Background: an optimization exercise with open tools, aiming at small area. Do not read the settings as production practice. The RTL was checked by simulation tests, not by an equivalence proof against the original design. Not every run is shown, and edits may drop behaviour that the tests do not exercise.

## design/flow/run.sh

```bash
#!/bin/bash
# synth_recipe.tcl (not shown) runs the flow's synth.tcl, then flattens the netlist and writes it again
# the make line also repeats each setting of config.mk as NAME=value (left out here)
make -C /OpenROAD-flow-scripts/flow DESIGN_CONFIG=/design/flow/config.mk WORK_HOME=/design/flow/orfs CLKGATE_MAP_FILE= SYNTH_SCRIPT=/design/flow/synth_recipe.tcl finish
```

## design/flow/config.mk

```make
export PLATFORM = sky130hd
export DESIGN_NAME = Animation
export DESIGN_NICKNAME = Animation
export VERILOG_FILES = /design/flow/design.v
export SDC_FILE = /design/flow/constraint.sdc
export NUM_CORES = 8
export LEC_CHECK = 0
export CAP_MARGIN = 40
export CORE_MARGIN = 2
export CORE_UTILIZATION = 15
export PLACE_DENSITY = 0.3
export SLEW_MARGIN = 20
```

## design/flow/constraint.sdc

```tcl
create_clock -name core_clock -period 20.0 [get_ports {clk}]
set_input_delay 4.0000 -clock core_clock [delete_from_list [all_inputs] [get_ports {clk}]]
set_output_delay 4.0000 -clock core_clock [all_outputs]
set_load 0.01 [all_outputs]
```

## design/flow/design.v

```verilog
module line_drawer2
(
	output logic [10:0] x, y,
    output logic done, colour,
	input logic [10:0] x0, y0, x1, y1,
    input logic start, clear,
	input logic clk, reset
);
    logic initRegs, doClear, doLoop;
    logic loopFinished;
    LineDrawerCTRL CTRL(.done, .colour, .initRegs, .doClear, .doLoop, .start, .clear, .loopFinished, .clk, .reset);
    LineDrawerDPTH DPTH(.x, .y, .loopFinished, .x0, .y0, .x1, .y1, .initRegs, .doClear, .doLoop, .clk, .reset);
endmodule
module LineDrawerCTRL
(
    output logic done, colour,
    output logic initRegs, doClear, doLoop,
    input logic start, clear,
    input logic loopFinished,  
	input logic clk, reset
);
    typedef enum { READY, INITLINE, LOOPLINE, INITCLEAR, LOOPCLEAR, DONE, XXX } LineState;
    LineState Present, Next;
    always_ff @(posedge clk)  
        if(reset) Present <= READY;
        else Present <= Next;
    always_comb  
    begin
        Next = XXX;
        case(Present)
            READY:
                if(start & clear) Next = INITCLEAR;
                else if(start & ~clear) Next = INITLINE;
                else Next = READY;  
            INITLINE: Next = LOOPLINE;
            LOOPLINE:
                if(loopFinished) Next = DONE;
                else Next = LOOPLINE;  
            INITCLEAR: Next = LOOPCLEAR;
            LOOPCLEAR:
                if(loopFinished) Next = DONE;
                else Next = LOOPCLEAR;  
            DONE:
                if(start) Next = DONE;  
                else Next = READY;
            default: Next = XXX;
        endcase
    end
    always_comb  
    begin
        done = Present == DONE;
        initRegs = Present == INITCLEAR || Present == INITLINE;
        doClear = Present == INITCLEAR || Present == LOOPCLEAR;
        doLoop = Present == LOOPCLEAR || Present == LOOPLINE;
        colour = ~doClear;
    end
endmodule
module LineDrawerDPTH
(
    output logic [10:0] x, y,
    output logic loopFinished,
	input logic [10:0] x0, y0, x1, y1,
    input logic initRegs, doClear, doLoop,
	input logic clk, reset
);
    logic signed [11:0] DistX, DistY;  
    logic signed [12:0] Error;
    logic signed [13:0] Error2;  
    logic StepXPsv, StepYPsv;  
    localparam WIDTH = 320;
    localparam HEIGHT = 240;
    always_ff @(posedge clk)
    begin
        if(reset)
        begin
            x <= '0;
            y <= '0;
        end
        else
        begin
        if(initRegs)
        begin
            StepXPsv <= (x0 < x1);
            StepYPsv <= (y0 < y1);
            x <= doClear ? '0 : x0;
            y <= doClear ? '0 : y0;
            Error <= DistX + DistY;
        end
        if(doLoop && ~doClear)
        begin
            if(Error2 >= DistY)
            begin
                Error <= Error + DistY;
                x <= (StepXPsv ? x + 1'd1 : x - 1'd1);
            end
            if(Error2 <= DistX)
            begin
                Error <= Error + DistX;
                y <= (StepYPsv ? y + 1'd1 : y - 1'd1);
            end
            if(Error2 >= DistY && Error2 <= DistX) Error <= Error + DistY + DistX;
        end
        if(doLoop && doClear)
        begin
            if(x == WIDTH - 1)
            begin
                x <= '0;
                y <= y + 1'd1;
            end
            else x <= x + 1'd1;
        end
        end
    end
    always_comb
    begin
        DistX = (x1 > x0) ? (x1 - x0) : (x0 - x1);
        DistY = (y1 > y0) ? (y0 - y1) : (y1 - y0);  
        Error2 = Error * 2'd2;
        if(doClear) loopFinished = (x == WIDTH - 1 && y == HEIGHT - 1);
        else loopFinished = (x == x1 && y == y1);
    end
endmodule
module Animation
#(parameter CLOCKDIV = 18, parameter SQSIZE = 64)
(
    output logic [10:0] x, y, 
    output logic colour, GameClock,
    input logic forceClear,
    input logic clk, rst,
	 input logic [7:0] xin, yin, titlex, titley,
	 input logic [79:0] ex, ey
);
    typedef enum { CLEAR, DRAWIN, DRAWLEFT, DRAWTOP, DRAWRIGHT, DRAWBOTTOM, FINISH, WAIT, XXX,
						DrawMarisa, DrawMarisa1, DrawMarisa2, DrawMarisa3, DrawMarisa4, DrawMarisa5, DrawMarisa6, DrawMarisa7, DrawMarisa8, DrawMarisa9, 
						DrawMarisa10, DrawMarisa11, DrawMarisa12, DrawMarisa13, DrawMarisa14, DrawMarisa15, DrawMarisa16, DrawMarisa17, DrawMarisa18, DrawMarisa19, 
						DrawMarisa20, DrawMarisa21, DrawMarisa22, DrawMarisa23, DrawMarisa24, DrawMarisa25, DrawMarisa26, DrawMarisa27, DrawMarisa28, DrawMarisa29, 
						DrawMarisa30, DrawMarisa31, DrawMarisa32, DrawMarisa33, DrawMarisa34,							 
						danmaku11, danmaku12, danmaku13, danmaku14, danmaku51, danmaku52, danmaku53, danmaku54, 
						danmaku21, danmaku22, danmaku23, danmaku24, danmaku61, danmaku62, danmaku63, danmaku64,
						danmaku31, danmaku32, danmaku33, danmaku34, danmaku71, danmaku72, danmaku73, danmaku74,
						danmaku41, danmaku42, danmaku43, danmaku44, danmaku81, danmaku82, danmaku83, danmaku84,	 
						rom1, rom2, rom3, rom4, rom5, rom6, rom7, rom8, rom9, rom10, rom11, rom12, rom13, rom14,	 
						fpga1, fpga2, fpga3, fpga4, fpga5, fpga6, fpga7, fpga8, fpga9, fpga10, 
						fpga11, fpga12, fpga13, fpga14, fpga15, fpga16, fpga17, fpga18, fpga19, fpga20, fpga21,	 
						uw1, uw2, uw3, uw4, uw5, uw6, uw7, uw8, uw9, uw10, 
						uw11, uw12, uw13, uw14, uw15, uw16, uw17, uw18, uw19, uw20, 
						uw21, uw22, uw23, uw24, uw25, uw26, uw27, uw28, uw29, uw30, 
						uw31, uw32, uw33, uw34, uw35, uw36, uw37, uw38, uw39, uw40, uw41, uw42,							 
						name1, name2, name3, name4, name5, name6, name7, name8, name9, name10, 
						name11, name12, name13, name14, name15, name16, name17, name18, name19, name20,
						name21, name22, name23, name24, name25, name26, name27, name28, name29, name30,
						name31, name32, name33, name34, 																				 
						kiri1, kiri2, kiri3, kiri4, kiri5, kiri6, kiri7, kiri8, kiri9, kiri10, 
						kiri11, kiri12, kiri13, kiri14, kiri15, kiri16, kiri17, kiri18, kiri19, kiri20, 
						kiri21, kiri22, kiri23, kiri24, kiri25, kiri26, kiri27, kiri28, kiri29, kiri30, 
						kiri31, kiri32, kiri33, kiri34, kiri35, kiri36, kiri37, kiri38, kiri39, kiri40, 
						kiri41, kiri42, kiri43, kiri44, kiri45, kiri46, kiri47, kiri48, kiri49, kiri50, 
						kiri51, kiri52, kiri53, kiri54, kiri55, kiri56, kiri57, kiri58, kiri59, kiri60, 
						kiri61, kiri62, kiri63, kiri64, kiri65, 																				 
						f1, f2, f3, f4, f5, f6, f7, f8, f9, f10,
						f11, f12, f13, f14, f15, f16, f17, f18, f19, f20,
						f21, f22, f23, f24, f25, f26, f27, f28, f29, f30,
						f31, f32, f33, f34, f35, f36, f37, f38, f39, f40,
						f41, f42, f43, f44, f45, f46, f47, 																			 
						ad1, ad2, ad3, ad4, ad5, ad6, ad7, ad8, ad9, ad10,
						ad11, ad12, ad13, ad14, ad15, ad16, ad17, ad18, ad19, ad20,
						ad21, ad22, ad23, ad24, ad25, ad26, ad27, ad28, ad29, ad30,
						ad31, ad32, ad33, ad34, ad35 																					 
							} AniState;
    AniState Present, Next;
    localparam HALFSQ = SQSIZE / 2;
    logic [10:0] x0, y0, x1, y1;  
	 logic [$clog2(SQSIZE * 4)-1:0] InternalEndpoint;  
    logic [CLOCKDIV-1:0] FrameClock;  
    logic nextFrame, done, start, clear;
    logic movingUp, movingLeft;  
    logic ColourOut;  
    line_drawer2 lines(.x, .y, .done, .colour(ColourOut), .x0, .y0, .x1, .y1, .start, .clear, .clk, .reset(rst));
	 always_ff @(posedge clk)  
        if(rst) Present <= DRAWIN;
        else Present <= Next;
    always_comb  
    begin
        Next = XXX;
        case(Present)
            CLEAR: if(done && ~forceClear) Next = DRAWIN;
                   else Next = CLEAR;  
            DRAWIN: if(done) Next = DRAWLEFT;
                    else Next = DRAWIN;  
            DRAWLEFT: if(done) Next = DRAWTOP;
                      else Next = DRAWLEFT;  
            DRAWTOP: if(done) Next = DRAWRIGHT;
                     else Next = DRAWTOP;  
            DRAWRIGHT: if(done) Next = DRAWBOTTOM;
                       else Next = DRAWRIGHT;  
            DRAWBOTTOM: if(done) Next = DrawMarisa;
                        else Next = DRAWBOTTOM;  
				DrawMarisa: if(done) Next = DrawMarisa1;
								else Next = DrawMarisa;
				DrawMarisa1: if(done) Next = DrawMarisa2;
								else Next = DrawMarisa1;
				DrawMarisa2: if(done) Next = DrawMarisa3;
								else Next = DrawMarisa2;
				DrawMarisa3: if(done) Next = DrawMarisa4;
								else Next = DrawMarisa3;
				DrawMarisa4: if(done) Next = DrawMarisa5;
								else Next = DrawMarisa4;
				DrawMarisa5: if(done) Next = DrawMarisa6;
								else Next = DrawMarisa5;
				DrawMarisa6: if(done) Next = DrawMarisa7;
								else Next = DrawMarisa6;
				DrawMarisa7: if(done) Next = DrawMarisa8;
								else Next = DrawMarisa7;
				DrawMarisa8: if(done) Next = DrawMarisa9;
								else Next = DrawMarisa8;
				DrawMarisa9: if(done) Next = DrawMarisa10;
								else Next = DrawMarisa9;
				DrawMarisa10: if(done) Next = DrawMarisa11;
								else Next = DrawMarisa10;
				DrawMarisa11: if(done) Next = DrawMarisa12;
								else Next = DrawMarisa11;
				DrawMarisa12: if(done) Next = DrawMarisa13;
								else Next = DrawMarisa12;
				DrawMarisa13: if(done) Next = DrawMarisa14;
								else Next = DrawMarisa13;
				DrawMarisa14: if(done) Next = DrawMarisa15;
								else Next = DrawMarisa14;
				DrawMarisa15: if(done) Next = DrawMarisa16;
								else Next = DrawMarisa15;
				DrawMarisa16: if(done) Next = DrawMarisa17;
								else Next = DrawMarisa16;
				DrawMarisa17: if(done) Next = DrawMarisa18;
								else Next = DrawMarisa17;
				DrawMarisa18: if(done) Next = DrawMarisa19;
								else Next = DrawMarisa18;
				DrawMarisa19: if(done) Next = DrawMarisa20;
								else Next = DrawMarisa19;
				DrawMarisa20: if(done) Next = DrawMarisa21;
								else Next = DrawMarisa20;
				DrawMarisa21: if(done) Next = DrawMarisa22;
								else Next = DrawMarisa21;
				DrawMarisa22: if(done) Next = DrawMarisa23;
								else Next = DrawMarisa22;
				DrawMarisa23: if(done) Next = DrawMarisa24;
								else Next = DrawMarisa23;
				DrawMarisa24: if(done) Next = DrawMarisa25;
								else Next = DrawMarisa24;
				DrawMarisa25: if(done) Next = DrawMarisa26;
								else Next = DrawMarisa25;
				DrawMarisa26: if(done) Next = DrawMarisa27;
								else Next = DrawMarisa26;
				DrawMarisa27: if(done) Next = DrawMarisa28;
								else Next = DrawMarisa27;
				DrawMarisa28: if(done) Next = DrawMarisa29;
								else Next = DrawMarisa28;
				DrawMarisa29: if(done) Next = DrawMarisa30;
								else Next = DrawMarisa29;
				DrawMarisa30: if(done) Next = DrawMarisa31;
								else Next = DrawMarisa30;
				DrawMarisa31: if(done) Next = DrawMarisa32;
								else Next = DrawMarisa31;
				DrawMarisa32: if(done) Next = DrawMarisa33;
								else Next = DrawMarisa32;
				DrawMarisa33: if(done) Next = DrawMarisa34;
								else Next = DrawMarisa33;
				DrawMarisa34: if(done) Next = danmaku11;
								else Next = DrawMarisa34;
				danmaku11: if(done) Next = danmaku12;
								else Next = danmaku11;
				danmaku12: if(done) Next = danmaku13;
								else Next = danmaku12;
				danmaku13: if(done) Next = danmaku14;
								else Next = danmaku13;
				danmaku14: if(done) Next = danmaku21;
								else Next = danmaku14;
				danmaku21: if(done) Next = danmaku22;
								else Next = danmaku21;
				danmaku22: if(done) Next = danmaku23;
								else Next = danmaku22;
				danmaku23: if(done) Next = danmaku24;
								else Next = danmaku23;
				danmaku24: if(done) Next = danmaku31;
								else Next = danmaku24;
				danmaku31: if(done) Next = danmaku32;
								else Next = danmaku31;
				danmaku32: if(done) Next = danmaku33;
								else Next = danmaku32;
				danmaku33: if(done) Next = danmaku34;
								else Next = danmaku33;
				danmaku34: if(done) Next = danmaku41;
								else Next = danmaku34;
				danmaku41: if(done) Next = danmaku42;
								else Next = danmaku41;
				danmaku42: if(done) Next = danmaku43;
								else Next = danmaku42;
				danmaku43: if(done) Next = danmaku44;
								else Next = danmaku43;
				danmaku44: if(done) Next = danmaku51;
								else Next = danmaku44;
				danmaku51: if(done) Next = danmaku52;
								else Next = danmaku51;
				danmaku52: if(done) Next = danmaku53;
								else Next = danmaku52;
				danmaku53: if(done) Next = danmaku54;
								else Next = danmaku53;
				danmaku54: if(done) Next = danmaku61;
								else Next = danmaku54;
				danmaku61: if(done) Next = danmaku62;
								else Next = danmaku61;
				danmaku62: if(done) Next = danmaku63;
								else Next = danmaku62;
				danmaku63: if(done) Next = danmaku64;
								else Next = danmaku63;
				danmaku64: if(done) Next = danmaku71;
								else Next = danmaku64;
				danmaku71: if(done) Next = danmaku72;
								else Next = danmaku71;
				danmaku72: if(done) Next = danmaku73;
								else Next = danmaku72;
				danmaku73: if(done) Next = danmaku74;
								else Next = danmaku73;
				danmaku74: if(done) Next = danmaku81;
								else Next = danmaku74;
				danmaku81: if(done) Next = danmaku82;
								else Next = danmaku81;
				danmaku82: if(done) Next = danmaku83;
								else Next = danmaku82;
				danmaku83: if(done) Next = danmaku84;
								else Next = danmaku83;
				danmaku84: if(done) Next = rom1;
								else Next = danmaku84;
				rom1: if(done) Next = rom2;
								else Next = rom1;
				rom2: if(done) Next = rom3;
								else Next = rom2;
				rom3: if(done) Next = rom4;
								else Next = rom3;
				rom4: if(done) Next = rom5;
								else Next = rom4;
				rom5: if(done) Next = rom6;
								else Next = rom5;
				rom6: if(done) Next = rom7;
								else Next = rom6;
				rom7: if(done) Next = rom8;
								else Next = rom7;
				rom8: if(done) Next = rom9;
								else Next = rom8;
				rom9: if(done) Next = rom10;
								else Next = rom9;
				rom10: if(done) Next = rom11;
								else Next = rom10;
				rom11: if(done) Next = rom12;
								else Next = rom11;
				rom12: if(done) Next = rom13;
								else Next = rom12;
				rom13: if(done) Next = rom14;
								else Next = rom13;
				rom14: if(done) Next = fpga1;
								else Next = rom14;				
				fpga1: if(done) Next = fpga2;
								else Next = fpga1;
				fpga2: if(done) Next = fpga3;
								else Next = fpga2;
				fpga3: if(done) Next = fpga4;
								else Next = fpga3;
				fpga4: if(done) Next = fpga5;
								else Next = fpga4;
				fpga5: if(done) Next = fpga6;
								else Next = fpga5;
				fpga6: if(done) Next = fpga7;
								else Next = fpga6;
				fpga7: if(done) Next = fpga8;
								else Next = fpga7;
				fpga8: if(done) Next = fpga9;
								else Next = fpga8;
				fpga9: if(done) Next = fpga10;
								else Next = fpga9;
				fpga10: if(done) Next = fpga11;
								else Next = fpga10;
				fpga11: if(done) Next = fpga12;
								else Next = fpga11;
				fpga12: if(done) Next = fpga13;
								else Next = fpga12;
				fpga13: if(done) Next = fpga14;
								else Next = fpga13;
				fpga14: if(done) Next = fpga15;
								else Next = fpga14;
				fpga15: if(done) Next = fpga16;
								else Next = fpga15;
				fpga16: if(done) Next = fpga17;
								else Next = fpga16;
				fpga17: if(done) Next = fpga18;
								else Next = fpga17;
				fpga18: if(done) Next = fpga19;
								else Next = fpga18;
				fpga19: if(done) Next = fpga20;
								else Next = fpga19;
				fpga20: if(done) Next = fpga21;
								else Next = fpga20;
				fpga21: if(done) Next = uw1;
								else Next = fpga21;
				uw1: if(done) Next = uw2;
								else Next = uw1;
				uw2: if(done) Next = uw3;
								else Next = uw2;
				uw3: if(done) Next = uw4;
								else Next = uw3;
				uw4: if(done) Next = uw5;
								else Next = uw4;
				uw5: if(done) Next = uw6;
								else Next = uw5;
				uw6: if(done) Next = uw7;
								else Next = uw6;
				uw7: if(done) Next = uw8;
								else Next = uw7;
				uw8: if(done) Next = uw9;
								else Next = uw8;
				uw9: if(done) Next = uw10;
								else Next = uw9;
				uw10: if(done) Next = uw11;
								else Next = uw10;
				uw11: if(done) Next = uw12;
								else Next = uw11;
				uw12: if(done) Next = uw13;
								else Next = uw12;
				uw13: if(done) Next = uw14;
								else Next = uw13;
				uw14: if(done) Next = uw15;
								else Next = uw14;
				uw15: if(done) Next = uw16;
								else Next = uw15;
				uw16: if(done) Next = uw17;
								else Next = uw16;
				uw17: if(done) Next = uw18;
								else Next = uw17;
				uw18: if(done) Next = uw19;
								else Next = uw18;
				uw19: if(done) Next = uw20;
								else Next = uw19;
				uw20: if(done) Next = uw21;
								else Next = uw20;
				uw21: if(done) Next = uw22;
								else Next = uw21;
				uw22: if(done) Next = uw23;
								else Next = uw22;
				uw23: if(done) Next = uw24;
								else Next = uw23;
				uw24: if(done) Next = uw25;
								else Next = uw24;
				uw25: if(done) Next = uw26;
								else Next = uw25;
				uw26: if(done) Next = uw27;
								else Next = uw26;
				uw27: if(done) Next = uw28;
								else Next = uw27;
				uw28: if(done) Next = uw29;
								else Next = uw28;
				uw29: if(done) Next = uw30;
								else Next = uw29;
				uw30: if(done) Next = uw31;
								else Next = uw30;
				uw31: if(done) Next = uw32;
								else Next = uw31;
				uw32: if(done) Next = uw33;
								else Next = uw32;
				uw33: if(done) Next = uw34;
								else Next = uw33;
				uw34: if(done) Next = uw35;
								else Next = uw34;
				uw35: if(done) Next = uw36;
								else Next = uw35;
				uw36: if(done) Next = uw37;
								else Next = uw36;
				uw37: if(done) Next = uw38;
								else Next = uw37;
				uw38: if(done) Next = uw39;
								else Next = uw38;
				uw39: if(done) Next = uw40;
								else Next = uw39;
				uw40: if(done) Next = uw41;
								else Next = uw40;
				uw41: if(done) Next = uw42;
								else Next = uw41;
				uw42: if(done) Next = name1;
								else Next = uw42;
				name1: if(done) Next = name2;
								else Next = name1;
				name2: if(done) Next = name3;
								else Next = name2;
				name3: if(done) Next = name4;
								else Next = name3;
				name4: if(done) Next = name5;
								else Next = name4;
				name5: if(done) Next = name6;
								else Next = name5;
				name6: if(done) Next = name7;
								else Next = name6;
				name7: if(done) Next = name8;
								else Next = name7;
				name8: if(done) Next = name9;
								else Next = name8;
				name9: if(done) Next = name10;
								else Next = name9;
				name10: if(done) Next = name11;
								else Next = name10;
				name11: if(done) Next = name12;
								else Next = name11;
				name12: if(done) Next = name13;
								else Next = name12;
				name13: if(done) Next = name14;
								else Next = name13;
				name14: if(done) Next = name15;
								else Next = name14;
				name15: if(done) Next = name16;
								else Next = name15;
				name16: if(done) Next = name17;
								else Next = name16;
				name17: if(done) Next = name18;
								else Next = name17;
				name18: if(done) Next = name19;
								else Next = name18;
				name19: if(done) Next = name20;
								else Next = name19;
				name20: if(done) Next = name21;
								else Next = name20;
				name21: if(done) Next = name22;
								else Next = name21;
				name22: if(done) Next = name23;
								else Next = name22;
				name23: if(done) Next = name24;
								else Next = name23;
				name24: if(done) Next = name25;
								else Next = name24;
				name25: if(done) Next = name26;
								else Next = name25;
				name26: if(done) Next = name27;
								else Next = name26;
				name27: if(done) Next = name28;
								else Next = name27;
				name28: if(done) Next = name29;
								else Next = name28;
				name29: if(done) Next = name30;
								else Next = name29;
				name30: if(done) Next = name31;
								else Next = name30;
				name31: if(done) Next = name32;
								else Next = name31;
				name32: if(done) Next = name33;
								else Next = name32;
				name33: if(done) Next = name34;
								else Next = name33;
				name34: if(done) Next = kiri1;
								else Next = name34;
				kiri1: if(done) Next = kiri2;
								else Next = kiri1;
				kiri2: if(done) Next = kiri3;
								else Next = kiri2;
				kiri3: if(done) Next = kiri4;
								else Next = kiri3;
				kiri4: if(done) Next = kiri5;
								else Next = kiri4;
				kiri5: if(done) Next = kiri6;
								else Next = kiri5;
				kiri6: if(done) Next = kiri7;
								else Next = kiri6;
				kiri7: if(done) Next = kiri8;
								else Next = kiri7;
				kiri8: if(done) Next = kiri9;
								else Next = kiri8;
				kiri9: if(done) Next = kiri10;
								else Next = kiri9;
				kiri10: if(done) Next = kiri11;
								else Next = kiri10;
				kiri11: if(done) Next = kiri12;
								else Next = kiri11;
				kiri12: if(done) Next = kiri13;
								else Next = kiri12;
				kiri13: if(done) Next = kiri14;
								else Next = kiri13;
				kiri14: if(done) Next = kiri15;
								else Next = kiri14;
				kiri15: if(done) Next = kiri16;
								else Next = kiri15;
				kiri16: if(done) Next = kiri17;
								else Next = kiri16;
				kiri17: if(done) Next = kiri18;
								else Next = kiri17;
				kiri18: if(done) Next = kiri19;
								else Next = kiri18;
				kiri19: if(done) Next = kiri20;
								else Next = kiri19;
				kiri20: if(done) Next = kiri21;
								else Next = kiri20;
				kiri21: if(done) Next = kiri22;
								else Next = kiri21;
				kiri22: if(done) Next = kiri23;
								else Next = kiri22;
				kiri23: if(done) Next = kiri24;
								else Next = kiri23;
				kiri24: if(done) Next = kiri25;
								else Next = kiri24;
				kiri25: if(done) Next = kiri26;
								else Next = kiri25;
				kiri26: if(done) Next = kiri27;
								else Next = kiri26;
				kiri27: if(done) Next = kiri28;
								else Next = kiri27;
				kiri28: if(done) Next = kiri29;
								else Next = kiri28;
				kiri29: if(done) Next = kiri30;
								else Next = kiri29;
				kiri30: if(done) Next = kiri31;
								else Next = kiri30;
				kiri31: if(done) Next = kiri32;
								else Next = kiri31;
				kiri32: if(done) Next = kiri33;
								else Next = kiri32;
				kiri33: if(done) Next = kiri34;
								else Next = kiri33;
				kiri34: if(done) Next = kiri35;
								else Next = kiri34;
				kiri35: if(done) Next = kiri36;
								else Next = kiri35;
				kiri36: if(done) Next = kiri37;
								else Next = kiri36;
				kiri37: if(done) Next = kiri38;
								else Next = kiri37;
				kiri38: if(done) Next = kiri39;
								else Next = kiri38;
				kiri39: if(done) Next = kiri40;
								else Next = kiri39;
				kiri40: if(done) Next = kiri41;
								else Next = kiri40;
				kiri41: if(done) Next = kiri42;
								else Next = kiri41;
				kiri42: if(done) Next = kiri43;
								else Next = kiri42;
				kiri43: if(done) Next = kiri44;
								else Next = kiri43;
				kiri44: if(done) Next = kiri45;
								else Next = kiri44;
				kiri45: if(done) Next = kiri46;
								else Next = kiri45;
				kiri46: if(done) Next = kiri47;
								else Next = kiri46;
				kiri47: if(done) Next = kiri48;
								else Next = kiri47;
				kiri48: if(done) Next = kiri49;
								else Next = kiri48;
				kiri49: if(done) Next = kiri50;
								else Next = kiri49;
				kiri50: if(done) Next = kiri51;
								else Next = kiri50;
				kiri51: if(done) Next = kiri52;
								else Next = kiri51;
				kiri52: if(done) Next = kiri53;
								else Next = kiri52;
				kiri53: if(done) Next = kiri54;
								else Next = kiri53;
				kiri54: if(done) Next = kiri55;
								else Next = kiri54;
				kiri55: if(done) Next = kiri56;
								else Next = kiri55;
				kiri56: if(done) Next = kiri57;
								else Next = kiri56;
				kiri57: if(done) Next = kiri58;
								else Next = kiri57;
				kiri58: if(done) Next = kiri59;
								else Next = kiri58;
				kiri59: if(done) Next = kiri60;
								else Next = kiri59;
				kiri60: if(done) Next = kiri61;
								else Next = kiri60;
				kiri61: if(done) Next = kiri62;
								else Next = kiri61;
				kiri62: if(done) Next = kiri63;
								else Next = kiri62;
				kiri63: if(done) Next = kiri64;
								else Next = kiri63;
				kiri64: if(done) Next = kiri65;
								else Next = kiri64;
				kiri65: if(done) Next = f1;
								else Next = kiri65;
				f1: if(done) Next = f2;
								else Next = f1;
				f2: if(done) Next = f3;
								else Next = f2;
				f3: if(done) Next = f4;
								else Next = f3;
				f4: if(done) Next = f5;
								else Next = f4;
				f5: if(done) Next = f6;
								else Next = f5;
				f6: if(done) Next = f7;
								else Next = f6;
				f7: if(done) Next = f8;
								else Next = f7;
				f8: if(done) Next = f9;
								else Next = f8;
				f9: if(done) Next = f10;
								else Next = f9;
				f10: if(done) Next = f11;
								else Next = f10;
				f11: if(done) Next = f12;
								else Next = f11;
				f12: if(done) Next = f13;
								else Next = f12;
				f13: if(done) Next = f14;
								else Next = f13;
				f14: if(done) Next = f15;
								else Next = f14;
				f15: if(done) Next = f16;
								else Next = f15;
				f16: if(done) Next = f17;
								else Next = f16;
				f17: if(done) Next = f18;
								else Next = f17;
				f18: if(done) Next = f19;
								else Next = f18;
				f19: if(done) Next = f20;
								else Next = f19;
				f20: if(done) Next = f21;
								else Next = f20;
				f21: if(done) Next = f22;
								else Next = f21;
				f22: if(done) Next = f23;
								else Next = f22;
				f23: if(done) Next = f24;
								else Next = f23;
				f24: if(done) Next = f25;
								else Next = f24;
				f25: if(done) Next = f26;
								else Next = f25;
				f26: if(done) Next = f27;
								else Next = f26;
				f27: if(done) Next = f28;
								else Next = f27;
				f28: if(done) Next = f29;
								else Next = f28;
				f29: if(done) Next = f30;
								else Next = f29;
				f30: if(done) Next = f31;
								else Next = f30;
				f31: if(done) Next = f32;
								else Next = f31;
				f32: if(done) Next = f33;
								else Next = f32;
				f33: if(done) Next = f34;
								else Next = f33;
				f34: if(done) Next = f35;
								else Next = f34;
				f35: if(done) Next = f36;
								else Next = f35;
				f36: if(done) Next = f37;
								else Next = f36;
				f37: if(done) Next = f38;
								else Next = f37;
				f38: if(done) Next = f39;
								else Next = f38;
				f39: if(done) Next = f40;
								else Next = f39;
				f40: if(done) Next = f41;
								else Next = f40;
				f41: if(done) Next = f42;
								else Next = f41;
				f42: if(done) Next = f43;
								else Next = f42;
				f43: if(done) Next = f44;
								else Next = f43;
				f44: if(done) Next = f45;
								else Next = f44;
				f45: if(done) Next = f46;
								else Next = f45;
				f46: if(done) Next = f47;
								else Next = f46;
				f47: if(done) Next = ad1;
								else Next = f47;
				ad1: if(done) Next = ad2;
								else Next = ad1;
				ad2: if(done) Next = ad3;
								else Next = ad2;
				ad3: if(done) Next = ad4;
								else Next = ad3;
				ad4: if(done) Next = ad5;
								else Next = ad4;
				ad5: if(done) Next = ad6;
								else Next = ad5;		
				ad6: if(done) Next = ad7;
								else Next = ad6;
				ad7: if(done) Next = ad8;
								else Next = ad7;
				ad8: if(done) Next = ad9;
								else Next = ad8;
				ad9: if(done) Next = ad10;
								else Next = ad9;
				ad10: if(done) Next = ad11;
								else Next = ad10;	
				ad11: if(done) Next = ad12;
								else Next = ad11;
				ad12: if(done) Next = ad13;
								else Next = ad12;
				ad13: if(done) Next = ad14;
								else Next = ad13;
				ad14: if(done) Next = ad15;
								else Next = ad14;
				ad15: if(done) Next = ad16;
								else Next = ad15;	
				ad16: if(done) Next = ad17;
								else Next = ad16;
				ad17: if(done) Next = ad18;
								else Next = ad17;
				ad18: if(done) Next = ad19;
								else Next = ad18;
				ad19: if(done) Next = ad20;
								else Next = ad19;
				ad20: if(done) Next = ad21;
								else Next = ad20;	
				ad21: if(done) Next = ad22;
								else Next = ad21;
				ad22: if(done) Next = ad23;
								else Next = ad22;
				ad23: if(done) Next = ad24;
								else Next = ad23;
				ad24: if(done) Next = ad25;
								else Next = ad24;
				ad25: if(done) Next = ad26;
								else Next = ad25;	
				ad26: if(done) Next = ad27;
								else Next = ad26;
				ad27: if(done) Next = ad28;
								else Next = ad27;
				ad28: if(done) Next = ad29;
								else Next = ad28;
				ad29: if(done) Next = ad30;
								else Next = ad29;
				ad30: if(done) Next = ad31;
								else Next = ad30;	
				ad31: if(done) Next = ad32;
								else Next = ad31;
				ad32: if(done) Next = ad33;
								else Next = ad32;
				ad33: if(done) Next = ad34;
								else Next = ad33;
				ad34: if(done) Next = ad35;
								else Next = ad34;
				ad35: if(done) Next = FINISH;
								else Next = ad35;				
            FINISH: Next = WAIT;
            WAIT: if(nextFrame) Next = CLEAR;
                  else Next = WAIT;  
            default: Next = XXX;
        endcase
    end
    always_comb  
    begin
		  GameClock = nextFrame;
        colour = ColourOut & (x < 320 && y < 240);  
        clear = Present == CLEAR;
        start = (Present == CLEAR || Present == DRAWIN || Present == DRAWLEFT || Present == DRAWTOP || Present == DRAWRIGHT || Present == DRAWBOTTOM
					  || Present == DrawMarisa || Present == DrawMarisa1 || Present == DrawMarisa2 || Present == DrawMarisa3 || Present == DrawMarisa4 || Present == DrawMarisa5 || Present == DrawMarisa6 || Present == DrawMarisa7 || Present == DrawMarisa8 || Present == DrawMarisa9 
					  || Present == DrawMarisa10 || Present == DrawMarisa11 || Present == DrawMarisa12 || Present == DrawMarisa13|| Present == DrawMarisa14 || Present == DrawMarisa15 || Present == DrawMarisa16 || Present == DrawMarisa17 || Present == DrawMarisa18 || Present == DrawMarisa19 
					  || Present == DrawMarisa20 || Present == DrawMarisa21 || Present == DrawMarisa22 || Present == DrawMarisa23|| Present == DrawMarisa24 || Present == DrawMarisa25 || Present == DrawMarisa26 || Present == DrawMarisa27 || Present == DrawMarisa28 || Present == DrawMarisa29 
					  || Present == DrawMarisa30 || Present == DrawMarisa31 || Present == DrawMarisa32 || Present == DrawMarisa33|| Present == DrawMarisa34 
					  || Present == danmaku11 || Present == danmaku12 || Present == danmaku13 || Present == danmaku14 || Present == danmaku21 || Present == danmaku22 || Present == danmaku23 || Present == danmaku24 || Present == danmaku31 || Present == danmaku32 
					  || Present == danmaku33 || Present == danmaku34 || Present == danmaku41 || Present == danmaku42 || Present == danmaku43 || Present == danmaku44 || Present == danmaku51 || Present == danmaku52 || Present == danmaku53 || Present == danmaku54 
					  || Present == danmaku61 || Present == danmaku62 || Present == danmaku63 || Present == danmaku64 || Present == danmaku71 || Present == danmaku72 || Present == danmaku73 || Present == danmaku74 || Present == danmaku81 || Present == danmaku82 
					  || Present == danmaku83 || Present == danmaku84
					  || Present == rom1 || Present == rom2 || Present == rom3 || Present == rom4 || Present == rom5 || Present == rom6 || Present == rom7 || Present == rom8 || Present == rom9 || Present == rom10 
					  || Present == rom11 || Present == rom12 || Present == rom13 || Present == rom14 
					  || Present == fpga1 || Present == fpga2 || Present == fpga3 || Present == fpga4 || Present == fpga5 || Present == fpga6 || Present == fpga7 || Present == fpga8 || Present == fpga9 || Present == fpga10 
					  || Present == fpga11 || Present == fpga12 || Present == fpga13 || Present == fpga14 || Present == fpga15 || Present == fpga16 || Present == fpga17 || Present == fpga18 || Present == fpga19 || Present == fpga20 || Present == fpga21 
					  || Present == uw1 || Present == uw2 || Present == uw3 || Present == uw4 || Present == uw5 || Present == uw6 || Present == uw7 || Present == uw8 || Present == uw9 || Present == uw10 
					  || Present == uw11 || Present == uw12 || Present == uw13 || Present == uw14 || Present == uw15 || Present == uw16 || Present == uw17 || Present == uw18 || Present == uw19 || Present == uw20 
					  || Present == uw21 || Present == uw22 || Present == uw23 || Present == uw24 || Present == uw25 || Present == uw26 || Present == uw27 || Present == uw28 || Present == uw29 || Present == uw30 
					  || Present == uw31 || Present == uw32 || Present == uw33 || Present == uw34 || Present == uw35 || Present == uw36 || Present == uw37 || Present == uw38 || Present == uw39 || Present == uw40 
					  || Present == uw41 || Present == uw42 
					  || Present == name1 || Present == name2 || Present == name3 || Present == name4 || Present == name5 || Present == name6 || Present == name7 || Present == name8 || Present == name9 || Present == name10 
					  || Present == name11 || Present == name12 || Present == name13 || Present == name14 || Present == name15 || Present == name16 || Present == name17 || Present == name18 || Present == name19 || Present == name20 
					  || Present == name21 || Present == name22 || Present == name23 || Present == name24 || Present == name25 || Present == name26 || Present == name27 || Present == name28 || Present == name29 || Present == name30 
					  || Present == name31 || Present == name32 || Present == name33 || Present == name34 
					  || Present == kiri1 || Present == kiri2 || Present == kiri3 || Present == kiri4 || Present == kiri5 || Present == kiri6 || Present == kiri7 || Present == kiri8 || Present == kiri9 || Present == kiri10  
					  || Present == kiri11 || Present == kiri12 || Present == kiri13 || Present == kiri14 || Present == kiri15 || Present == kiri16 || Present == kiri17 || Present == kiri18 || Present == kiri19 || Present == kiri20  
					  || Present == kiri21 || Present == kiri22 || Present == kiri23 || Present == kiri24 || Present == kiri25 || Present == kiri26 || Present == kiri27 || Present == kiri28 || Present == kiri29 || Present == kiri30  
					  || Present == kiri31 || Present == kiri32 || Present == kiri33 || Present == kiri34 || Present == kiri35 || Present == kiri36 || Present == kiri37 || Present == kiri38 || Present == kiri39 || Present == kiri40  
					  || Present == kiri41 || Present == kiri42 || Present == kiri43 || Present == kiri44 || Present == kiri45 || Present == kiri46 || Present == kiri47 || Present == kiri48 || Present == kiri49 || Present == kiri50  
					  || Present == kiri51 || Present == kiri52 || Present == kiri53 || Present == kiri54 || Present == kiri55 || Present == kiri56 || Present == kiri57 || Present == kiri58 || Present == kiri59 || Present == kiri60  
					  || Present == kiri61 || Present == kiri62 || Present == kiri63 || Present == kiri64 || Present == kiri65 
					  || Present == f1 || Present == f2 || Present == f3 || Present == f4 || Present == f5 || Present == f6 || Present == f7 || Present == f8 || Present == f9 || Present == f10
					  || Present == f11 || Present == f12 || Present == f13 || Present == f14 || Present == f15 || Present == f16 || Present == f17 || Present == f18 || Present == f19 || Present == f20
					  || Present == f21 || Present == f22 || Present == f23 || Present == f24 || Present == f25 || Present == f26 || Present == f27 || Present == f28 || Present == f29 || Present == f30
					  || Present == f31 || Present == f32 || Present == f33 || Present == f34 || Present == f35 || Present == f36 || Present == f37 || Present == f38 || Present == f39 || Present == f40
					  || Present == f41 || Present == f42 || Present == f43 || Present == f44 || Present == f45 || Present == f46 || Present == f47 
					  || Present == ad1 || Present == ad2 || Present == ad3 || Present == ad4 || Present == ad5 || Present == ad6 || Present == ad7 || Present == ad8 || Present == ad9 || Present == ad10 
					  || Present == ad11 || Present == ad12 || Present == ad13 || Present == ad14 || Present == ad15 || Present == ad16 || Present == ad17 || Present == ad18 || Present == ad19 || Present == ad20 
					  || Present == ad21 || Present == ad22 || Present == ad23 || Present == ad24 || Present == ad25 || Present == ad26 || Present == ad27 || Present == ad28 || Present == ad29 || Present == ad30 
					  || Present == ad31 || Present == ad32 || Present == ad33 || Present == ad34 || Present == ad35 
					  ) & ~done;
        nextFrame = FrameClock[CLOCKDIV-1];
        x0 = '0;
        x1 = '0;
        y0 = '0;
        y1 = '0;
        case(Present)
            DRAWIN:
            begin
				x0 = 200;
				y0 = 0;
				x1 = 200;
				y1 = 239;
            end
            DRAWLEFT:
            begin
				x0 = 0;
				x1 = 0;
				y0 = 0;
				y1 = 239;
            end
            DRAWRIGHT:
            begin
				x0 = 319;
				x1 = 319;
				y0 = 0;
				y1 = 239;
            end
            DRAWTOP:
            begin
				x0 = 0;
				x1 = 319;
				y0 = 0;
				y1 = 0;
            end
            DRAWBOTTOM:
            begin
				x0 = 0;
				x1 = 319;
				y0 = 239;
				y1 = 239;
            end
				DrawMarisa:  
				begin
					x0 = xin;
					x1 = xin;
					y0 = yin;
					y1 = yin;
				end
				DrawMarisa1:
				begin
					x0 = xin;
					x1 = xin-2;
					y0 = yin-16;
					y1 = yin-9;
				end
				DrawMarisa2:
				begin
					x0 = xin;
					x1 = xin+2;
					y0 = yin-16;
					y1 = yin-9;
				end
				DrawMarisa3:
				begin
					x0 = xin-1;
					x1 = xin+1;
					y0 = yin-8;
					y1 = yin-8;
				end
				DrawMarisa4:
				begin
					x0 = xin-2;
					x1 = xin-6;
					y0 = yin-12;
					y1 = yin-8;
				end
				DrawMarisa5:
				begin
					x0 = xin+2;
					x1 = xin+6;
					y0 = yin-12;
					y1 = yin-8;
				end
				DrawMarisa6:
				begin
					x0 = xin-6;
					x1 = xin-3;
					y0 = yin-8;
					y1 = yin-5;
				end
				DrawMarisa7:
				begin
					x0 = xin+6;
					x1 = xin+3;
					y0 = yin-8;
					y1 = yin-5;
				end
				DrawMarisa8:
				begin
					x0 = xin-3;
					x1 = xin+3;
					y0 = yin-5;
					y1 = yin-5;
				end
				DrawMarisa9: 
				begin
					x0 = xin-2;
					x1 = xin-5;
					y0 = yin-5;
					y1 = yin+1;
				end
				DrawMarisa10:
				begin
					x0 = xin+2;
					x1 = xin+5;
					y0 = yin-5;
					y1 = yin+1;
				end
				DrawMarisa11:
				begin
					x0 = xin;
					x1 = xin-4;
					y0 = yin-2;
					y1 = yin+2;
				end
				DrawMarisa12:
				begin
					x0 = xin;
					x1 = xin+4;
					y0 = yin-2;
					y1 = yin+2;
				end
				DrawMarisa13:
				begin
					x0 = xin-1;
					x1 = xin-5;
					y0 = yin+1;
					y1 = yin+9;
				end
				DrawMarisa14:
				begin
					x0 = xin+1;
					x1 = xin+5;
					y0 = yin+1;
					y1 = yin+9;
				end
				DrawMarisa15:
				begin
					x0 = xin-3;
					x1 = xin-2;
					y0 = yin+10;
					y1 = yin+11;
				end
				DrawMarisa16:
				begin
					x0 = xin+3;
					x1 = xin+2;
					y0 = yin+10;
					y1 = yin+11;
				end
				DrawMarisa17:  
				begin
					x0 = xin-1;
					x1 = xin-1;
					y0 = yin+10;
					y1 = yin+12;
				end
				DrawMarisa18:
				begin
					x0 = xin;
					x1 = xin;
					y0 = yin+10;
					y1 = yin+21;
				end
				DrawMarisa19:
				begin
					x0 = xin+1;
					x1 = xin+1;
					y0 = yin+10;
					y1 = yin+12;
				end
				DrawMarisa20:
				begin
					x0 = xin-2;
					x1 = xin-2;
					y0 = yin+11;
					y1 = yin+14;
				end
				DrawMarisa21:
				begin
					x0 = xin+2;
					x1 = xin+2;
					y0 = yin+11;
					y1 = yin+14;
				end
				DrawMarisa22:
				begin
					x0 = xin-3;
					x1 = xin-3;
					y0 = yin+13;
					y1 = yin+19;
				end
				DrawMarisa23:
				begin
					x0 = xin+3;
					x1 = xin+3;
					y0 = yin+13;
					y1 = yin+19;
				end
				DrawMarisa24:
				begin
					x0 = xin-4;
					x1 = xin-4;
					y0 = yin+19;
					y1 = yin+19;
				end
				DrawMarisa25:
				begin
					x0 = xin+4;
					x1 = xin+4;
					y0 = yin+19;
					y1 = yin+19;
				end
				DrawMarisa26: 
				begin
					x0 = xin-1;
					x1 = xin-1;
					y0 = yin+22;
					y1 = yin+23;
				end
				DrawMarisa27:
				begin
					x0 = xin+1;
					x1 = xin+1;
					y0 = yin+22;
					y1 = yin+23;
				end
				DrawMarisa28:
				begin
					x0 = xin-2;
					x1 = xin-2;
					y0 = yin+24;
					y1 = yin+28;
				end
				DrawMarisa29:
				begin
					x0 = xin+2;
					x1 = xin+2;
					y0 = yin+24;
					y1 = yin+28;
				end
				DrawMarisa30:
				begin
					x0 = xin;
					x1 = xin;
					y0 = yin+24;
					y1 = yin+29;
				end
				DrawMarisa31:
				begin
					x0 = xin-1;
					x1 = xin-1;
					y0 = yin+29;
					y1 = yin+31;
				end
				DrawMarisa32:
				begin
					x0 = xin-3;
					x1 = xin-3;
					y0 = yin+29;
					y1 = yin+30;
				end
				DrawMarisa33:
				begin
					x0 = xin+1;
					x1 = xin+1;
					y0 = yin+29;
					y1 = yin+30;
				end
				DrawMarisa34:
				begin
					x0 = xin+3;
					x1 = xin+3;
					y0 = yin+29;
					y1 = yin+30;
				end
				danmaku11:
				begin
					x0 = ex[8*1 +: 8]-5;
					x1 = ex[8*1 +: 8]-5;
					y0 = ey[8*1 +: 8]-5;
					y1 = ey[8*1 +: 8]+5;
				end
				danmaku12:
				begin
					x0 = ex[8*1 +: 8]-5;
					x1 = ex[8*1 +: 8]+5;
					y0 = ey[8*1 +: 8]-5;
					y1 = ey[8*1 +: 8]-5;
				end
				danmaku13:
				begin
					x0 = ex[8*1 +: 8]+5;
					x1 = ex[8*1 +: 8]-5;
					y0 = ey[8*1 +: 8]+5;
					y1 = ey[8*1 +: 8]+5;
				end
				danmaku14:
				begin
					x0 = ex[8*1 +: 8]+5;
					x1 = ex[8*1 +: 8]+5;
					y0 = ey[8*1 +: 8]+5;
					y1 = ey[8*1 +: 8]-5;
				end
				danmaku21:
				begin
					x0 = ex[8*2 +: 8]-5;
					x1 = ex[8*2 +: 8]-5;
					y0 = ey[8*2 +: 8]-5;
					y1 = ey[8*2 +: 8]+5;
				end
				danmaku22:
				begin
					x0 = ex[8*2 +: 8]-5;
					x1 = ex[8*2 +: 8]+5;
					y0 = ey[8*2 +: 8]-5;
					y1 = ey[8*2 +: 8]-5;
				end
				danmaku23:
				begin
					x0 = ex[8*2 +: 8]+5;
					x1 = ex[8*2 +: 8]-5;
					y0 = ey[8*2 +: 8]+5;
					y1 = ey[8*2 +: 8]+5;
				end
				danmaku24:
				begin
					x0 = ex[8*2 +: 8]+5;
					x1 = ex[8*2 +: 8]+5;
					y0 = ey[8*2 +: 8]+5;
					y1 = ey[8*2 +: 8]-5;
				end
				danmaku31:
				begin
					x0 = ex[8*3 +: 8]-5;
					x1 = ex[8*3 +: 8]-5;
					y0 = ey[8*3 +: 8]-5;
					y1 = ey[8*3 +: 8]+5;
				end
				danmaku32:
				begin
					x0 = ex[8*3 +: 8]-5;
					x1 = ex[8*3 +: 8]+5;
					y0 = ey[8*3 +: 8]-5;
					y1 = ey[8*3 +: 8]-5;
				end
				danmaku33:
				begin
					x0 = ex[8*3 +: 8]+5;
					x1 = ex[8*3 +: 8]-5;
					y0 = ey[8*3 +: 8]+5;
					y1 = ey[8*3 +: 8]+5;
				end
				danmaku34:
				begin
					x0 = ex[8*3 +: 8]+5;
					x1 = ex[8*3 +: 8]+5;
					y0 = ey[8*3 +: 8]+5;
					y1 = ey[8*3 +: 8]-5;
				end
				danmaku41:
				begin
					x0 = ex[8*4 +: 8]-5;
					x1 = ex[8*4 +: 8]-5;
					y0 = ey[8*4 +: 8]-5;
					y1 = ey[8*4 +: 8]+5;
				end
				danmaku42:
				begin
					x0 = ex[8*4 +: 8]-5;
					x1 = ex[8*4 +: 8]+5;
					y0 = ey[8*4 +: 8]-5;
					y1 = ey[8*4 +: 8]-5;
				end
				danmaku43:
				begin
					x0 = ex[8*4 +: 8]+5;
					x1 = ex[8*4 +: 8]-5;
					y0 = ey[8*4 +: 8]+5;
					y1 = ey[8*4 +: 8]+5;
				end
				danmaku44:
				begin
					x0 = ex[8*4 +: 8]+5;
					x1 = ex[8*4 +: 8]+5;
					y0 = ey[8*4 +: 8]+5;
					y1 = ey[8*4 +: 8]-5;
				end
				danmaku51:
				begin
					x0 = ex[8*5 +: 8]-5;
					x1 = ex[8*5 +: 8]-5;
					y0 = ey[8*5 +: 8]-5;
					y1 = ey[8*5 +: 8]+5;
				end
				danmaku52:
				begin
					x0 = ex[8*5 +: 8]-5;
					x1 = ex[8*5 +: 8]+5;
					y0 = ey[8*5 +: 8]-5;
					y1 = ey[8*5 +: 8]-5;
				end
				danmaku53:
				begin
					x0 = ex[8*5 +: 8]+5;
					x1 = ex[8*5 +: 8]-5;
					y0 = ey[8*5 +: 8]+5;
					y1 = ey[8*5 +: 8]+5;
				end
				danmaku54:
				begin
					x0 = ex[8*5 +: 8]+5;
					x1 = ex[8*5 +: 8]+5;
					y0 = ey[8*5 +: 8]+5;
					y1 = ey[8*5 +: 8]-5;
				end
				danmaku61:
				begin
					x0 = ex[8*6 +: 8]-5;
					x1 = ex[8*6 +: 8]-5;
					y0 = ey[8*6 +: 8]-5;
					y1 = ey[8*6 +: 8]+5;
				end
				danmaku62:
				begin
					x0 = ex[8*6 +: 8]-5;
					x1 = ex[8*6 +: 8]+5;
					y0 = ey[8*6 +: 8]-5;
					y1 = ey[8*6 +: 8]-5;
				end
				danmaku63:
				begin
					x0 = ex[8*6 +: 8]+5;
					x1 = ex[8*6 +: 8]-5;
					y0 = ey[8*6 +: 8]+5;
					y1 = ey[8*6 +: 8]+5;
				end
				danmaku64:
				begin
					x0 = ex[8*6 +: 8]+5;
					x1 = ex[8*6 +: 8]+5;
					y0 = ey[8*6 +: 8]+5;
					y1 = ey[8*6 +: 8]-5;
				end
				danmaku71:
				begin
					x0 = ex[8*7 +: 8]-5;
					x1 = ex[8*7 +: 8]-5;
					y0 = ey[8*7 +: 8]-5;
					y1 = ey[8*7 +: 8]+5;
				end
				danmaku72:
				begin
					x0 = ex[8*7 +: 8]-5;
					x1 = ex[8*7 +: 8]+5;
					y0 = ey[8*7 +: 8]-5;
					y1 = ey[8*7 +: 8]-5;
				end
				danmaku73:
				begin
					x0 = ex[8*7 +: 8]+5;
					x1 = ex[8*7 +: 8]-5;
					y0 = ey[8*7 +: 8]+5;
					y1 = ey[8*7 +: 8]+5;
				end
				danmaku74:
				begin
					x0 = ex[8*7 +: 8]+5;
					x1 = ex[8*7 +: 8]+5;
					y0 = ey[8*7 +: 8]+5;
					y1 = ey[8*7 +: 8]-5;
				end
				danmaku81:
				begin
					x0 = ex[8*8 +: 8]-5;
					x1 = ex[8*8 +: 8]-5;
					y0 = ey[8*8 +: 8]-5;
					y1 = ey[8*8 +: 8]+5;
				end
				danmaku82:
				begin
					x0 = ex[8*8 +: 8]-5;
					x1 = ex[8*8 +: 8]+5;
					y0 = ey[8*8 +: 8]-5;
					y1 = ey[8*8 +: 8]-5;
				end
				danmaku83:
				begin
					x0 = ex[8*8 +: 8]+5;
					x1 = ex[8*8 +: 8]-5;
					y0 = ey[8*8 +: 8]+5;
					y1 = ey[8*8 +: 8]+5;
				end
				danmaku84:
				begin
					x0 = ex[8*8 +: 8]+5;
					x1 = ex[8*8 +: 8]+5;
					y0 = ey[8*8 +: 8]+5;
					y1 = ey[8*8 +: 8]-5;
				end
				rom1:  
				begin
					x0 = ex[8*9 +: 8];
					x1 = ex[8*9 +: 8]+80;
					y0 = ey[8*9 +: 8];
					y1 = ey[8*9 +: 8];
				end
				rom2:
				begin
					x0 = ex[8*9 +: 8];
					x1 = ex[8*9 +: 8];
					y0 = ey[8*9 +: 8];
					y1 = ey[8*9 +: 8]+40;
				end
				rom3:
				begin
					x0 = ex[8*9 +: 8]+80;
					x1 = ex[8*9 +: 8]+80;
					y0 = ey[8*9 +: 8]+40;
					y1 = ey[8*9 +: 8];
				end
				rom4:
				begin
					x0 = ex[8*9 +: 8]+80;
					x1 = ex[8*9 +: 8];
					y0 = ey[8*9 +: 8]+40;
					y1 = ey[8*9 +: 8]+40;
				end
				rom5:  
				begin
					x0 = ex[8*9 +: 8]+10;
					x1 = ex[8*9 +: 8]+10;
					y0 = ey[8*9 +: 8]+10;
					y1 = ey[8*9 +: 8]+30;
				end
				rom6:
				begin
					x0 = ex[8*9 +: 8]+10;
					x1 = ex[8*9 +: 8]+28;
					y0 = ey[8*9 +: 8]+15;
					y1 = ey[8*9 +: 8]+10;
				end
				rom7:   
				begin
					x0 = ex[8*9 +: 8]+30;
					x1 = ex[8*9 +: 8]+48;
					y0 = ey[8*9 +: 8]+10;
					y1 = ey[8*9 +: 8]+10;
				end
				rom8:
				begin
					x0 = ex[8*9 +: 8]+30;
					x1 = ex[8*9 +: 8]+30;
					y0 = ey[8*9 +: 8]+10;
					y1 = ey[8*9 +: 8]+30;
				end
				rom9:
				begin
					x0 = ex[8*9 +: 8]+48;
					x1 = ex[8*9 +: 8]+48;
					y0 = ey[8*9 +: 8]+30;
					y1 = ey[8*9 +: 8]+10;
				end
				rom10:
				begin
					x0 = ex[8*9 +: 8]+48;
					x1 = ex[8*9 +: 8]+30;
					y0 = ey[8*9 +: 8]+30;
					y1 = ey[8*9 +: 8]+30;
				end
				rom11:  
				begin
					x0 = ex[8*9 +: 8]+50;
					x1 = ex[8*9 +: 8]+55;
					y0 = ey[8*9 +: 8]+30;
					y1 = ey[8*9 +: 8]+10;
				end
				rom12:
				begin
					x0 = ex[8*9 +: 8]+55;
					x1 = ex[8*9 +: 8]+60;
					y0 = ey[8*9 +: 8]+10;
					y1 = ey[8*9 +: 8]+30;
				end
				rom13:
				begin
					x0 = ex[8*9 +: 8]+60;
					x1 = ex[8*9 +: 8]+65;
					y0 = ey[8*9 +: 8]+30;
					y1 = ey[8*9 +: 8]+10;
				end
				rom14:
				begin
					x0 = ex[8*9 +: 8]+65;
					x1 = ex[8*9 +: 8]+70;
					y0 = ey[8*9 +: 8]+10;
					y1 = ey[8*9 +: 8]+30;
				end
				fpga1: 
				begin
					x0 = ex[8*0 +: 8];
					x1 = ex[8*0 +: 8]+70;
					y0 = ey[8*0 +: 8];
					y1 = ey[8*0 +: 8];
				end
				fpga2:
				begin
					x0 = ex[8*0 +: 8];
					x1 = ex[8*0 +: 8];
					y0 = ey[8*0 +: 8];
					y1 = ey[8*0 +: 8]+70;
				end
				fpga3:
				begin
					x0 = ex[8*0 +: 8]+70;
					x1 = ex[8*0 +: 8]+70;
					y0 = ey[8*0 +: 8]+70;
					y1 = ey[8*0 +: 8];
				end
				fpga4:
				begin
					x0 = ex[8*0 +: 8]+70;
					x1 = ex[8*0 +: 8];
					y0 = ey[8*0 +: 8]+70;
					y1 = ey[8*0 +: 8]+70;
				end
				fpga5:  
				begin
					x0 = ex[8*0 +: 8]+10;
					x1 = ex[8*0 +: 8]+30;
					y0 = ey[8*0 +: 8]+10;
					y1 = ey[8*0 +: 8]+10;
				end
				fpga6:
				begin
					x0 = ex[8*0 +: 8]+10;
					x1 = ex[8*0 +: 8]+10;
					y0 = ey[8*0 +: 8]+10;
					y1 = ey[8*0 +: 8]+30;
				end
				fpga7:
				begin
					x0 = ex[8*0 +: 8]+10;
					x1 = ex[8*0 +: 8]+30;
					y0 = ey[8*0 +: 8]+20;
					y1 = ey[8*0 +: 8]+20;
				end
				fpga8:  
				begin
					x0 = ex[8*0 +: 8]+40;
					x1 = ex[8*0 +: 8]+40;
					y0 = ey[8*0 +: 8]+10;
					y1 = ey[8*0 +: 8]+30;
				end
				fpga9:
				begin
					x0 = ex[8*0 +: 8]+40;
					x1 = ex[8*0 +: 8]+60;
					y0 = ey[8*0 +: 8]+10;
					y1 = ey[8*0 +: 8]+13;
				end
				fpga10:
				begin
					x0 = ex[8*0 +: 8]+60;
					x1 = ex[8*0 +: 8]+60;
					y0 = ey[8*0 +: 8]+13;
					y1 = ey[8*0 +: 8]+17;
				end
				fpga11:
				begin
					x0 = ex[8*0 +: 8]+60;
					x1 = ex[8*0 +: 8]+40;
					y0 = ey[8*0 +: 8]+17;
					y1 = ey[8*0 +: 8]+20;
				end
				fpga12:  
				begin
					x0 = ex[8*0 +: 8]+20+10;
					x1 = ex[8*0 +: 8]+10+10;
					y0 = ey[8*0 +: 8]+7+40;
					y1 = ey[8*0 +: 8]+40;
				end
				fpga13:
				begin
					x0 = ex[8*0 +: 8]+10+10;
					x1 = ex[8*0 +: 8]+10;
					y0 = ey[8*0 +: 8]+40;
					y1 = ey[8*0 +: 8]+7+40;
				end
				fpga14:
				begin
					x0 = ex[8*0 +: 8]+10;
					x1 = ex[8*0 +: 8]+10;
					y0 = ey[8*0 +: 8]+7+40;
					y1 = ey[8*0 +: 8]+13+40;
				end
				fpga15:
				begin
					x0 = ex[8*0 +: 8]+10;
					x1 = ex[8*0 +: 8]+10+10;
					y0 = ey[8*0 +: 8]+13+40;
					y1 = ey[8*0 +: 8]+20+40;
				end
				fpga16:
				begin
					x0 = ex[8*0 +: 8]+10+10;
					x1 = ex[8*0 +: 8]+20+10;
					y0 = ey[8*0 +: 8]+20+40;
					y1 = ey[8*0 +: 8]+13+40;
				end
				fpga17:
				begin
					x0 = ex[8*0 +: 8]+20+10;
					x1 = ex[8*0 +: 8]+20+10;
					y0 = ey[8*0 +: 8]+13+40;
					y1 = ey[8*0 +: 8]+20+40;
				end
				fpga18:
				begin
					x0 = ex[8*0 +: 8]+20+10;
					x1 = ex[8*0 +: 8]+10+10;
					y0 = ey[8*0 +: 8]+13+40;
					y1 = ey[8*0 +: 8]+13+40;
				end
				fpga19:  
				begin
					x0 = ex[8*0 +: 8]+40;
					x1 = ex[8*0 +: 8]+50;
					y0 = ey[8*0 +: 8]+60;
					y1 = ey[8*0 +: 8]+40;
				end
				fpga20:
				begin
					x0 = ex[8*0 +: 8]+50;
					x1 = ex[8*0 +: 8]+60;
					y0 = ey[8*0 +: 8]+40;
					y1 = ey[8*0 +: 8]+60;
				end
				fpga21:
				begin
					x0 = ex[8*0 +: 8]+45;
					x1 = ex[8*0 +: 8]+55;
					y0 = ey[8*0 +: 8]+50;
					y1 = ey[8*0 +: 8]+50;
				end
				uw1:  
				begin 
					x0 = 230;
					x1 = 230;
					y0 = 40;
					y1 = 70;
				end
				uw2:
				begin
					x0 = 230;
					x1 = 240;
					y0 = 70;
					y1 = 80;
				end
				uw3:
				begin
					x0 = 240;
					x1 = 248;
					y0 = 80;
					y1 = 80;
				end
				uw4:
				begin
					x0 = 248;
					x1 = 258;
					y0 = 80;
					y1 = 70;
				end
				uw5:
				begin
					x0 = 258;
					x1 = 258;
					y0 = 70;
					y1 = 40;
				end
				uw6:   
				begin
					x0 = 262;
					x1 = 269;
					y0 = 40;
					y1 = 80;
				end
				uw7:
				begin
					x0 = 269;
					x1 = 276;
					y0 = 80;
					y1 = 40;
				end
				uw8:
				begin
					x0 = 276;
					x1 = 283;
					y0 = 40;
					y1 = 80;
				end
				uw9:
				begin
					x0 = 283;
					x1 = 290;
					y0 = 80;
					y1 = 40;
				end
				uw10:  
				begin
					x0 = 217;
					x1 = 217;
					y0 = 90;
					y1 = 110;
				end
				uw11:
				begin
					x0 = 217;
					x1 = 228;
					y0 = 90;
					y1 = 90;
				end
				uw12:
				begin
					x0 = 217;
					x1 = 225;
					y0 = 100;
					y1 = 100;
				end
				uw13:
				begin
					x0 = 217;
					x1 = 228;
					y0 = 110;
					y1 = 110;
				end
				uw14:  
				begin
					x0 = 232;
					x1 = 232;
					y0 = 90;
					y1 = 110;
				end
				uw15:
				begin
					x0 = 232;
					x1 = 243;
					y0 = 90;
					y1 = 90;
				end
				uw16:
				begin
					x0 = 232;
					x1 = 243;
					y0 = 110;
					y1 = 110;
				end
				uw17:  
				begin
					x0 = 247;
					x1 = 247;
					y0 = 90;
					y1 = 110;
				end
				uw18:
				begin
					x0 = 247;
					x1 = 258;
					y0 = 90;
					y1 = 90;
				end
				uw19:
				begin
					x0 = 247;
					x1 = 258;
					y0 = 100;
					y1 = 100;
				end
				uw20:
				begin
					x0 = 247;
					x1 = 258;
					y0 = 110;
					y1 = 110;
				end
				uw21:  
				begin
					x0 = 262;
					x1 = 273;
					y0 = 90;
					y1 = 90;
				end
				uw22:
				begin
					x0 = 262;
					x1 = 273;
					y0 = 100;
					y1 = 100;
				end
				uw23:
				begin
					x0 = 262;
					x1 = 273;
					y0 = 110;
					y1 = 110;
				end
				uw24:
				begin
					x0 = 273;
					x1 = 273;
					y0 = 90;
					y1 = 110;
				end
				uw25:  
				begin
					x0 = 277;
					x1 = 288;
					y0 = 90;
					y1 = 90;
				end
				uw26:
				begin
					x0 = 288;
					x1 = 284;
					y0 = 90;
					y1 = 110;
				end
				uw27:  
				begin
					x0 = 297;
					x1 = 297;
					y0 = 90;
					y1 = 110;
				end
				uw28:  
				begin
					x0 = 232;
					x1 = 243;
					y0 = 120;
					y1 = 120;
				end
				uw29:
				begin
					x0 = 243;
					x1 = 243;
					y0 = 120;
					y1 = 130;
				end
				uw30:
				begin
					x0 = 243;
					x1 = 232;
					y0 = 130;
					y1 = 130;
				end
				uw31:
				begin
					x0 = 232;
					x1 = 232;
					y0 = 130;
					y1 = 140;
				end
				uw32:
				begin
					x0 = 232;
					x1 = 243;
					y0 = 140;
					y1 = 140;
				end
				uw33:  
				begin
					x0 = 247;
					x1 = 258;
					y0 = 120;
					y1 = 120;
				end
				uw34:
				begin
					x0 = 258;
					x1 = 258;
					y0 = 120;
					y1 = 140;
				end
				uw35:
				begin
					x0 = 258;
					x1 = 247;
					y0 = 140;
					y1 = 140;
				end
				uw36:
				begin
					x0 = 247;
					x1 = 247;
					y0 = 140;
					y1 = 120;
				end
				uw37:  
				begin
					x0 = 262;
					x1 = 273;
					y0 = 120;
					y1 = 120;
				end
				uw38:
				begin
					x0 = 273;
					x1 = 272;
					y0 = 120;
					y1 = 130;
				end
				uw39:
				begin
					x0 = 273;
					x1 = 262;
					y0 = 130;
					y1 = 130;
				end
				uw40:
				begin
					x0 = 262;
					x1 = 262;
					y0 = 130;
					y1 = 140;
				end
				uw41:
				begin
					x0 = 263;
					x1 = 273;
					y0 = 140;
					y1 = 140;
				end
				uw42:  
				begin
					x0 = 282;
					x1 = 282;
					y0 = 120;
					y1 = 140;
				end
				name1:  
				begin
					x0 = 217;
					x1 = 228;
					y0 = 150;
					y1 = 150;
				end
				name2:
				begin
					x0 = 228;
					x1 = 217;
					y0 = 150;
					y1 = 170;
				end
				name3:
				begin
					x0 = 217;
					x1 = 228;
					y0 = 170;
					y1 = 170;
				end
				name4:  
				begin
					x0 = 232;
					x1 = 232;
					y0 = 150;
					y1 = 170;
				end
				name5:
				begin
					x0 = 243;
					x1 = 243;
					y0 = 150;
					y1 = 170;
				end
				name6:
				begin
					x0 = 232;
					x1 = 243;
					y0 = 160;
					y1 = 160;
				end
				name7:  
				begin
					x0 = 247;
					x1 = 252;
					y0 = 170;
					y1 = 150;
				end
				name8:
				begin
					x0 = 252;
					x1 = 258;
					y0 = 150;
					y1 = 170;
				end
				name9:
				begin
					x0 = 250;
					x1 = 255;
					y0 = 160;
					y1 = 160;
				end
				name10:  
				begin
					x0 = 262;
					x1 = 262;
					y0 = 170;
					y1 = 150;
				end
				name11:
				begin
					x0 = 262;
					x1 = 273;
					y0 = 150;
					y1 = 170;
				end
				name12:
				begin
					x0 = 273;
					x1 = 273;
					y0 = 150;
					y1 = 170;
				end
				name13:  
				begin
					x0 = 288;
					x1 = 282;
					y0 = 157;
					y1 = 150;
				end
				name14:
				begin
					x0 = 282;
					x1 = 277;
					y0 = 150;
					y1 = 157;
				end
				name15:
				begin
					x0 = 277;
					x1 = 277;
					y0 = 157;
					y1 = 163;
				end
				name16:
				begin
					x0 = 277;
					x1 = 282;
					y0 = 163;
					y1 = 170;
				end
				name17:
				begin
					x0 = 282;
					x1 = 288;
					y0 = 170;
					y1 = 163;
				end
				name18:
				begin
					x0 = 288;
					x1 = 282;
					y0 = 163;
					y1 = 163;
				end
				name19:
				begin
					x0 = 288;
					x1 = 288;
					y0 = 163;
					y1 = 170;
				end
				name20:  
				begin
					x0 = 232;
					x1 = 237;
					y0 = 180;
					y1 = 190;
				end
				name21:
				begin
					x0 = 237;
					x1 = 243;
					y0 = 190;
					y1 = 180;
				end
				name22:
				begin
					x0 = 237;
					x1 = 237;
					y0 = 190;
					y1 = 200;
				end
				name23:  
				begin
					x0 = 252;
					x1 = 252;
					y0 = 180;
					y1 = 200;
				end
				name24:
				begin
					x0 = 250;
					x1 = 254;
					y0 = 180;
					y1 = 180;
				end
				name25:
				begin
					x0 = 250;
					x1 = 254;
					y0 = 200;
					y1 = 200;
				end
				name26:  
				begin
					x0 = 262;
					x1 = 273;
					y0 = 180;
					y1 = 180;
				end
				name27:
				begin
					x0 = 262;
					x1 = 273;
					y0 = 190;
					y1 = 190;
				end
				name28:
				begin
					x0 = 262;
					x1 = 262;
					y0 = 180;
					y1 = 200;
				end
				name29:  
				begin
					x0 = 277;
					x1 = 282;
					y0 = 200;
					y1 = 180;
				end
				name30:
				begin
					x0 = 282;
					x1 = 288;
					y0 = 180;
					y1 = 200;
				end
				name31:
				begin
					x0 = 280;
					x1 = 285;
					y0 = 190;
					y1 = 190;
				end
				name32:  
				begin
					x0 = 292;
					x1 = 292;
					y0 = 180;
					y1 = 200;
				end
				name33:
				begin
					x0 = 292;
					x1 = 303;
					y0 = 180;
					y1 = 200;
				end
				name34:
				begin
					x0 = 303;
					x1 = 303;
					y0 = 180;
					y1 = 200;
				end
				kiri1:  
				begin
					x0 = titlex+2;
					x1 = titlex+2;
					y0 = titley;
					y1 = titley+20;
				end
				kiri2:
				begin
					x0 = titlex+2;
					x1 = titlex+18;
					y0 = titley+12;
					y1 = titley;
				end
				kiri3:
				begin
					x0 = titlex+6;
					x1 = titlex+18;
					y0 = titley+9;
					y1 = titley+20;
				end
				kiri4:  
				begin
					x0 = titlex+30;
					x1 = titlex+30;
					y0 = titley;
					y1 = titley+2;
				end
				kiri5:
				begin
					x0 = titlex+30;
					x1 = titlex+30;
					y0 = titley+6;
					y1 = titley+20;
				end
				kiri6:  
				begin
					x0 = titlex+42;
					x1 = titlex+42;
					y0 = titley;
					y1 = titley+20;
				end
				kiri7:
				begin
					x0 = titlex+42;
					x1 = titlex+58;
					y0 = titley+5;
					y1 = titley;
				end
				kiri8:  
				begin
					x0 = titlex+70;
					x1 = titlex+70;
					y0 = titley;
					y1 = titley+2;
				end
				kiri9:
				begin
					x0 = titlex+70;
					x1 = titlex+70;
					y0 = titley+6;
					y1 = titley+20;
				end
				kiri10:  
				begin
					x0 = titlex+98;
					x1 = titlex+90;
					y0 = titley+7;
					y1 = titley;
				end
				kiri11:
				begin
					x0 = titlex+90;
					x1 = titlex+82;
					y0 = titley;
					y1 = titley+7;
				end
				kiri12:
				begin
					x0 = titlex+82;
					x1 = titlex+98;
					y0 = titley+7;
					y1 = titley+13;
				end
				kiri13:
				begin
					x0 = titlex+98;
					x1 = titlex+90;
					y0 = titley+13;
					y1 = titley+20;
				end
				kiri14:
				begin
					x0 = titlex+90;
					x1 = titlex+82;
					y0 = titley+20;
					y1 = titley+13;
				end
				kiri15:  
				begin
					x0 = titlex+102;
					x1 = titlex+110;
					y0 = titley+7;
					y1 = titley;
				end
				kiri16:
				begin
					x0 = titlex+110;
					x1 = titlex+118;
					y0 = titley;
					y1 = titley+7;
				end
				kiri17:
				begin
					x0 = titlex+118;
					x1 = titlex+118;
					y0 = titley+7;
					y1 = titley+20;
				end
				kiri18:
				begin
					x0 = titlex+102;
					x1 = titlex+110;
					y0 = titley+13;
					y1 = titley+7;
				end
				kiri19:
				begin
					x0 = titlex+110;
					x1 = titlex+118;
					y0 = titley+7;
					y1 = titley+13;
				end
				kiri20:
				begin
					x0 = titlex+118;
					x1 = titlex+110;
					y0 = titley+13;
					y1 = titley+20;
				end
				kiri21:
				begin
					x0 = titlex+110;
					x1 = titlex+102;
					y0 = titley+20;
					y1 = titley+13;
				end
				kiri22:  
				begin
					x0 = titlex+122;
					x1 = titlex+126;
					y0 = titley+20;
					y1 = titley;
				end
				kiri23:
				begin
					x0 = titlex+126;
					x1 = titlex+130;
					y0 = titley;
					y1 = titley+20;
				end
				kiri24:
				begin
					x0 = titlex+130;
					x1 = titlex+138;
					y0 = titley+20;
					y1 = titley;
				end
				kiri25:
				begin
					x0 = titlex+138;
					x1 = titlex+142;
					y0 = titley;
					y1 = titley+20;
				end
				kiri26:  
				begin
					x0 = titlex+142;
					x1 = titlex+150;
					y0 = titley+7;
					y1 = titley;
				end
				kiri27:
				begin
					x0 = titlex+150;
					x1 = titlex+158;
					y0 = titley;
					y1 = titley+7;
				end
				kiri28:
				begin
					x0 = titlex+158;
					x1 = titlex+150;
					y0 = titley+7;
					y1 = titley+13;
				end
				kiri29:
				begin
					x0 = titlex+150;
					x1 = titlex+142;
					y0 = titley+13;
					y1 = titley+7;
				end
				kiri30:
				begin
					x0 = titlex+142;
					x1 = titlex+142;
					y0 = titley+7;
					y1 = titley+13;
				end
				kiri31:
				begin
					x0 = titlex+142;
					x1 = titlex+150;
					y0 = titley+13;
					y1 = titley+20;
				end
				kiri32:
				begin
					x0 = titlex+150;
					x1 = titlex+158;
					y0 = titley+20;
					y1 = titley+13;
				end
				kiri33:   
				begin
					x0 = titlex+2;
					x1 = titlex+6;
					y0 = titley+50;
					y1 = titley+30;
				end
				kiri34:
				begin
					x0 = titlex+6;
					x1 = titlex+10;
					y0 = titley+30;
					y1 = titley+50;
				end
				kiri35:
				begin
					x0 = titlex+10;
					x1 = titlex+14;
					y0 = titley+50;
					y1 = titley+30;
				end
				kiri36:
				begin
					x0 = titlex+14;
					x1 = titlex+18;
					y0 = titley+30;
					y1 = titley+50;
				end
				kiri37:  
				begin
					x0 = titlex+22;
					x1 = titlex+30;
					y0 = titley+37;
					y1 = titley+30;
				end
				kiri38:
				begin
					x0 = titlex+30;
					x1 = titlex+38;
					y0 = titley+30;
					y1 = titley+37;
				end
				kiri39:
				begin
					x0 = titlex+38;
					x1 = titlex+38;
					y0 = titley+37;
					y1 = titley+50;
				end
				kiri40:
				begin
					x0 = titlex+38;
					x1 = titlex+30;
					y0 = titley+43;
					y1 = titley+37;
				end
				kiri41:
				begin
					x0 = titlex+30;
					x1 = titlex+22;
					y0 = titley+37;
					y1 = titley+43;
				end
				kiri42:
				begin
					x0 = titlex+22;
					x1 = titlex+30;
					y0 = titley+43;
					y1 = titley+50;
				end
				kiri43:
				begin
					x0 = titlex+30;
					x1 = titlex+38;
					y0 = titley+50;
					y1 = titley+43;
				end
				kiri44:  
				begin
					x0 = titlex+42;
					x1 = titlex+42;
					y0 = titley+30;
					y1 = titley+50;
				end
				kiri45:
				begin
					x0 = titlex+42;
					x1 = titlex+58;
					y0 = titley+35;
					y1 = titley+30;
				end
				kiri46:  
				begin
					x0 = titlex+70;
					x1 = titlex+70;
					y0 = titley+30;
					y1 = titley+32;
				end
				kiri47:
				begin
					x0 = titlex+70;
					x1 = titlex+70;
					y0 = titley+36;
					y1 = titley+50;
				end
				kiri48:  
				begin
					x0 = titlex+98;
					x1 = titlex+90;
					y0 = titley+37;
					y1 = titley+30;
				end
				kiri49:
				begin
					x0 = titlex+90;
					x1 = titlex+82;
					y0 = titley+30;
					y1 = titley+37;
				end
				kiri50:
				begin
					x0 = titlex+82;
					x1 = titlex+98;
					y0 = titley+37;
					y1 = titley+43;
				end
				kiri51:
				begin
					x0 = titlex+98;
					x1 = titlex+90;
					y0 = titley+43;
					y1 = titley+50;
				end
				kiri52:
				begin
					x0 = titlex+90;
					x1 = titlex+82;
					y0 = titley+50;
					y1 = titley+43;
				end
				kiri53:  
				begin
					x0 = titlex+102;
					x1 = titlex+110;
					y0 = titley+37;
					y1 = titley+30;
				end
				kiri54:
				begin
					x0 = titlex+110;
					x1 = titlex+118;
					y0 = titley+30;
					y1 = titley+37;
				end
				kiri55:
				begin
					x0 = titlex+118;
					x1 = titlex+118;
					y0 = titley+37;
					y1 = titley+50;
				end
				kiri56:
				begin
					x0 = titlex+118;
					x1 = titlex+110;
					y0 = titley+43;
					y1 = titley+37;
				end
				kiri57:
				begin
					x0 = titlex+110;
					x1 = titlex+102;
					y0 = titley+37;
					y1 = titley+43;
				end
				kiri58:
				begin
					x0 = titlex+102;
					x1 = titlex+110;
					y0 = titley+43;
					y1 = titley+50;
				end
				kiri59:
				begin
					x0 = titlex+110;
					x1 = titlex+118;
					y0 = titley+50;
					y1 = titley+43;
				end
				kiri60:  
				begin
					x0 = titlex+130;
					x1 = titlex+125;
					y0 = titley+30;
					y1 = titley+35;
				end
				kiri61:  
				begin
					x0 = titlex+158;
					x1 = titlex+150;
					y0 = titley+37;
					y1 = titley+30;
				end
				kiri62:
				begin
					x0 = titlex+150;
					x1 = titlex+142;
					y0 = titley+30;
					y1 = titley+37;
				end
				kiri63:
				begin
					x0 = titlex+142;
					x1 = titlex+158;
					y0 = titley+37;
					y1 = titley+43;
				end
				kiri64:
				begin
					x0 = titlex+158;
					x1 = titlex+150;
					y0 = titley+43;
					y1 = titley+50;
				end
				kiri65:
				begin
					x0 = titlex+150;
					x1 = titlex+142;
					y0 = titley+50;
					y1 = titley+43;
				end
				f1:  
				begin
					x0 = titlex+2;
					x1 = titlex+38;
					y0 = titley+60;
					y1 = titley+60;
				end
				f2:
				begin
					x0 = titlex+38;
					x1 = titlex+38;
					y0 = titley+60;
					y1 = titley+66;
				end
				f3:
				begin
					x0 = titlex+38;
					x1 = titlex+8;
					y0 = titley+66;
					y1 = titley+66;
				end
				f4:
				begin
					x0 = titlex+8;
					x1 = titlex+8;
					y0 = titley+66;
					y1 = titley+74;
				end
				f5:
				begin
					x0 = titlex+8;
					x1 = titlex+38;
					y0 = titley+74;
					y1 = titley+74;
				end
				f6:
				begin
					x0 = titlex+38;
					x1 = titlex+38;
					y0 = titley+74;
					y1 = titley+80;
				end
				f7:
				begin
					x0 = titlex+38;
					x1 = titlex+8;
					y0 = titley+80;
					y1 = titley+80;
				end
				f8:
				begin
					x0 = titlex+8;
					x1 = titlex+8;
					y0 = titley+80;
					y1 = titley+100;
				end
				f9:
				begin
					x0 = titlex+8;
					x1 = titlex+2;
					y0 = titley+100;
					y1 = titley+100;
				end
				f10:
				begin
					x0 = titlex+2;
					x1 = titlex+2;
					y0 = titley+100;
					y1 = titley+60;
				end
				f11:  
				begin
					x0 = titlex+42;
					x1 = titlex+78;
					y0 = titley+60;
					y1 = titley+60;
				end
				f12:
				begin
					x0 = titlex+78;
					x1 = titlex+78;
					y0 = titley+60;
					y1 = titley+80;
				end
				f13:
				begin
					x0 = titlex+78;
					x1 = titlex+48;
					y0 = titley+80;
					y1 = titley+80;
				end
				f14:
				begin
					x0 = titlex+48;
					x1 = titlex+48;
					y0 = titley+80;
					y1 = titley+100;
				end
				f15:
				begin
					x0 = titlex+48;
					x1 = titlex+42;
					y0 = titley+100;
					y1 = titley+100;
				end
				f16:
				begin
					x0 = titlex+42;
					x1 = titlex+42;
					y0 = titley+100;
					y1 = titley+60;
				end
				f17:
				begin
					x0 = titlex+48;
					x1 = titlex+72;
					y0 = titley+66;
					y1 = titley+66;
				end
				f18:
				begin
					x0 = titlex+72;
					x1 = titlex+72;
					y0 = titley+66;
					y1 = titley+74;
				end
				f19:
				begin
					x0 = titlex+72;
					x1 = titlex+48;
					y0 = titley+74;
					y1 = titley+74;
				end
				f20:
				begin
					x0 = titlex+48;
					x1 = titlex+48;
					y0 = titley+74;
					y1 = titley+66;
				end
				f21:  
				begin
					x0 = titlex+118;
					x1 = titlex+100;
					y0 = titley+68;
					y1 = titley+60;
				end
				f22:
				begin
					x0 = titlex+100;
					x1 = titlex+82;
					y0 = titley+60;
					y1 = titley+74;
				end
				f23:
				begin
					x0 = titlex+82;
					x1 = titlex+82;
					y0 = titley+74;
					y1 = titley+86;
				end
				f24:
				begin
					x0 = titlex+82;
					x1 = titlex+100;
					y0 = titley+86;
					y1 = titley+100;
				end
				f25:
				begin
					x0 = titlex+100;
					x1 = titlex+112;
					y0 = titley+100;
					y1 = titley+92;
				end
				f26:
				begin
					x0 = titlex+112;
					x1 = titlex+112;
					y0 = titley+92;
					y1 = titley+100;
				end
				f27:
				begin
					x0 = titlex+112;
					x1 = titlex+118;
					y0 = titley+100;
					y1 = titley+100;
				end
				f28:
				begin
					x0 = titlex+118;
					x1 = titlex+118;
					y0 = titley+100;
					y1 = titley+80;
				end
				f29:
				begin
					x0 = titlex+118;
					x1 = titlex+100;
					y0 = titley+80;
					y1 = titley+80;
				end
				f30:
				begin
					x0 = titlex+100;
					x1 = titlex+100;
					y0 = titley+80;
					y1 = titley+86;
				end
				f31:
				begin
					x0 = titlex+100;
					x1 = titlex+112;
					y0 = titley+86;
					y1 = titley+86;
				end
				f32:
				begin
					x0 = titlex+112;
					x1 = titlex+100;
					y0 = titley+86;
					y1 = titley+94;
				end
				f33:
				begin
					x0 = titlex+100;
					x1 = titlex+88;
					y0 = titley+94;
					y1 = titley+86;
				end
				f34:
				begin
					x0 = titlex+88;
					x1 = titlex+88;
					y0 = titley+86;
					y1 = titley+74;
				end
				f35:
				begin
					x0 = titlex+88;
					x1 = titlex+100;
					y0 = titley+74;
					y1 = titley+66;
				end
				f36:
				begin
					x0 = titlex+100;
					x1 = titlex+118;
					y0 = titley+66;
					y1 = titley+74;
				end
				f37:
				begin
					x0 = titlex+118;
					x1 = titlex+118;
					y0 = titley+74;
					y1 = titley+68;
				end
				f38:  
				begin
					x0 = titlex+140;
					x1 = titlex+122;
					y0 = titley+60;
					y1 = titley+100;
				end
				f39:
				begin
					x0 = titlex+122;
					x1 = titlex+128;
					y0 = titley+100;
					y1 = titley+100;
				end
				f40:
				begin
					x0 = titlex+128;
					x1 = titlex+132;
					y0 = titley+100;
					y1 = titley+87;
				end
				f41:
				begin
					x0 = titlex+132;
					x1 = titlex+148;
					y0 = titley+87;
					y1 = titley+89;
				end
				f42:
				begin
					x0 = titlex+148;
					x1 = titlex+152;
					y0 = titley+89;
					y1 = titley+100;
				end
				f43:
				begin
					x0 = titlex+152;
					x1 = titlex+158;
					y0 = titley+100;
					y1 = titley+100;
				end
				f44:
				begin
					x0 = titlex+158;
					x1 = titlex+140;
					y0 = titley+100;
					y1 = titley+60;
				end
				f45:
				begin
					x0 = titlex+140;
					x1 = titlex+134;
					y0 = titley+66;
					y1 = titley+83;
				end
				f46:
				begin
					x0 = titlex+134;
					x1 = titlex+146;
					y0 = titley+83;
					y1 = titley+83;
				end
				f47:
				begin
					x0 = titlex+146;
					x1 = titlex+140;
					y0 = titley+83;
					y1 = titley+66;
				end
				ad1:  
				begin
					x0 = titlex+2;
					x1 = titlex+10;
					y0 = titley+130;
					y1 = titley+110;
				end
				ad2:
				begin
					x0 = titlex+10;
					x1 = titlex+18;
					y0 = titley+110;
					y1 = titley+130;
				end
				ad3:
				begin
					x0 = titlex+6;
					x1 = titlex+14;
					y0 = titley+120;
					y1 = titley+120;
				end
				ad4:  
				begin
					x0 = titlex+22;
					x1 = titlex+30;
					y0 = titley+125;
					y1 = titley+120;
				end
				ad5:
				begin
					x0 = titlex+30;
					x1 = titlex+38;
					y0 = titley+120;
					y1 = titley+125;
				end
				ad6:
				begin
					x0 = titlex+38;
					x1 = titlex+30;
					y0 = titley+125;
					y1 = titley+130;
				end
				ad7:
				begin
					x0 = titlex+30;
					x1 = titlex+22;
					y0 = titley+130;
					y1 = titley+125;
				end
				ad8:
				begin
					x0 = titlex+38;
					x1 = titlex+38;
					y0 = titley+110;
					y1 = titley+130;
				end
				ad9:  
				begin
					x0 = titlex+42;
					x1 = titlex+50;
					y0 = titley+110;
					y1 = titley+130;
				end
				ad10:
				begin
					x0 = titlex+50;
					x1 = titlex+58;
					y0 = titley+130;
					y1 = titley+110;
				end
				ad11:  
				begin
					x0 = titlex+62;
					x1 = titlex+70;
					y0 = titley+117;
					y1 = titley+110;
				end
				ad12:
				begin
					x0 = titlex+70;
					x1 = titlex+78;
					y0 = titley+110;
					y1 = titley+117;
				end
				ad13:
				begin
					x0 = titlex+78;
					x1 = titlex+70;
					y0 = titley+117;
					y1 = titley+123;
				end
				ad14:
				begin
					x0 = titlex+70;
					x1 = titlex+62;
					y0 = titley+123;
					y1 = titley+117;
				end
				ad15:
				begin
					x0 = titlex+62;
					x1 = titlex+62;
					y0 = titley+117;
					y1 = titley+123;
				end
				ad16:
				begin
					x0 = titlex+62;
					x1 = titlex+70;
					y0 = titley+123;
					y1 = titley+130;
				end
				ad17:
				begin
					x0 = titlex+70;
					x1 = titlex+78;
					y0 = titley+130;
					y1 = titley+123;
				end
				ad18:   
				begin
					x0 = titlex+82;
					x1 = titlex+82;
					y0 = titley+110;
					y1 = titley+130;
				end
				ad19:
				begin
					x0 = titlex+82;
					x1 = titlex+98;
					y0 = titley+110;
					y1 = titley+130;
				end
				ad20:
				begin
					x0 = titlex+98;
					x1 = titlex+98;
					y0 = titley+110;
					y1 = titley+130;
				end
				ad21:  
				begin
					x0 = titlex+110;
					x1 = titlex+110;
					y0 = titley+110;
					y1 = titley+130;
				end
				ad22:
				begin
					x0 = titlex+106;
					x1 = titlex+114;
					y0 = titley+117;
					y1 = titley+117;
				end
				ad23:
				begin
					x0 = titlex+110;
					x1 = titlex+114;
					y0 = titley+130;
					y1 = titley+130;
				end
				ad24:  
				begin
					x0 = titlex+122;
					x1 = titlex+122;
					y0 = titley+110;
					y1 = titley+130;
				end
				ad25:
				begin
					x0 = titlex+122;
					x1 = titlex+138;
					y0 = titley+130;
					y1 = titley+130;
				end
				ad26:
				begin
					x0 = titlex+138;
					x1 = titlex+138;
					y0 = titley+110;
					y1 = titley+130;
				end
				ad27:  
				begin
					x0 = titlex+142;
					x1 = titlex+142;
					y0 = titley+110;
					y1 = titley+130;
				end
				ad28:
				begin
					x0 = titlex+142;
					x1 = titlex+158;
					y0 = titley+115;
					y1 = titley+110;
				end
				ad29:  
				begin
					x0 = titlex+162;
					x1 = titlex+170;
					y0 = titley+117;
					y1 = titley+110;
				end
				ad30:
				begin
					x0 = titlex+170;
					x1 = titlex+178;
					y0 = titley+110;
					y1 = titley+117;
				end
				ad31:
				begin
					x0 = titlex+178;
					x1 = titlex+170;
					y0 = titley+117;
					y1 = titley+123;
				end
				ad32:
				begin
					x0 = titlex+170;
					x1 = titlex+162;
					y0 = titley+123;
					y1 = titley+117;
				end
				ad33:
				begin
					x0 = titlex+162;
					x1 = titlex+162;
					y0 = titley+117;
					y1 = titley+123;
				end
				ad34:
				begin
					x0 = titlex+162;
					x1 = titlex+170;
					y0 = titley+123;
					y1 = titley+130;
				end
				ad35:
				begin
					x0 = titlex+170;
					x1 = titlex+178;
					y0 = titley+130;
					y1 = titley+123;
				end
        endcase
    end
    always_ff @(posedge clk)  
    begin
        if(rst)
        begin
            InternalEndpoint <= '0;
            FrameClock <= '0;
        end
        else
        begin
            if(FrameClock[CLOCKDIV-1]) FrameClock <= '0;
            else FrameClock <= FrameClock + 1'd1;
            if(Present == FINISH)
            begin
                if(InternalEndpoint == (SQSIZE * 4)) InternalEndpoint <= '0;
                else InternalEndpoint <= InternalEndpoint + 1'd1;
            end
        end
    end
endmodule
```

==> run_1/io_fan.png <==
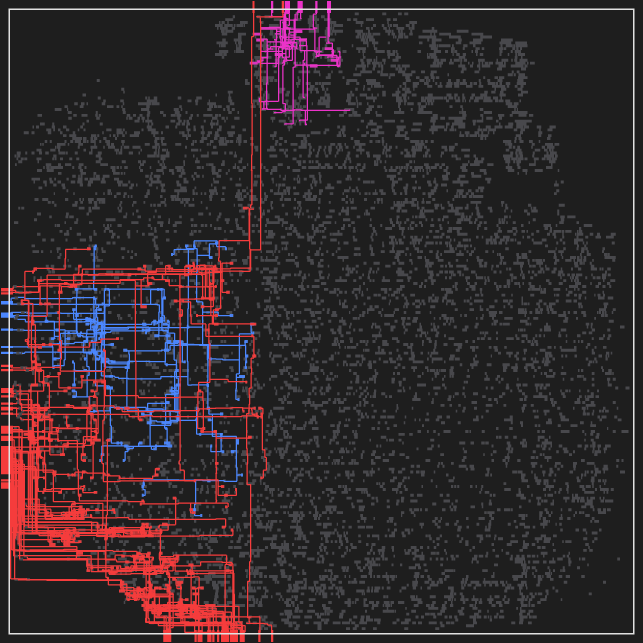
port	colour	direction	edge	end cells	buffers	wire
yin	blue	input	west	149	17	4,440 um
ey	red	input	45 west, 33 south, 2 north	439	93	17,800 um
y	magenta	output	north	11	11	1,670 um

==> run_1/io_placement.png <==
The bar under the picture is 200 um long. Pins as bars across the die edge, other pins in grey.
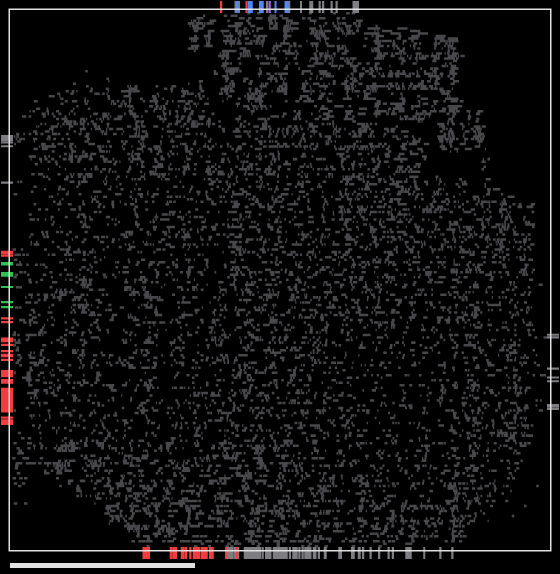
port	colour	pins	direction	edge
GameClock	purple	1	output	north
ey	red	80	input	45 west, 33 south, 2 north
yin	green	8	input	west
y	blue	11	output	north
Die Span X: 584 um
input/output buffers: 218
Die H: 584 um

==> run_1/placement_by_type.png <==
The bar under the picture is 200 um long.
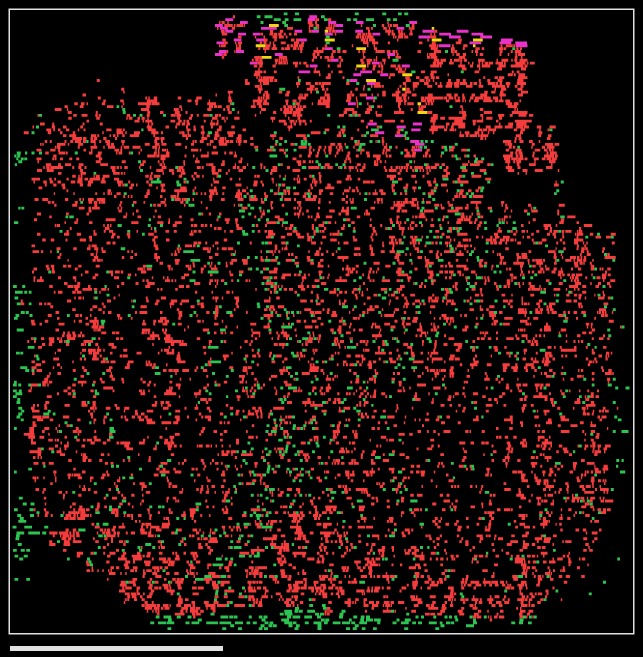
class	colour	cells	share of their area
combinational and other logic	red	7,104	80%
clock drivers and dummy loads	yellow	16	0.53%
remaining buffers and delay cells	green	1,227	17%
sequential cells	magenta	67	2.6%
num rows: 213
Seq area share: 0.0232
Post-Route Utilization: 0.195
cell area after layout: 65,500 um^2

==> results by group, run 1 <==
Outcome
  – Status: complete, no violations

Global routing
  – Number of global-route vias before repair: 77.0k
  – Antenna violations before repair: 185
  – Global-route wire length before repair: 969,000 um
  – Largest net degree at the start of global routing: 95
  – Total GRT Usage: 0.444
  – Grt ovf: 0

Worst hold path
  – Worst Hold Endpoint: FrameClock[0]
  – Hold path startpoint: FrameClock[0]
  – Hold WC Path Type: register to register
  – Hold Crit Depth: 1

Die
  – Starting Density: 0.150
  – Core box area: 336,000 um^2
  – Die area: 341,000 um^2
  – IO Count: 219

Synthesis
  – #FFs+latches synth: 67
  – Asr flop ratio synth: 0
  – Avg Cell Area, Syn: 6.44 um^2
  – Sequential fraction of the synthesis area: 0.0295
  – Yosys cell types: 135
  – Top FF cell, synth: dfxtp_1
  – Mapped Area: 50,500 um^2
  – Number of synthesized flops with an enable pin: 15
  – Yosys warnings: 3
  – Post-Synthesis Cells: 7,844

Clock tree
  – Post-cts resize count: 0
  – Post-CTS Hold Buffers: 0
  – Reg clk slew, reported paths: 70 ps
  – CTS tree: yes
  – Postcts setup bufs: 0
  – Number of H-tree levels: 3
  – Clock insertion delay at the later pin of the skew report: 370 ps
  – Max Buffers Root-to-Sink: 2
  – CTS root buffer: clkbuf_16
  – Clk sinks: 67
  – CTS Buf Count: 9

STA
  – Worst-margin pin slew: 1310 ps
  – Max frequency: 62.2 MHz
  – RSZ-0062 raised after global routing: no
  – Slew Limit Fails: 0
  – Fin Hold WS: 446 ps
  – Slew headroom: 0.125
  – Setup violations, final: 0
  – Final setup TNS: 0 ps
  – Worst Skew: 12.6 ps
  – Hold Fails Final Rpt: 0
  – Min Tclk post-route: 16,080 ps
  – Period utilization: 0.804

Route
  – Post-Route WL: 790,000 um
  – 1st-iter DRT viols: 16.7k
  – DR WL/cell: 60.8 um
  – ANT nets after route: 0
  – DRC viols: 0
  – Vias per inst: 6.75
  – Vias: 87.8k
  – Pre-antenna DRT Iters: 12

Critical path
  – FF-to-FF Start: Present[6]
  – Worst Reg-to-Reg Cells: 45
  – Register-to-register setup slack: 6080 ps
  – Critical path startpoint category: input pin
  – Critical Path Slowest Stage Cell: clkinv_1
  – Worst-path maximum fanout: 17
  – FF-to-FF End: lines.DPTH.x[8]
  – Largest stage delay, worst path: 740 ps
  – Crit. End Element: register
  – Worst Path Arrival: 16,360 ps
  – Worst Setup Path Type: input pin to register
  – Critical path's most frequent cell: a21oi_1
  – Worst Path Required: 20,280 ps

Placed design
  – Post-DP HPWL: 632,000 um
  – Placer Congestion: 1.14

Finish
  – Final #Nets: 8,930
  – Most common cell after layout, fill and taps aside: buf_4
  – Most frequent cells in the layout: buf_4 (855), nor2_1 (727), nand2_1 (692), a21oi_1 (609), o21ai_0 (514)
  – Layout cells sized above 1: 0.170
  – Syn-to-layout area delta: 29.6%

Run
  – Max-cap violations: 0
## run 1: logic make-up (layout without fill, tap and decap cells)
logic type,Yosys count,in the layout,share of synthesized area
XOR/XNOR,699,699,0.122
adder cells (fa/ha/maj),326,326,0.0825
buffers and inverters,955,1525,0.0801
multiplexers,73,73,0.0151
flip-flops,67,67,0.0295
AND/OR/NAND/NOR,2798,2798,0.278
other,0,180,0
AO/OA/AOI/OAI,2926,2926,0.393
## run 1: state kept, by name, summed over array words and instances (netlist names)
signal	flops
FrameClock	18
Present	9
lines.CTRL.Present	3
lines.DPTH.Error	13
lines.DPTH.StepXPsv	1
lines.DPTH.StepYPsv	1
lines.DPTH.x	11
lines.DPTH.y	11
## run 1: stage by stage
step	setup slack [ps]	instances	cell area, um^2	util
6_report	3920	13001	65500	0.195
5_1_grt	3900	12868	65100	0.194
4_1_cts	4370	12769	64300	0.191
3_5_place_dp	4030	12753	64000	0.191
3_3_place_gp	3290	12528	61800	0.184
2_1_floorplan	7090	7844	50500	-
## run 1: cell usage after synthesis, types with 217 or more instances
| cell type | n | share of area |
|---|---|---|
| nand2_1 | 696 | 0.052 |
| ha_1 | 314 | 0.078 |
| inv_1 | 263 | 0.020 |
| nor3_1 | 248 | 0.025 |
| nand3_1 | 231 | 0.023 |
| a21oi_1 | 623 | 0.062 |
| nor2_1 | 754 | 0.056 |
| o21ai_0 | 538 | 0.053 |
| xnor2_1 | 478 | 0.083 |
| clkbuf_1 | 438 | 0.033 |
| o22ai_1 | 350 | 0.043 |
| xor2_1 | 217 | 0.038 |
## run 1: final cells by class
| cell class | count | area [um^2] |
|---|---|---|
| inverter | 282 | 1060 |
| antenna | 180 | 450 |
| tap | 4407 | 5510 |
| clock buffer | 11 | 275 |
| clock inverter | 5 | 38.8 |
| fill | 38543 | 270000 |
| multi-input combinational | 6822 | 46400 |
| sequential | 67 | 1520 |
| timing repair buffer | 1227 | 10200 |
## run 1: critical path: cells and delay by family
family / cells / cell delay (ps)
AO/OA/AOI/OAI: 19 / 3880
XOR/XNOR: 2 / 990
adder cells (fa/ha/maj): 3 / 1400
buffers and inverters: 9 / 2520
multiplexers: 1 / 430
AND/OR/NAND/NOR: 8 / 3070
## run 1: worst max path at each step
stage                    from              endpoint  slack (ps)  depth (start not counted)
global placement       yin[2]       lines.DPTH.x[8]        3290                         41
floorplan               ey[2]  lines.DPTH.Error[12]        7090                         43
finish              titlex[4]      lines.DPTH.y[10]        3920                         42
CTS                 titlex[4]      lines.DPTH.y[10]        4370                         36
global route        titlex[4]      lines.DPTH.y[10]        3900                         41
detailed placement  titlex[4]      lines.DPTH.y[10]        4030                         36
## run 1: per-layer routing
metal  share of wire  track usage
met3            0.11        0.171
met4            0.12        0.445
met1            0.37        0.506
met2            0.40        0.617
met5         0.00060      0.00406
## Run 2: large edit since run 1, in outline
design/flow/design.v: 3234 -> 613 lines; modules unchanged: 0
  line_drawer2: edited, 13 -> 40 lines
  Animation: edited, 3112 -> 573 lines
  removed: LineDrawerCTRL, LineDrawerDPTH
==> module line_drawer2 as of run 2 <==
module line_drawer2
(
    output logic [8:0] px, py,
    output logic on,
    input logic show, clk, active,
    input logic [5:0] c,
    input logic load, vis, xmaj, sx, sy,
    input logic [5:0] n, m,
    input logic [8:0] bx, by
);
    logic signed [6:0] h;
    logic minor, xs, ys, fwd, upd, back, step, dx, dy;
    logic [6:0] c1, n1, n2;
    assign c1 = {1'b0, c};
    assign n1 = {1'b0, n} + 7'd1;
    assign n2 = {1'b0, n} + 7'd2;
    assign minor = h[6];
    assign xs = xmaj | minor;
    assign ys = ~xmaj | minor;
    assign fwd = (c != 6'd0) & (c1 <= n1);
    assign upd = (c != 6'd0) & (c1 <= {1'b0, n});
    assign back = (c1 == n2);
    assign dx = sx ^ back;
    assign dy = sy ^ back;
    assign on = active & vis & show & (c != 6'd0);
    always_ff @(posedge clk)
        if (active) begin
            if (c == 6'd0) begin
                h <= 7'(({1'b0, n} + 7'd1) >> 1) - 7'({1'b0, m}) - 7'd1;
                if (load) begin
                    px <= bx;
                    py <= by;
                end
            end else begin
                if (upd) h <= h + (minor ? 7'({1'b0, n}) : 7'd0) - 7'({1'b0, m});
                if ((fwd | back) & xs) px <= dx ? px + 9'd1 : px - 9'd1;
                if ((fwd | back) & ys) py <= dy ? py + 9'd1 : py - 9'd1;
            end
        end
endmodule
--- a/design/flow/config.mk
+++ b/design/flow/config.mk
@@ -6,4 +6,5 @@
 export NUM_CORES = 8
 export LEC_CHECK = 0
+export ABC_AREA = 1
 export CAP_MARGIN = 40
 export CORE_MARGIN = 2
@@ -11,2 +12,3 @@
 export PLACE_DENSITY = 0.3
 export SLEW_MARGIN = 20
+export SYNTH_MEMORY_MAX_BITS = 65536
==> run_2/io_placement.png <==
The bar under the picture is 100 um long. Pins as bars across the die edge, other pins in grey.
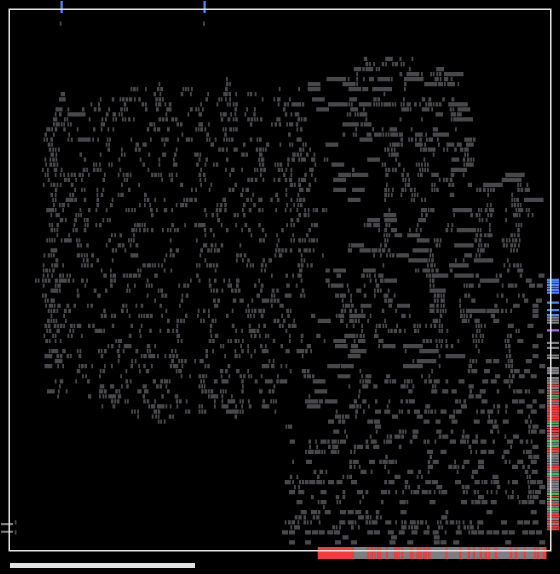
port	colour	pins	direction	edge
y	blue	11	output	9 east, 2 north
yin	green	8	input	east
GameClock	purple	1	output	east
ey	red	80	input	54 south, 26 east
all pins by edge	134 south, 81 east, 2 west, 2 north
Die Span X: 292 um
input/output buffers: 214
Die H: 292 um

==> run_2/io_fan.png <==
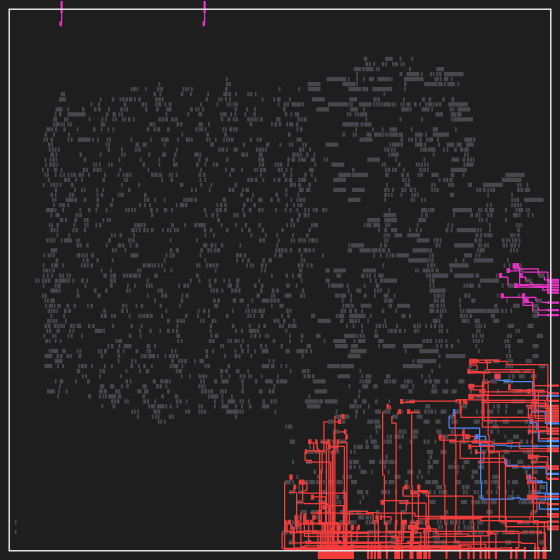
IO Count: 219

==> run 2 against run 1 <==
Hold slack better by 22 ps. Routed wire length decreased by 87%. Global-route usage shrank 21 points. Design area fell by 76%.
==> results by group, run 2 <==
Critical path
  – Worst Path Arrival: 6110 ps
  – Worst-path maximum fanout: 19
  – Critical path startpoint category: input pin
  – Crit. End Element: output pin
  – Worst Setup Path Type: input pin to output pin
  – Worst Path Required: 16,000 ps

Clock tree
  – Reg clk slew, reported paths: 60 ps
  – Clk sinks: 64
  – CTS Buf Count: 9
  – Post-CTS Hold Buffers: 0
  – Clock insertion delay at the later pin of the skew report: 350 ps
  – CTS tree: yes
  – Max Buffers Root-to-Sink: 2
  – CTS root buffer: clkbuf_16
  – Postcts setup bufs: 0
  – Number of H-tree levels: 3
  – Post-cts resize count: 0

Synthesis
  – Top-area cell type share of the netlist area: 0.220
  – Yosys cell types: 56
  – Number of synthesized flops with an enable pin: 25
  – Sequential fraction of the synthesis area: 0.123
  – Most frequent cell after synthesis: nand2_1
  – Area leader, netlist: nand2_1
  – Top cells by area, synth: nand2_1 (22%), nand3_1 (9.7%), o21ai_0 (8.3%), nor2_1 (7.5%), dfxtp_1 (6.3%)
  – Top FF cell, synth: dfxtp_1
  – #FFs+latches synth: 64
  – Mapped Area: 12,400 um^2
  – Yosys warnings: 2
  – Asr flop ratio synth: 0
  – Avg Cell Area, Syn: 5.35 um^2
  – Post-Synthesis Cells: 2,320
  – Top cells by count, synth: nand2_1 (727), nor2_1 (248), nand3_1 (240)

Route
  – Vias: 18.2k
  – Vias per inst: 5.12
  – 1st-iter DRT viols: 2,004
  – DRC viols: 0
  – Post-Route WL: 104,000 um
  – Pre-antenna DRT Iters: 5
  – ANT nets after route: 0
  – DR WL/cell: 29.3 um

STA
  – Slew headroom: 0.448
  – Fin Hold WS: 469 ps
  – Worst-margin pin slew: 818 ps
  – Final setup TNS: 0 ps
  – Min Tclk post-route: 10,110 ps
  – Slew Limit Fails: 0
  – Max frequency: 98.9 MHz
  – RSZ-0062 raised after global routing: no
  – Period utilization: 0.506
  – Hold Fails Final Rpt: 0
  – Worst Skew: 8.15 ps
  – Setup violations, final: 0

Global routing
  – Met3 usage: 0.0310
  – Global-route wire length before repair: 144,000 um
  – Grt met1 use: 0.318
  – Grt ovf: 0
  – Total GRT Usage: 0.237
  – Antenna violations before repair: 4
  – Largest net degree at the start of global routing: 66
  – Most Crowded Layer GR: met2
  – Met2 Use GR: 0.372
  – Number of global-route vias before repair: 17.7k

Finish
  – Most frequent cells in the layout: nand2_1 (727), nor2_1 (247), nand3_1 (239), clkdlybuf4s50_1 (214), o21ai_0 (205)
  – Final #Nets: 2,729
  – Syn-to-layout area delta: 29.1%
  – Most common cell after layout, fill and taps aside: nand2_1
  – Layout cells sized above 1: 0.0569
  – Max reg flops: 20

Die
  – Die area: 85,100 um^2
  – Core box area: 82,000 um^2
  – Starting Density: 0.151
  – Num rows: 105

Worst hold path
  – Hold WC Path Type: register to register

Placed design
  – Placer Congestion: 1.01
  – Post-DP HPWL: 80,200 um

Outcome
  – Status: complete, no violations

Run
  – Max-cap violations: 0
==> run_2/placement_by_type.png <==
The bar under the picture is 100 um long.
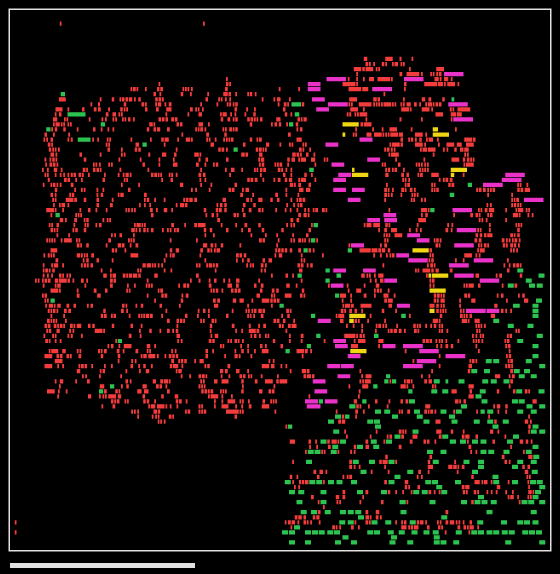
class	colour	cells	share of their area
remaining buffers and delay cells	green	262	17%
sequential cells	magenta	64	10%
combinational and other logic	red	2,136	70%
clock drivers and dummy loads	yellow	16	1.8%

run 2: layer usage:
| layer | routed length, um | share of wire |
|---|---|---|
| met1 | 45500 | 0.44 |
| met2 | 45300 | 0.44 |
| met3 | 7280 | 0.070 |
| met4 | 5910 | 0.057 |
| met5 | 11 | 0.00011 |
run 2: path summary, 6_finish.rpt:
check                                   start    end  slack (ps)  depth (start not counted)
worst min register to register          first  first         470                          2
worst max register to register  FrameClock[9]  w[10]       14640                         17
worst max-delay path               forceClear   x[6]        9890                          6
worst min-delay path                    first  first         470                          2
run 2: cell families (layout without fill, tap and decap cells):
group / after synthesis / count (layout) / synth area share
AOI/OAI and AO/OA: 498 / 498 / 0.224
xor gates and xnor gates: 15 / 15 / 0.0106
adders and majority gates: 61 / 61 / 0.0657
buffers and inverters: 343 / 498 / 0.114
DFF: 64 / 64 / 0.123
muxes: 1 / 1 / 0.000806
other: 1 / 7 / 0.000302
and+or+nand+nor: 1337 / 1337 / 0.461
run 2: critical path, cell delays in order:
cell	delay, ps
clkdlybuf4s50_1	410
nand2_1	90
nand4_1	480
buf_6	360
o21ai_0	200
clkdlybuf4s50_1	570
run 2: area by class of cell:
class / instances / area (um^2)
Sequential cell: 64 / 1530
Clock buffer: 9 / 225
Timing Repair Buffer: 262 / 2540
Tap cell: 1070 / 1340
Multi-Input combinational cell: 1916 / 9510
Clock inverter: 7 / 46.3
Inverter: 220 / 826
Fill cell: 9702 / 65900
Antenna cell: 3 / 7.51
run 2: stage by stage:
step	worst slack, ps	instance area [um^2]	std cells	util
after floorplan	11180	12400	2323	-
after global placement	9620	15600	3522	0.191
after detailed placement	9860	15700	3531	0.192
after CTS	9850	16000	3547	0.195
after global routing	9660	16000	3549	0.195
final	9890	16000	3551	0.196

-- static timing again, ports no longer ideal --
Ports are ideal in the flow. The routed layouts listed here were re-timed in OpenROAD. Step 1 assumes that a clkbuf_16 drives the clock port and a buf_2 every other input. Step 2 moves the port delays by t, midway between the first and last clock arrival at a register: inputs arrive t later, outputs are due t later. That takes back most of the time a late clock gives input paths. a / b / c = no drivers / after step 1 / after step 2; a / b = the first two.
| run | t (ns) | setup slack, ns | hold slack, ns | pins driven straight from the clock port |
|---|---|---|---|---|
| run 1 | 0.401 | 3.917 / 3.933 / 3.532 | 0.446 / 0.446 / 0.446 | 1 |
| run 2 | 0.395 | 9.885 / 9.850 / 9.850 | 0.469 / 0.469 / 0.469 | 1 |
After both steps every run listed still meets setup and hold. For run 1, which loses most, drivers alone change the setup slack by +0.016 ns; drivers and shift together by -0.385 ns.
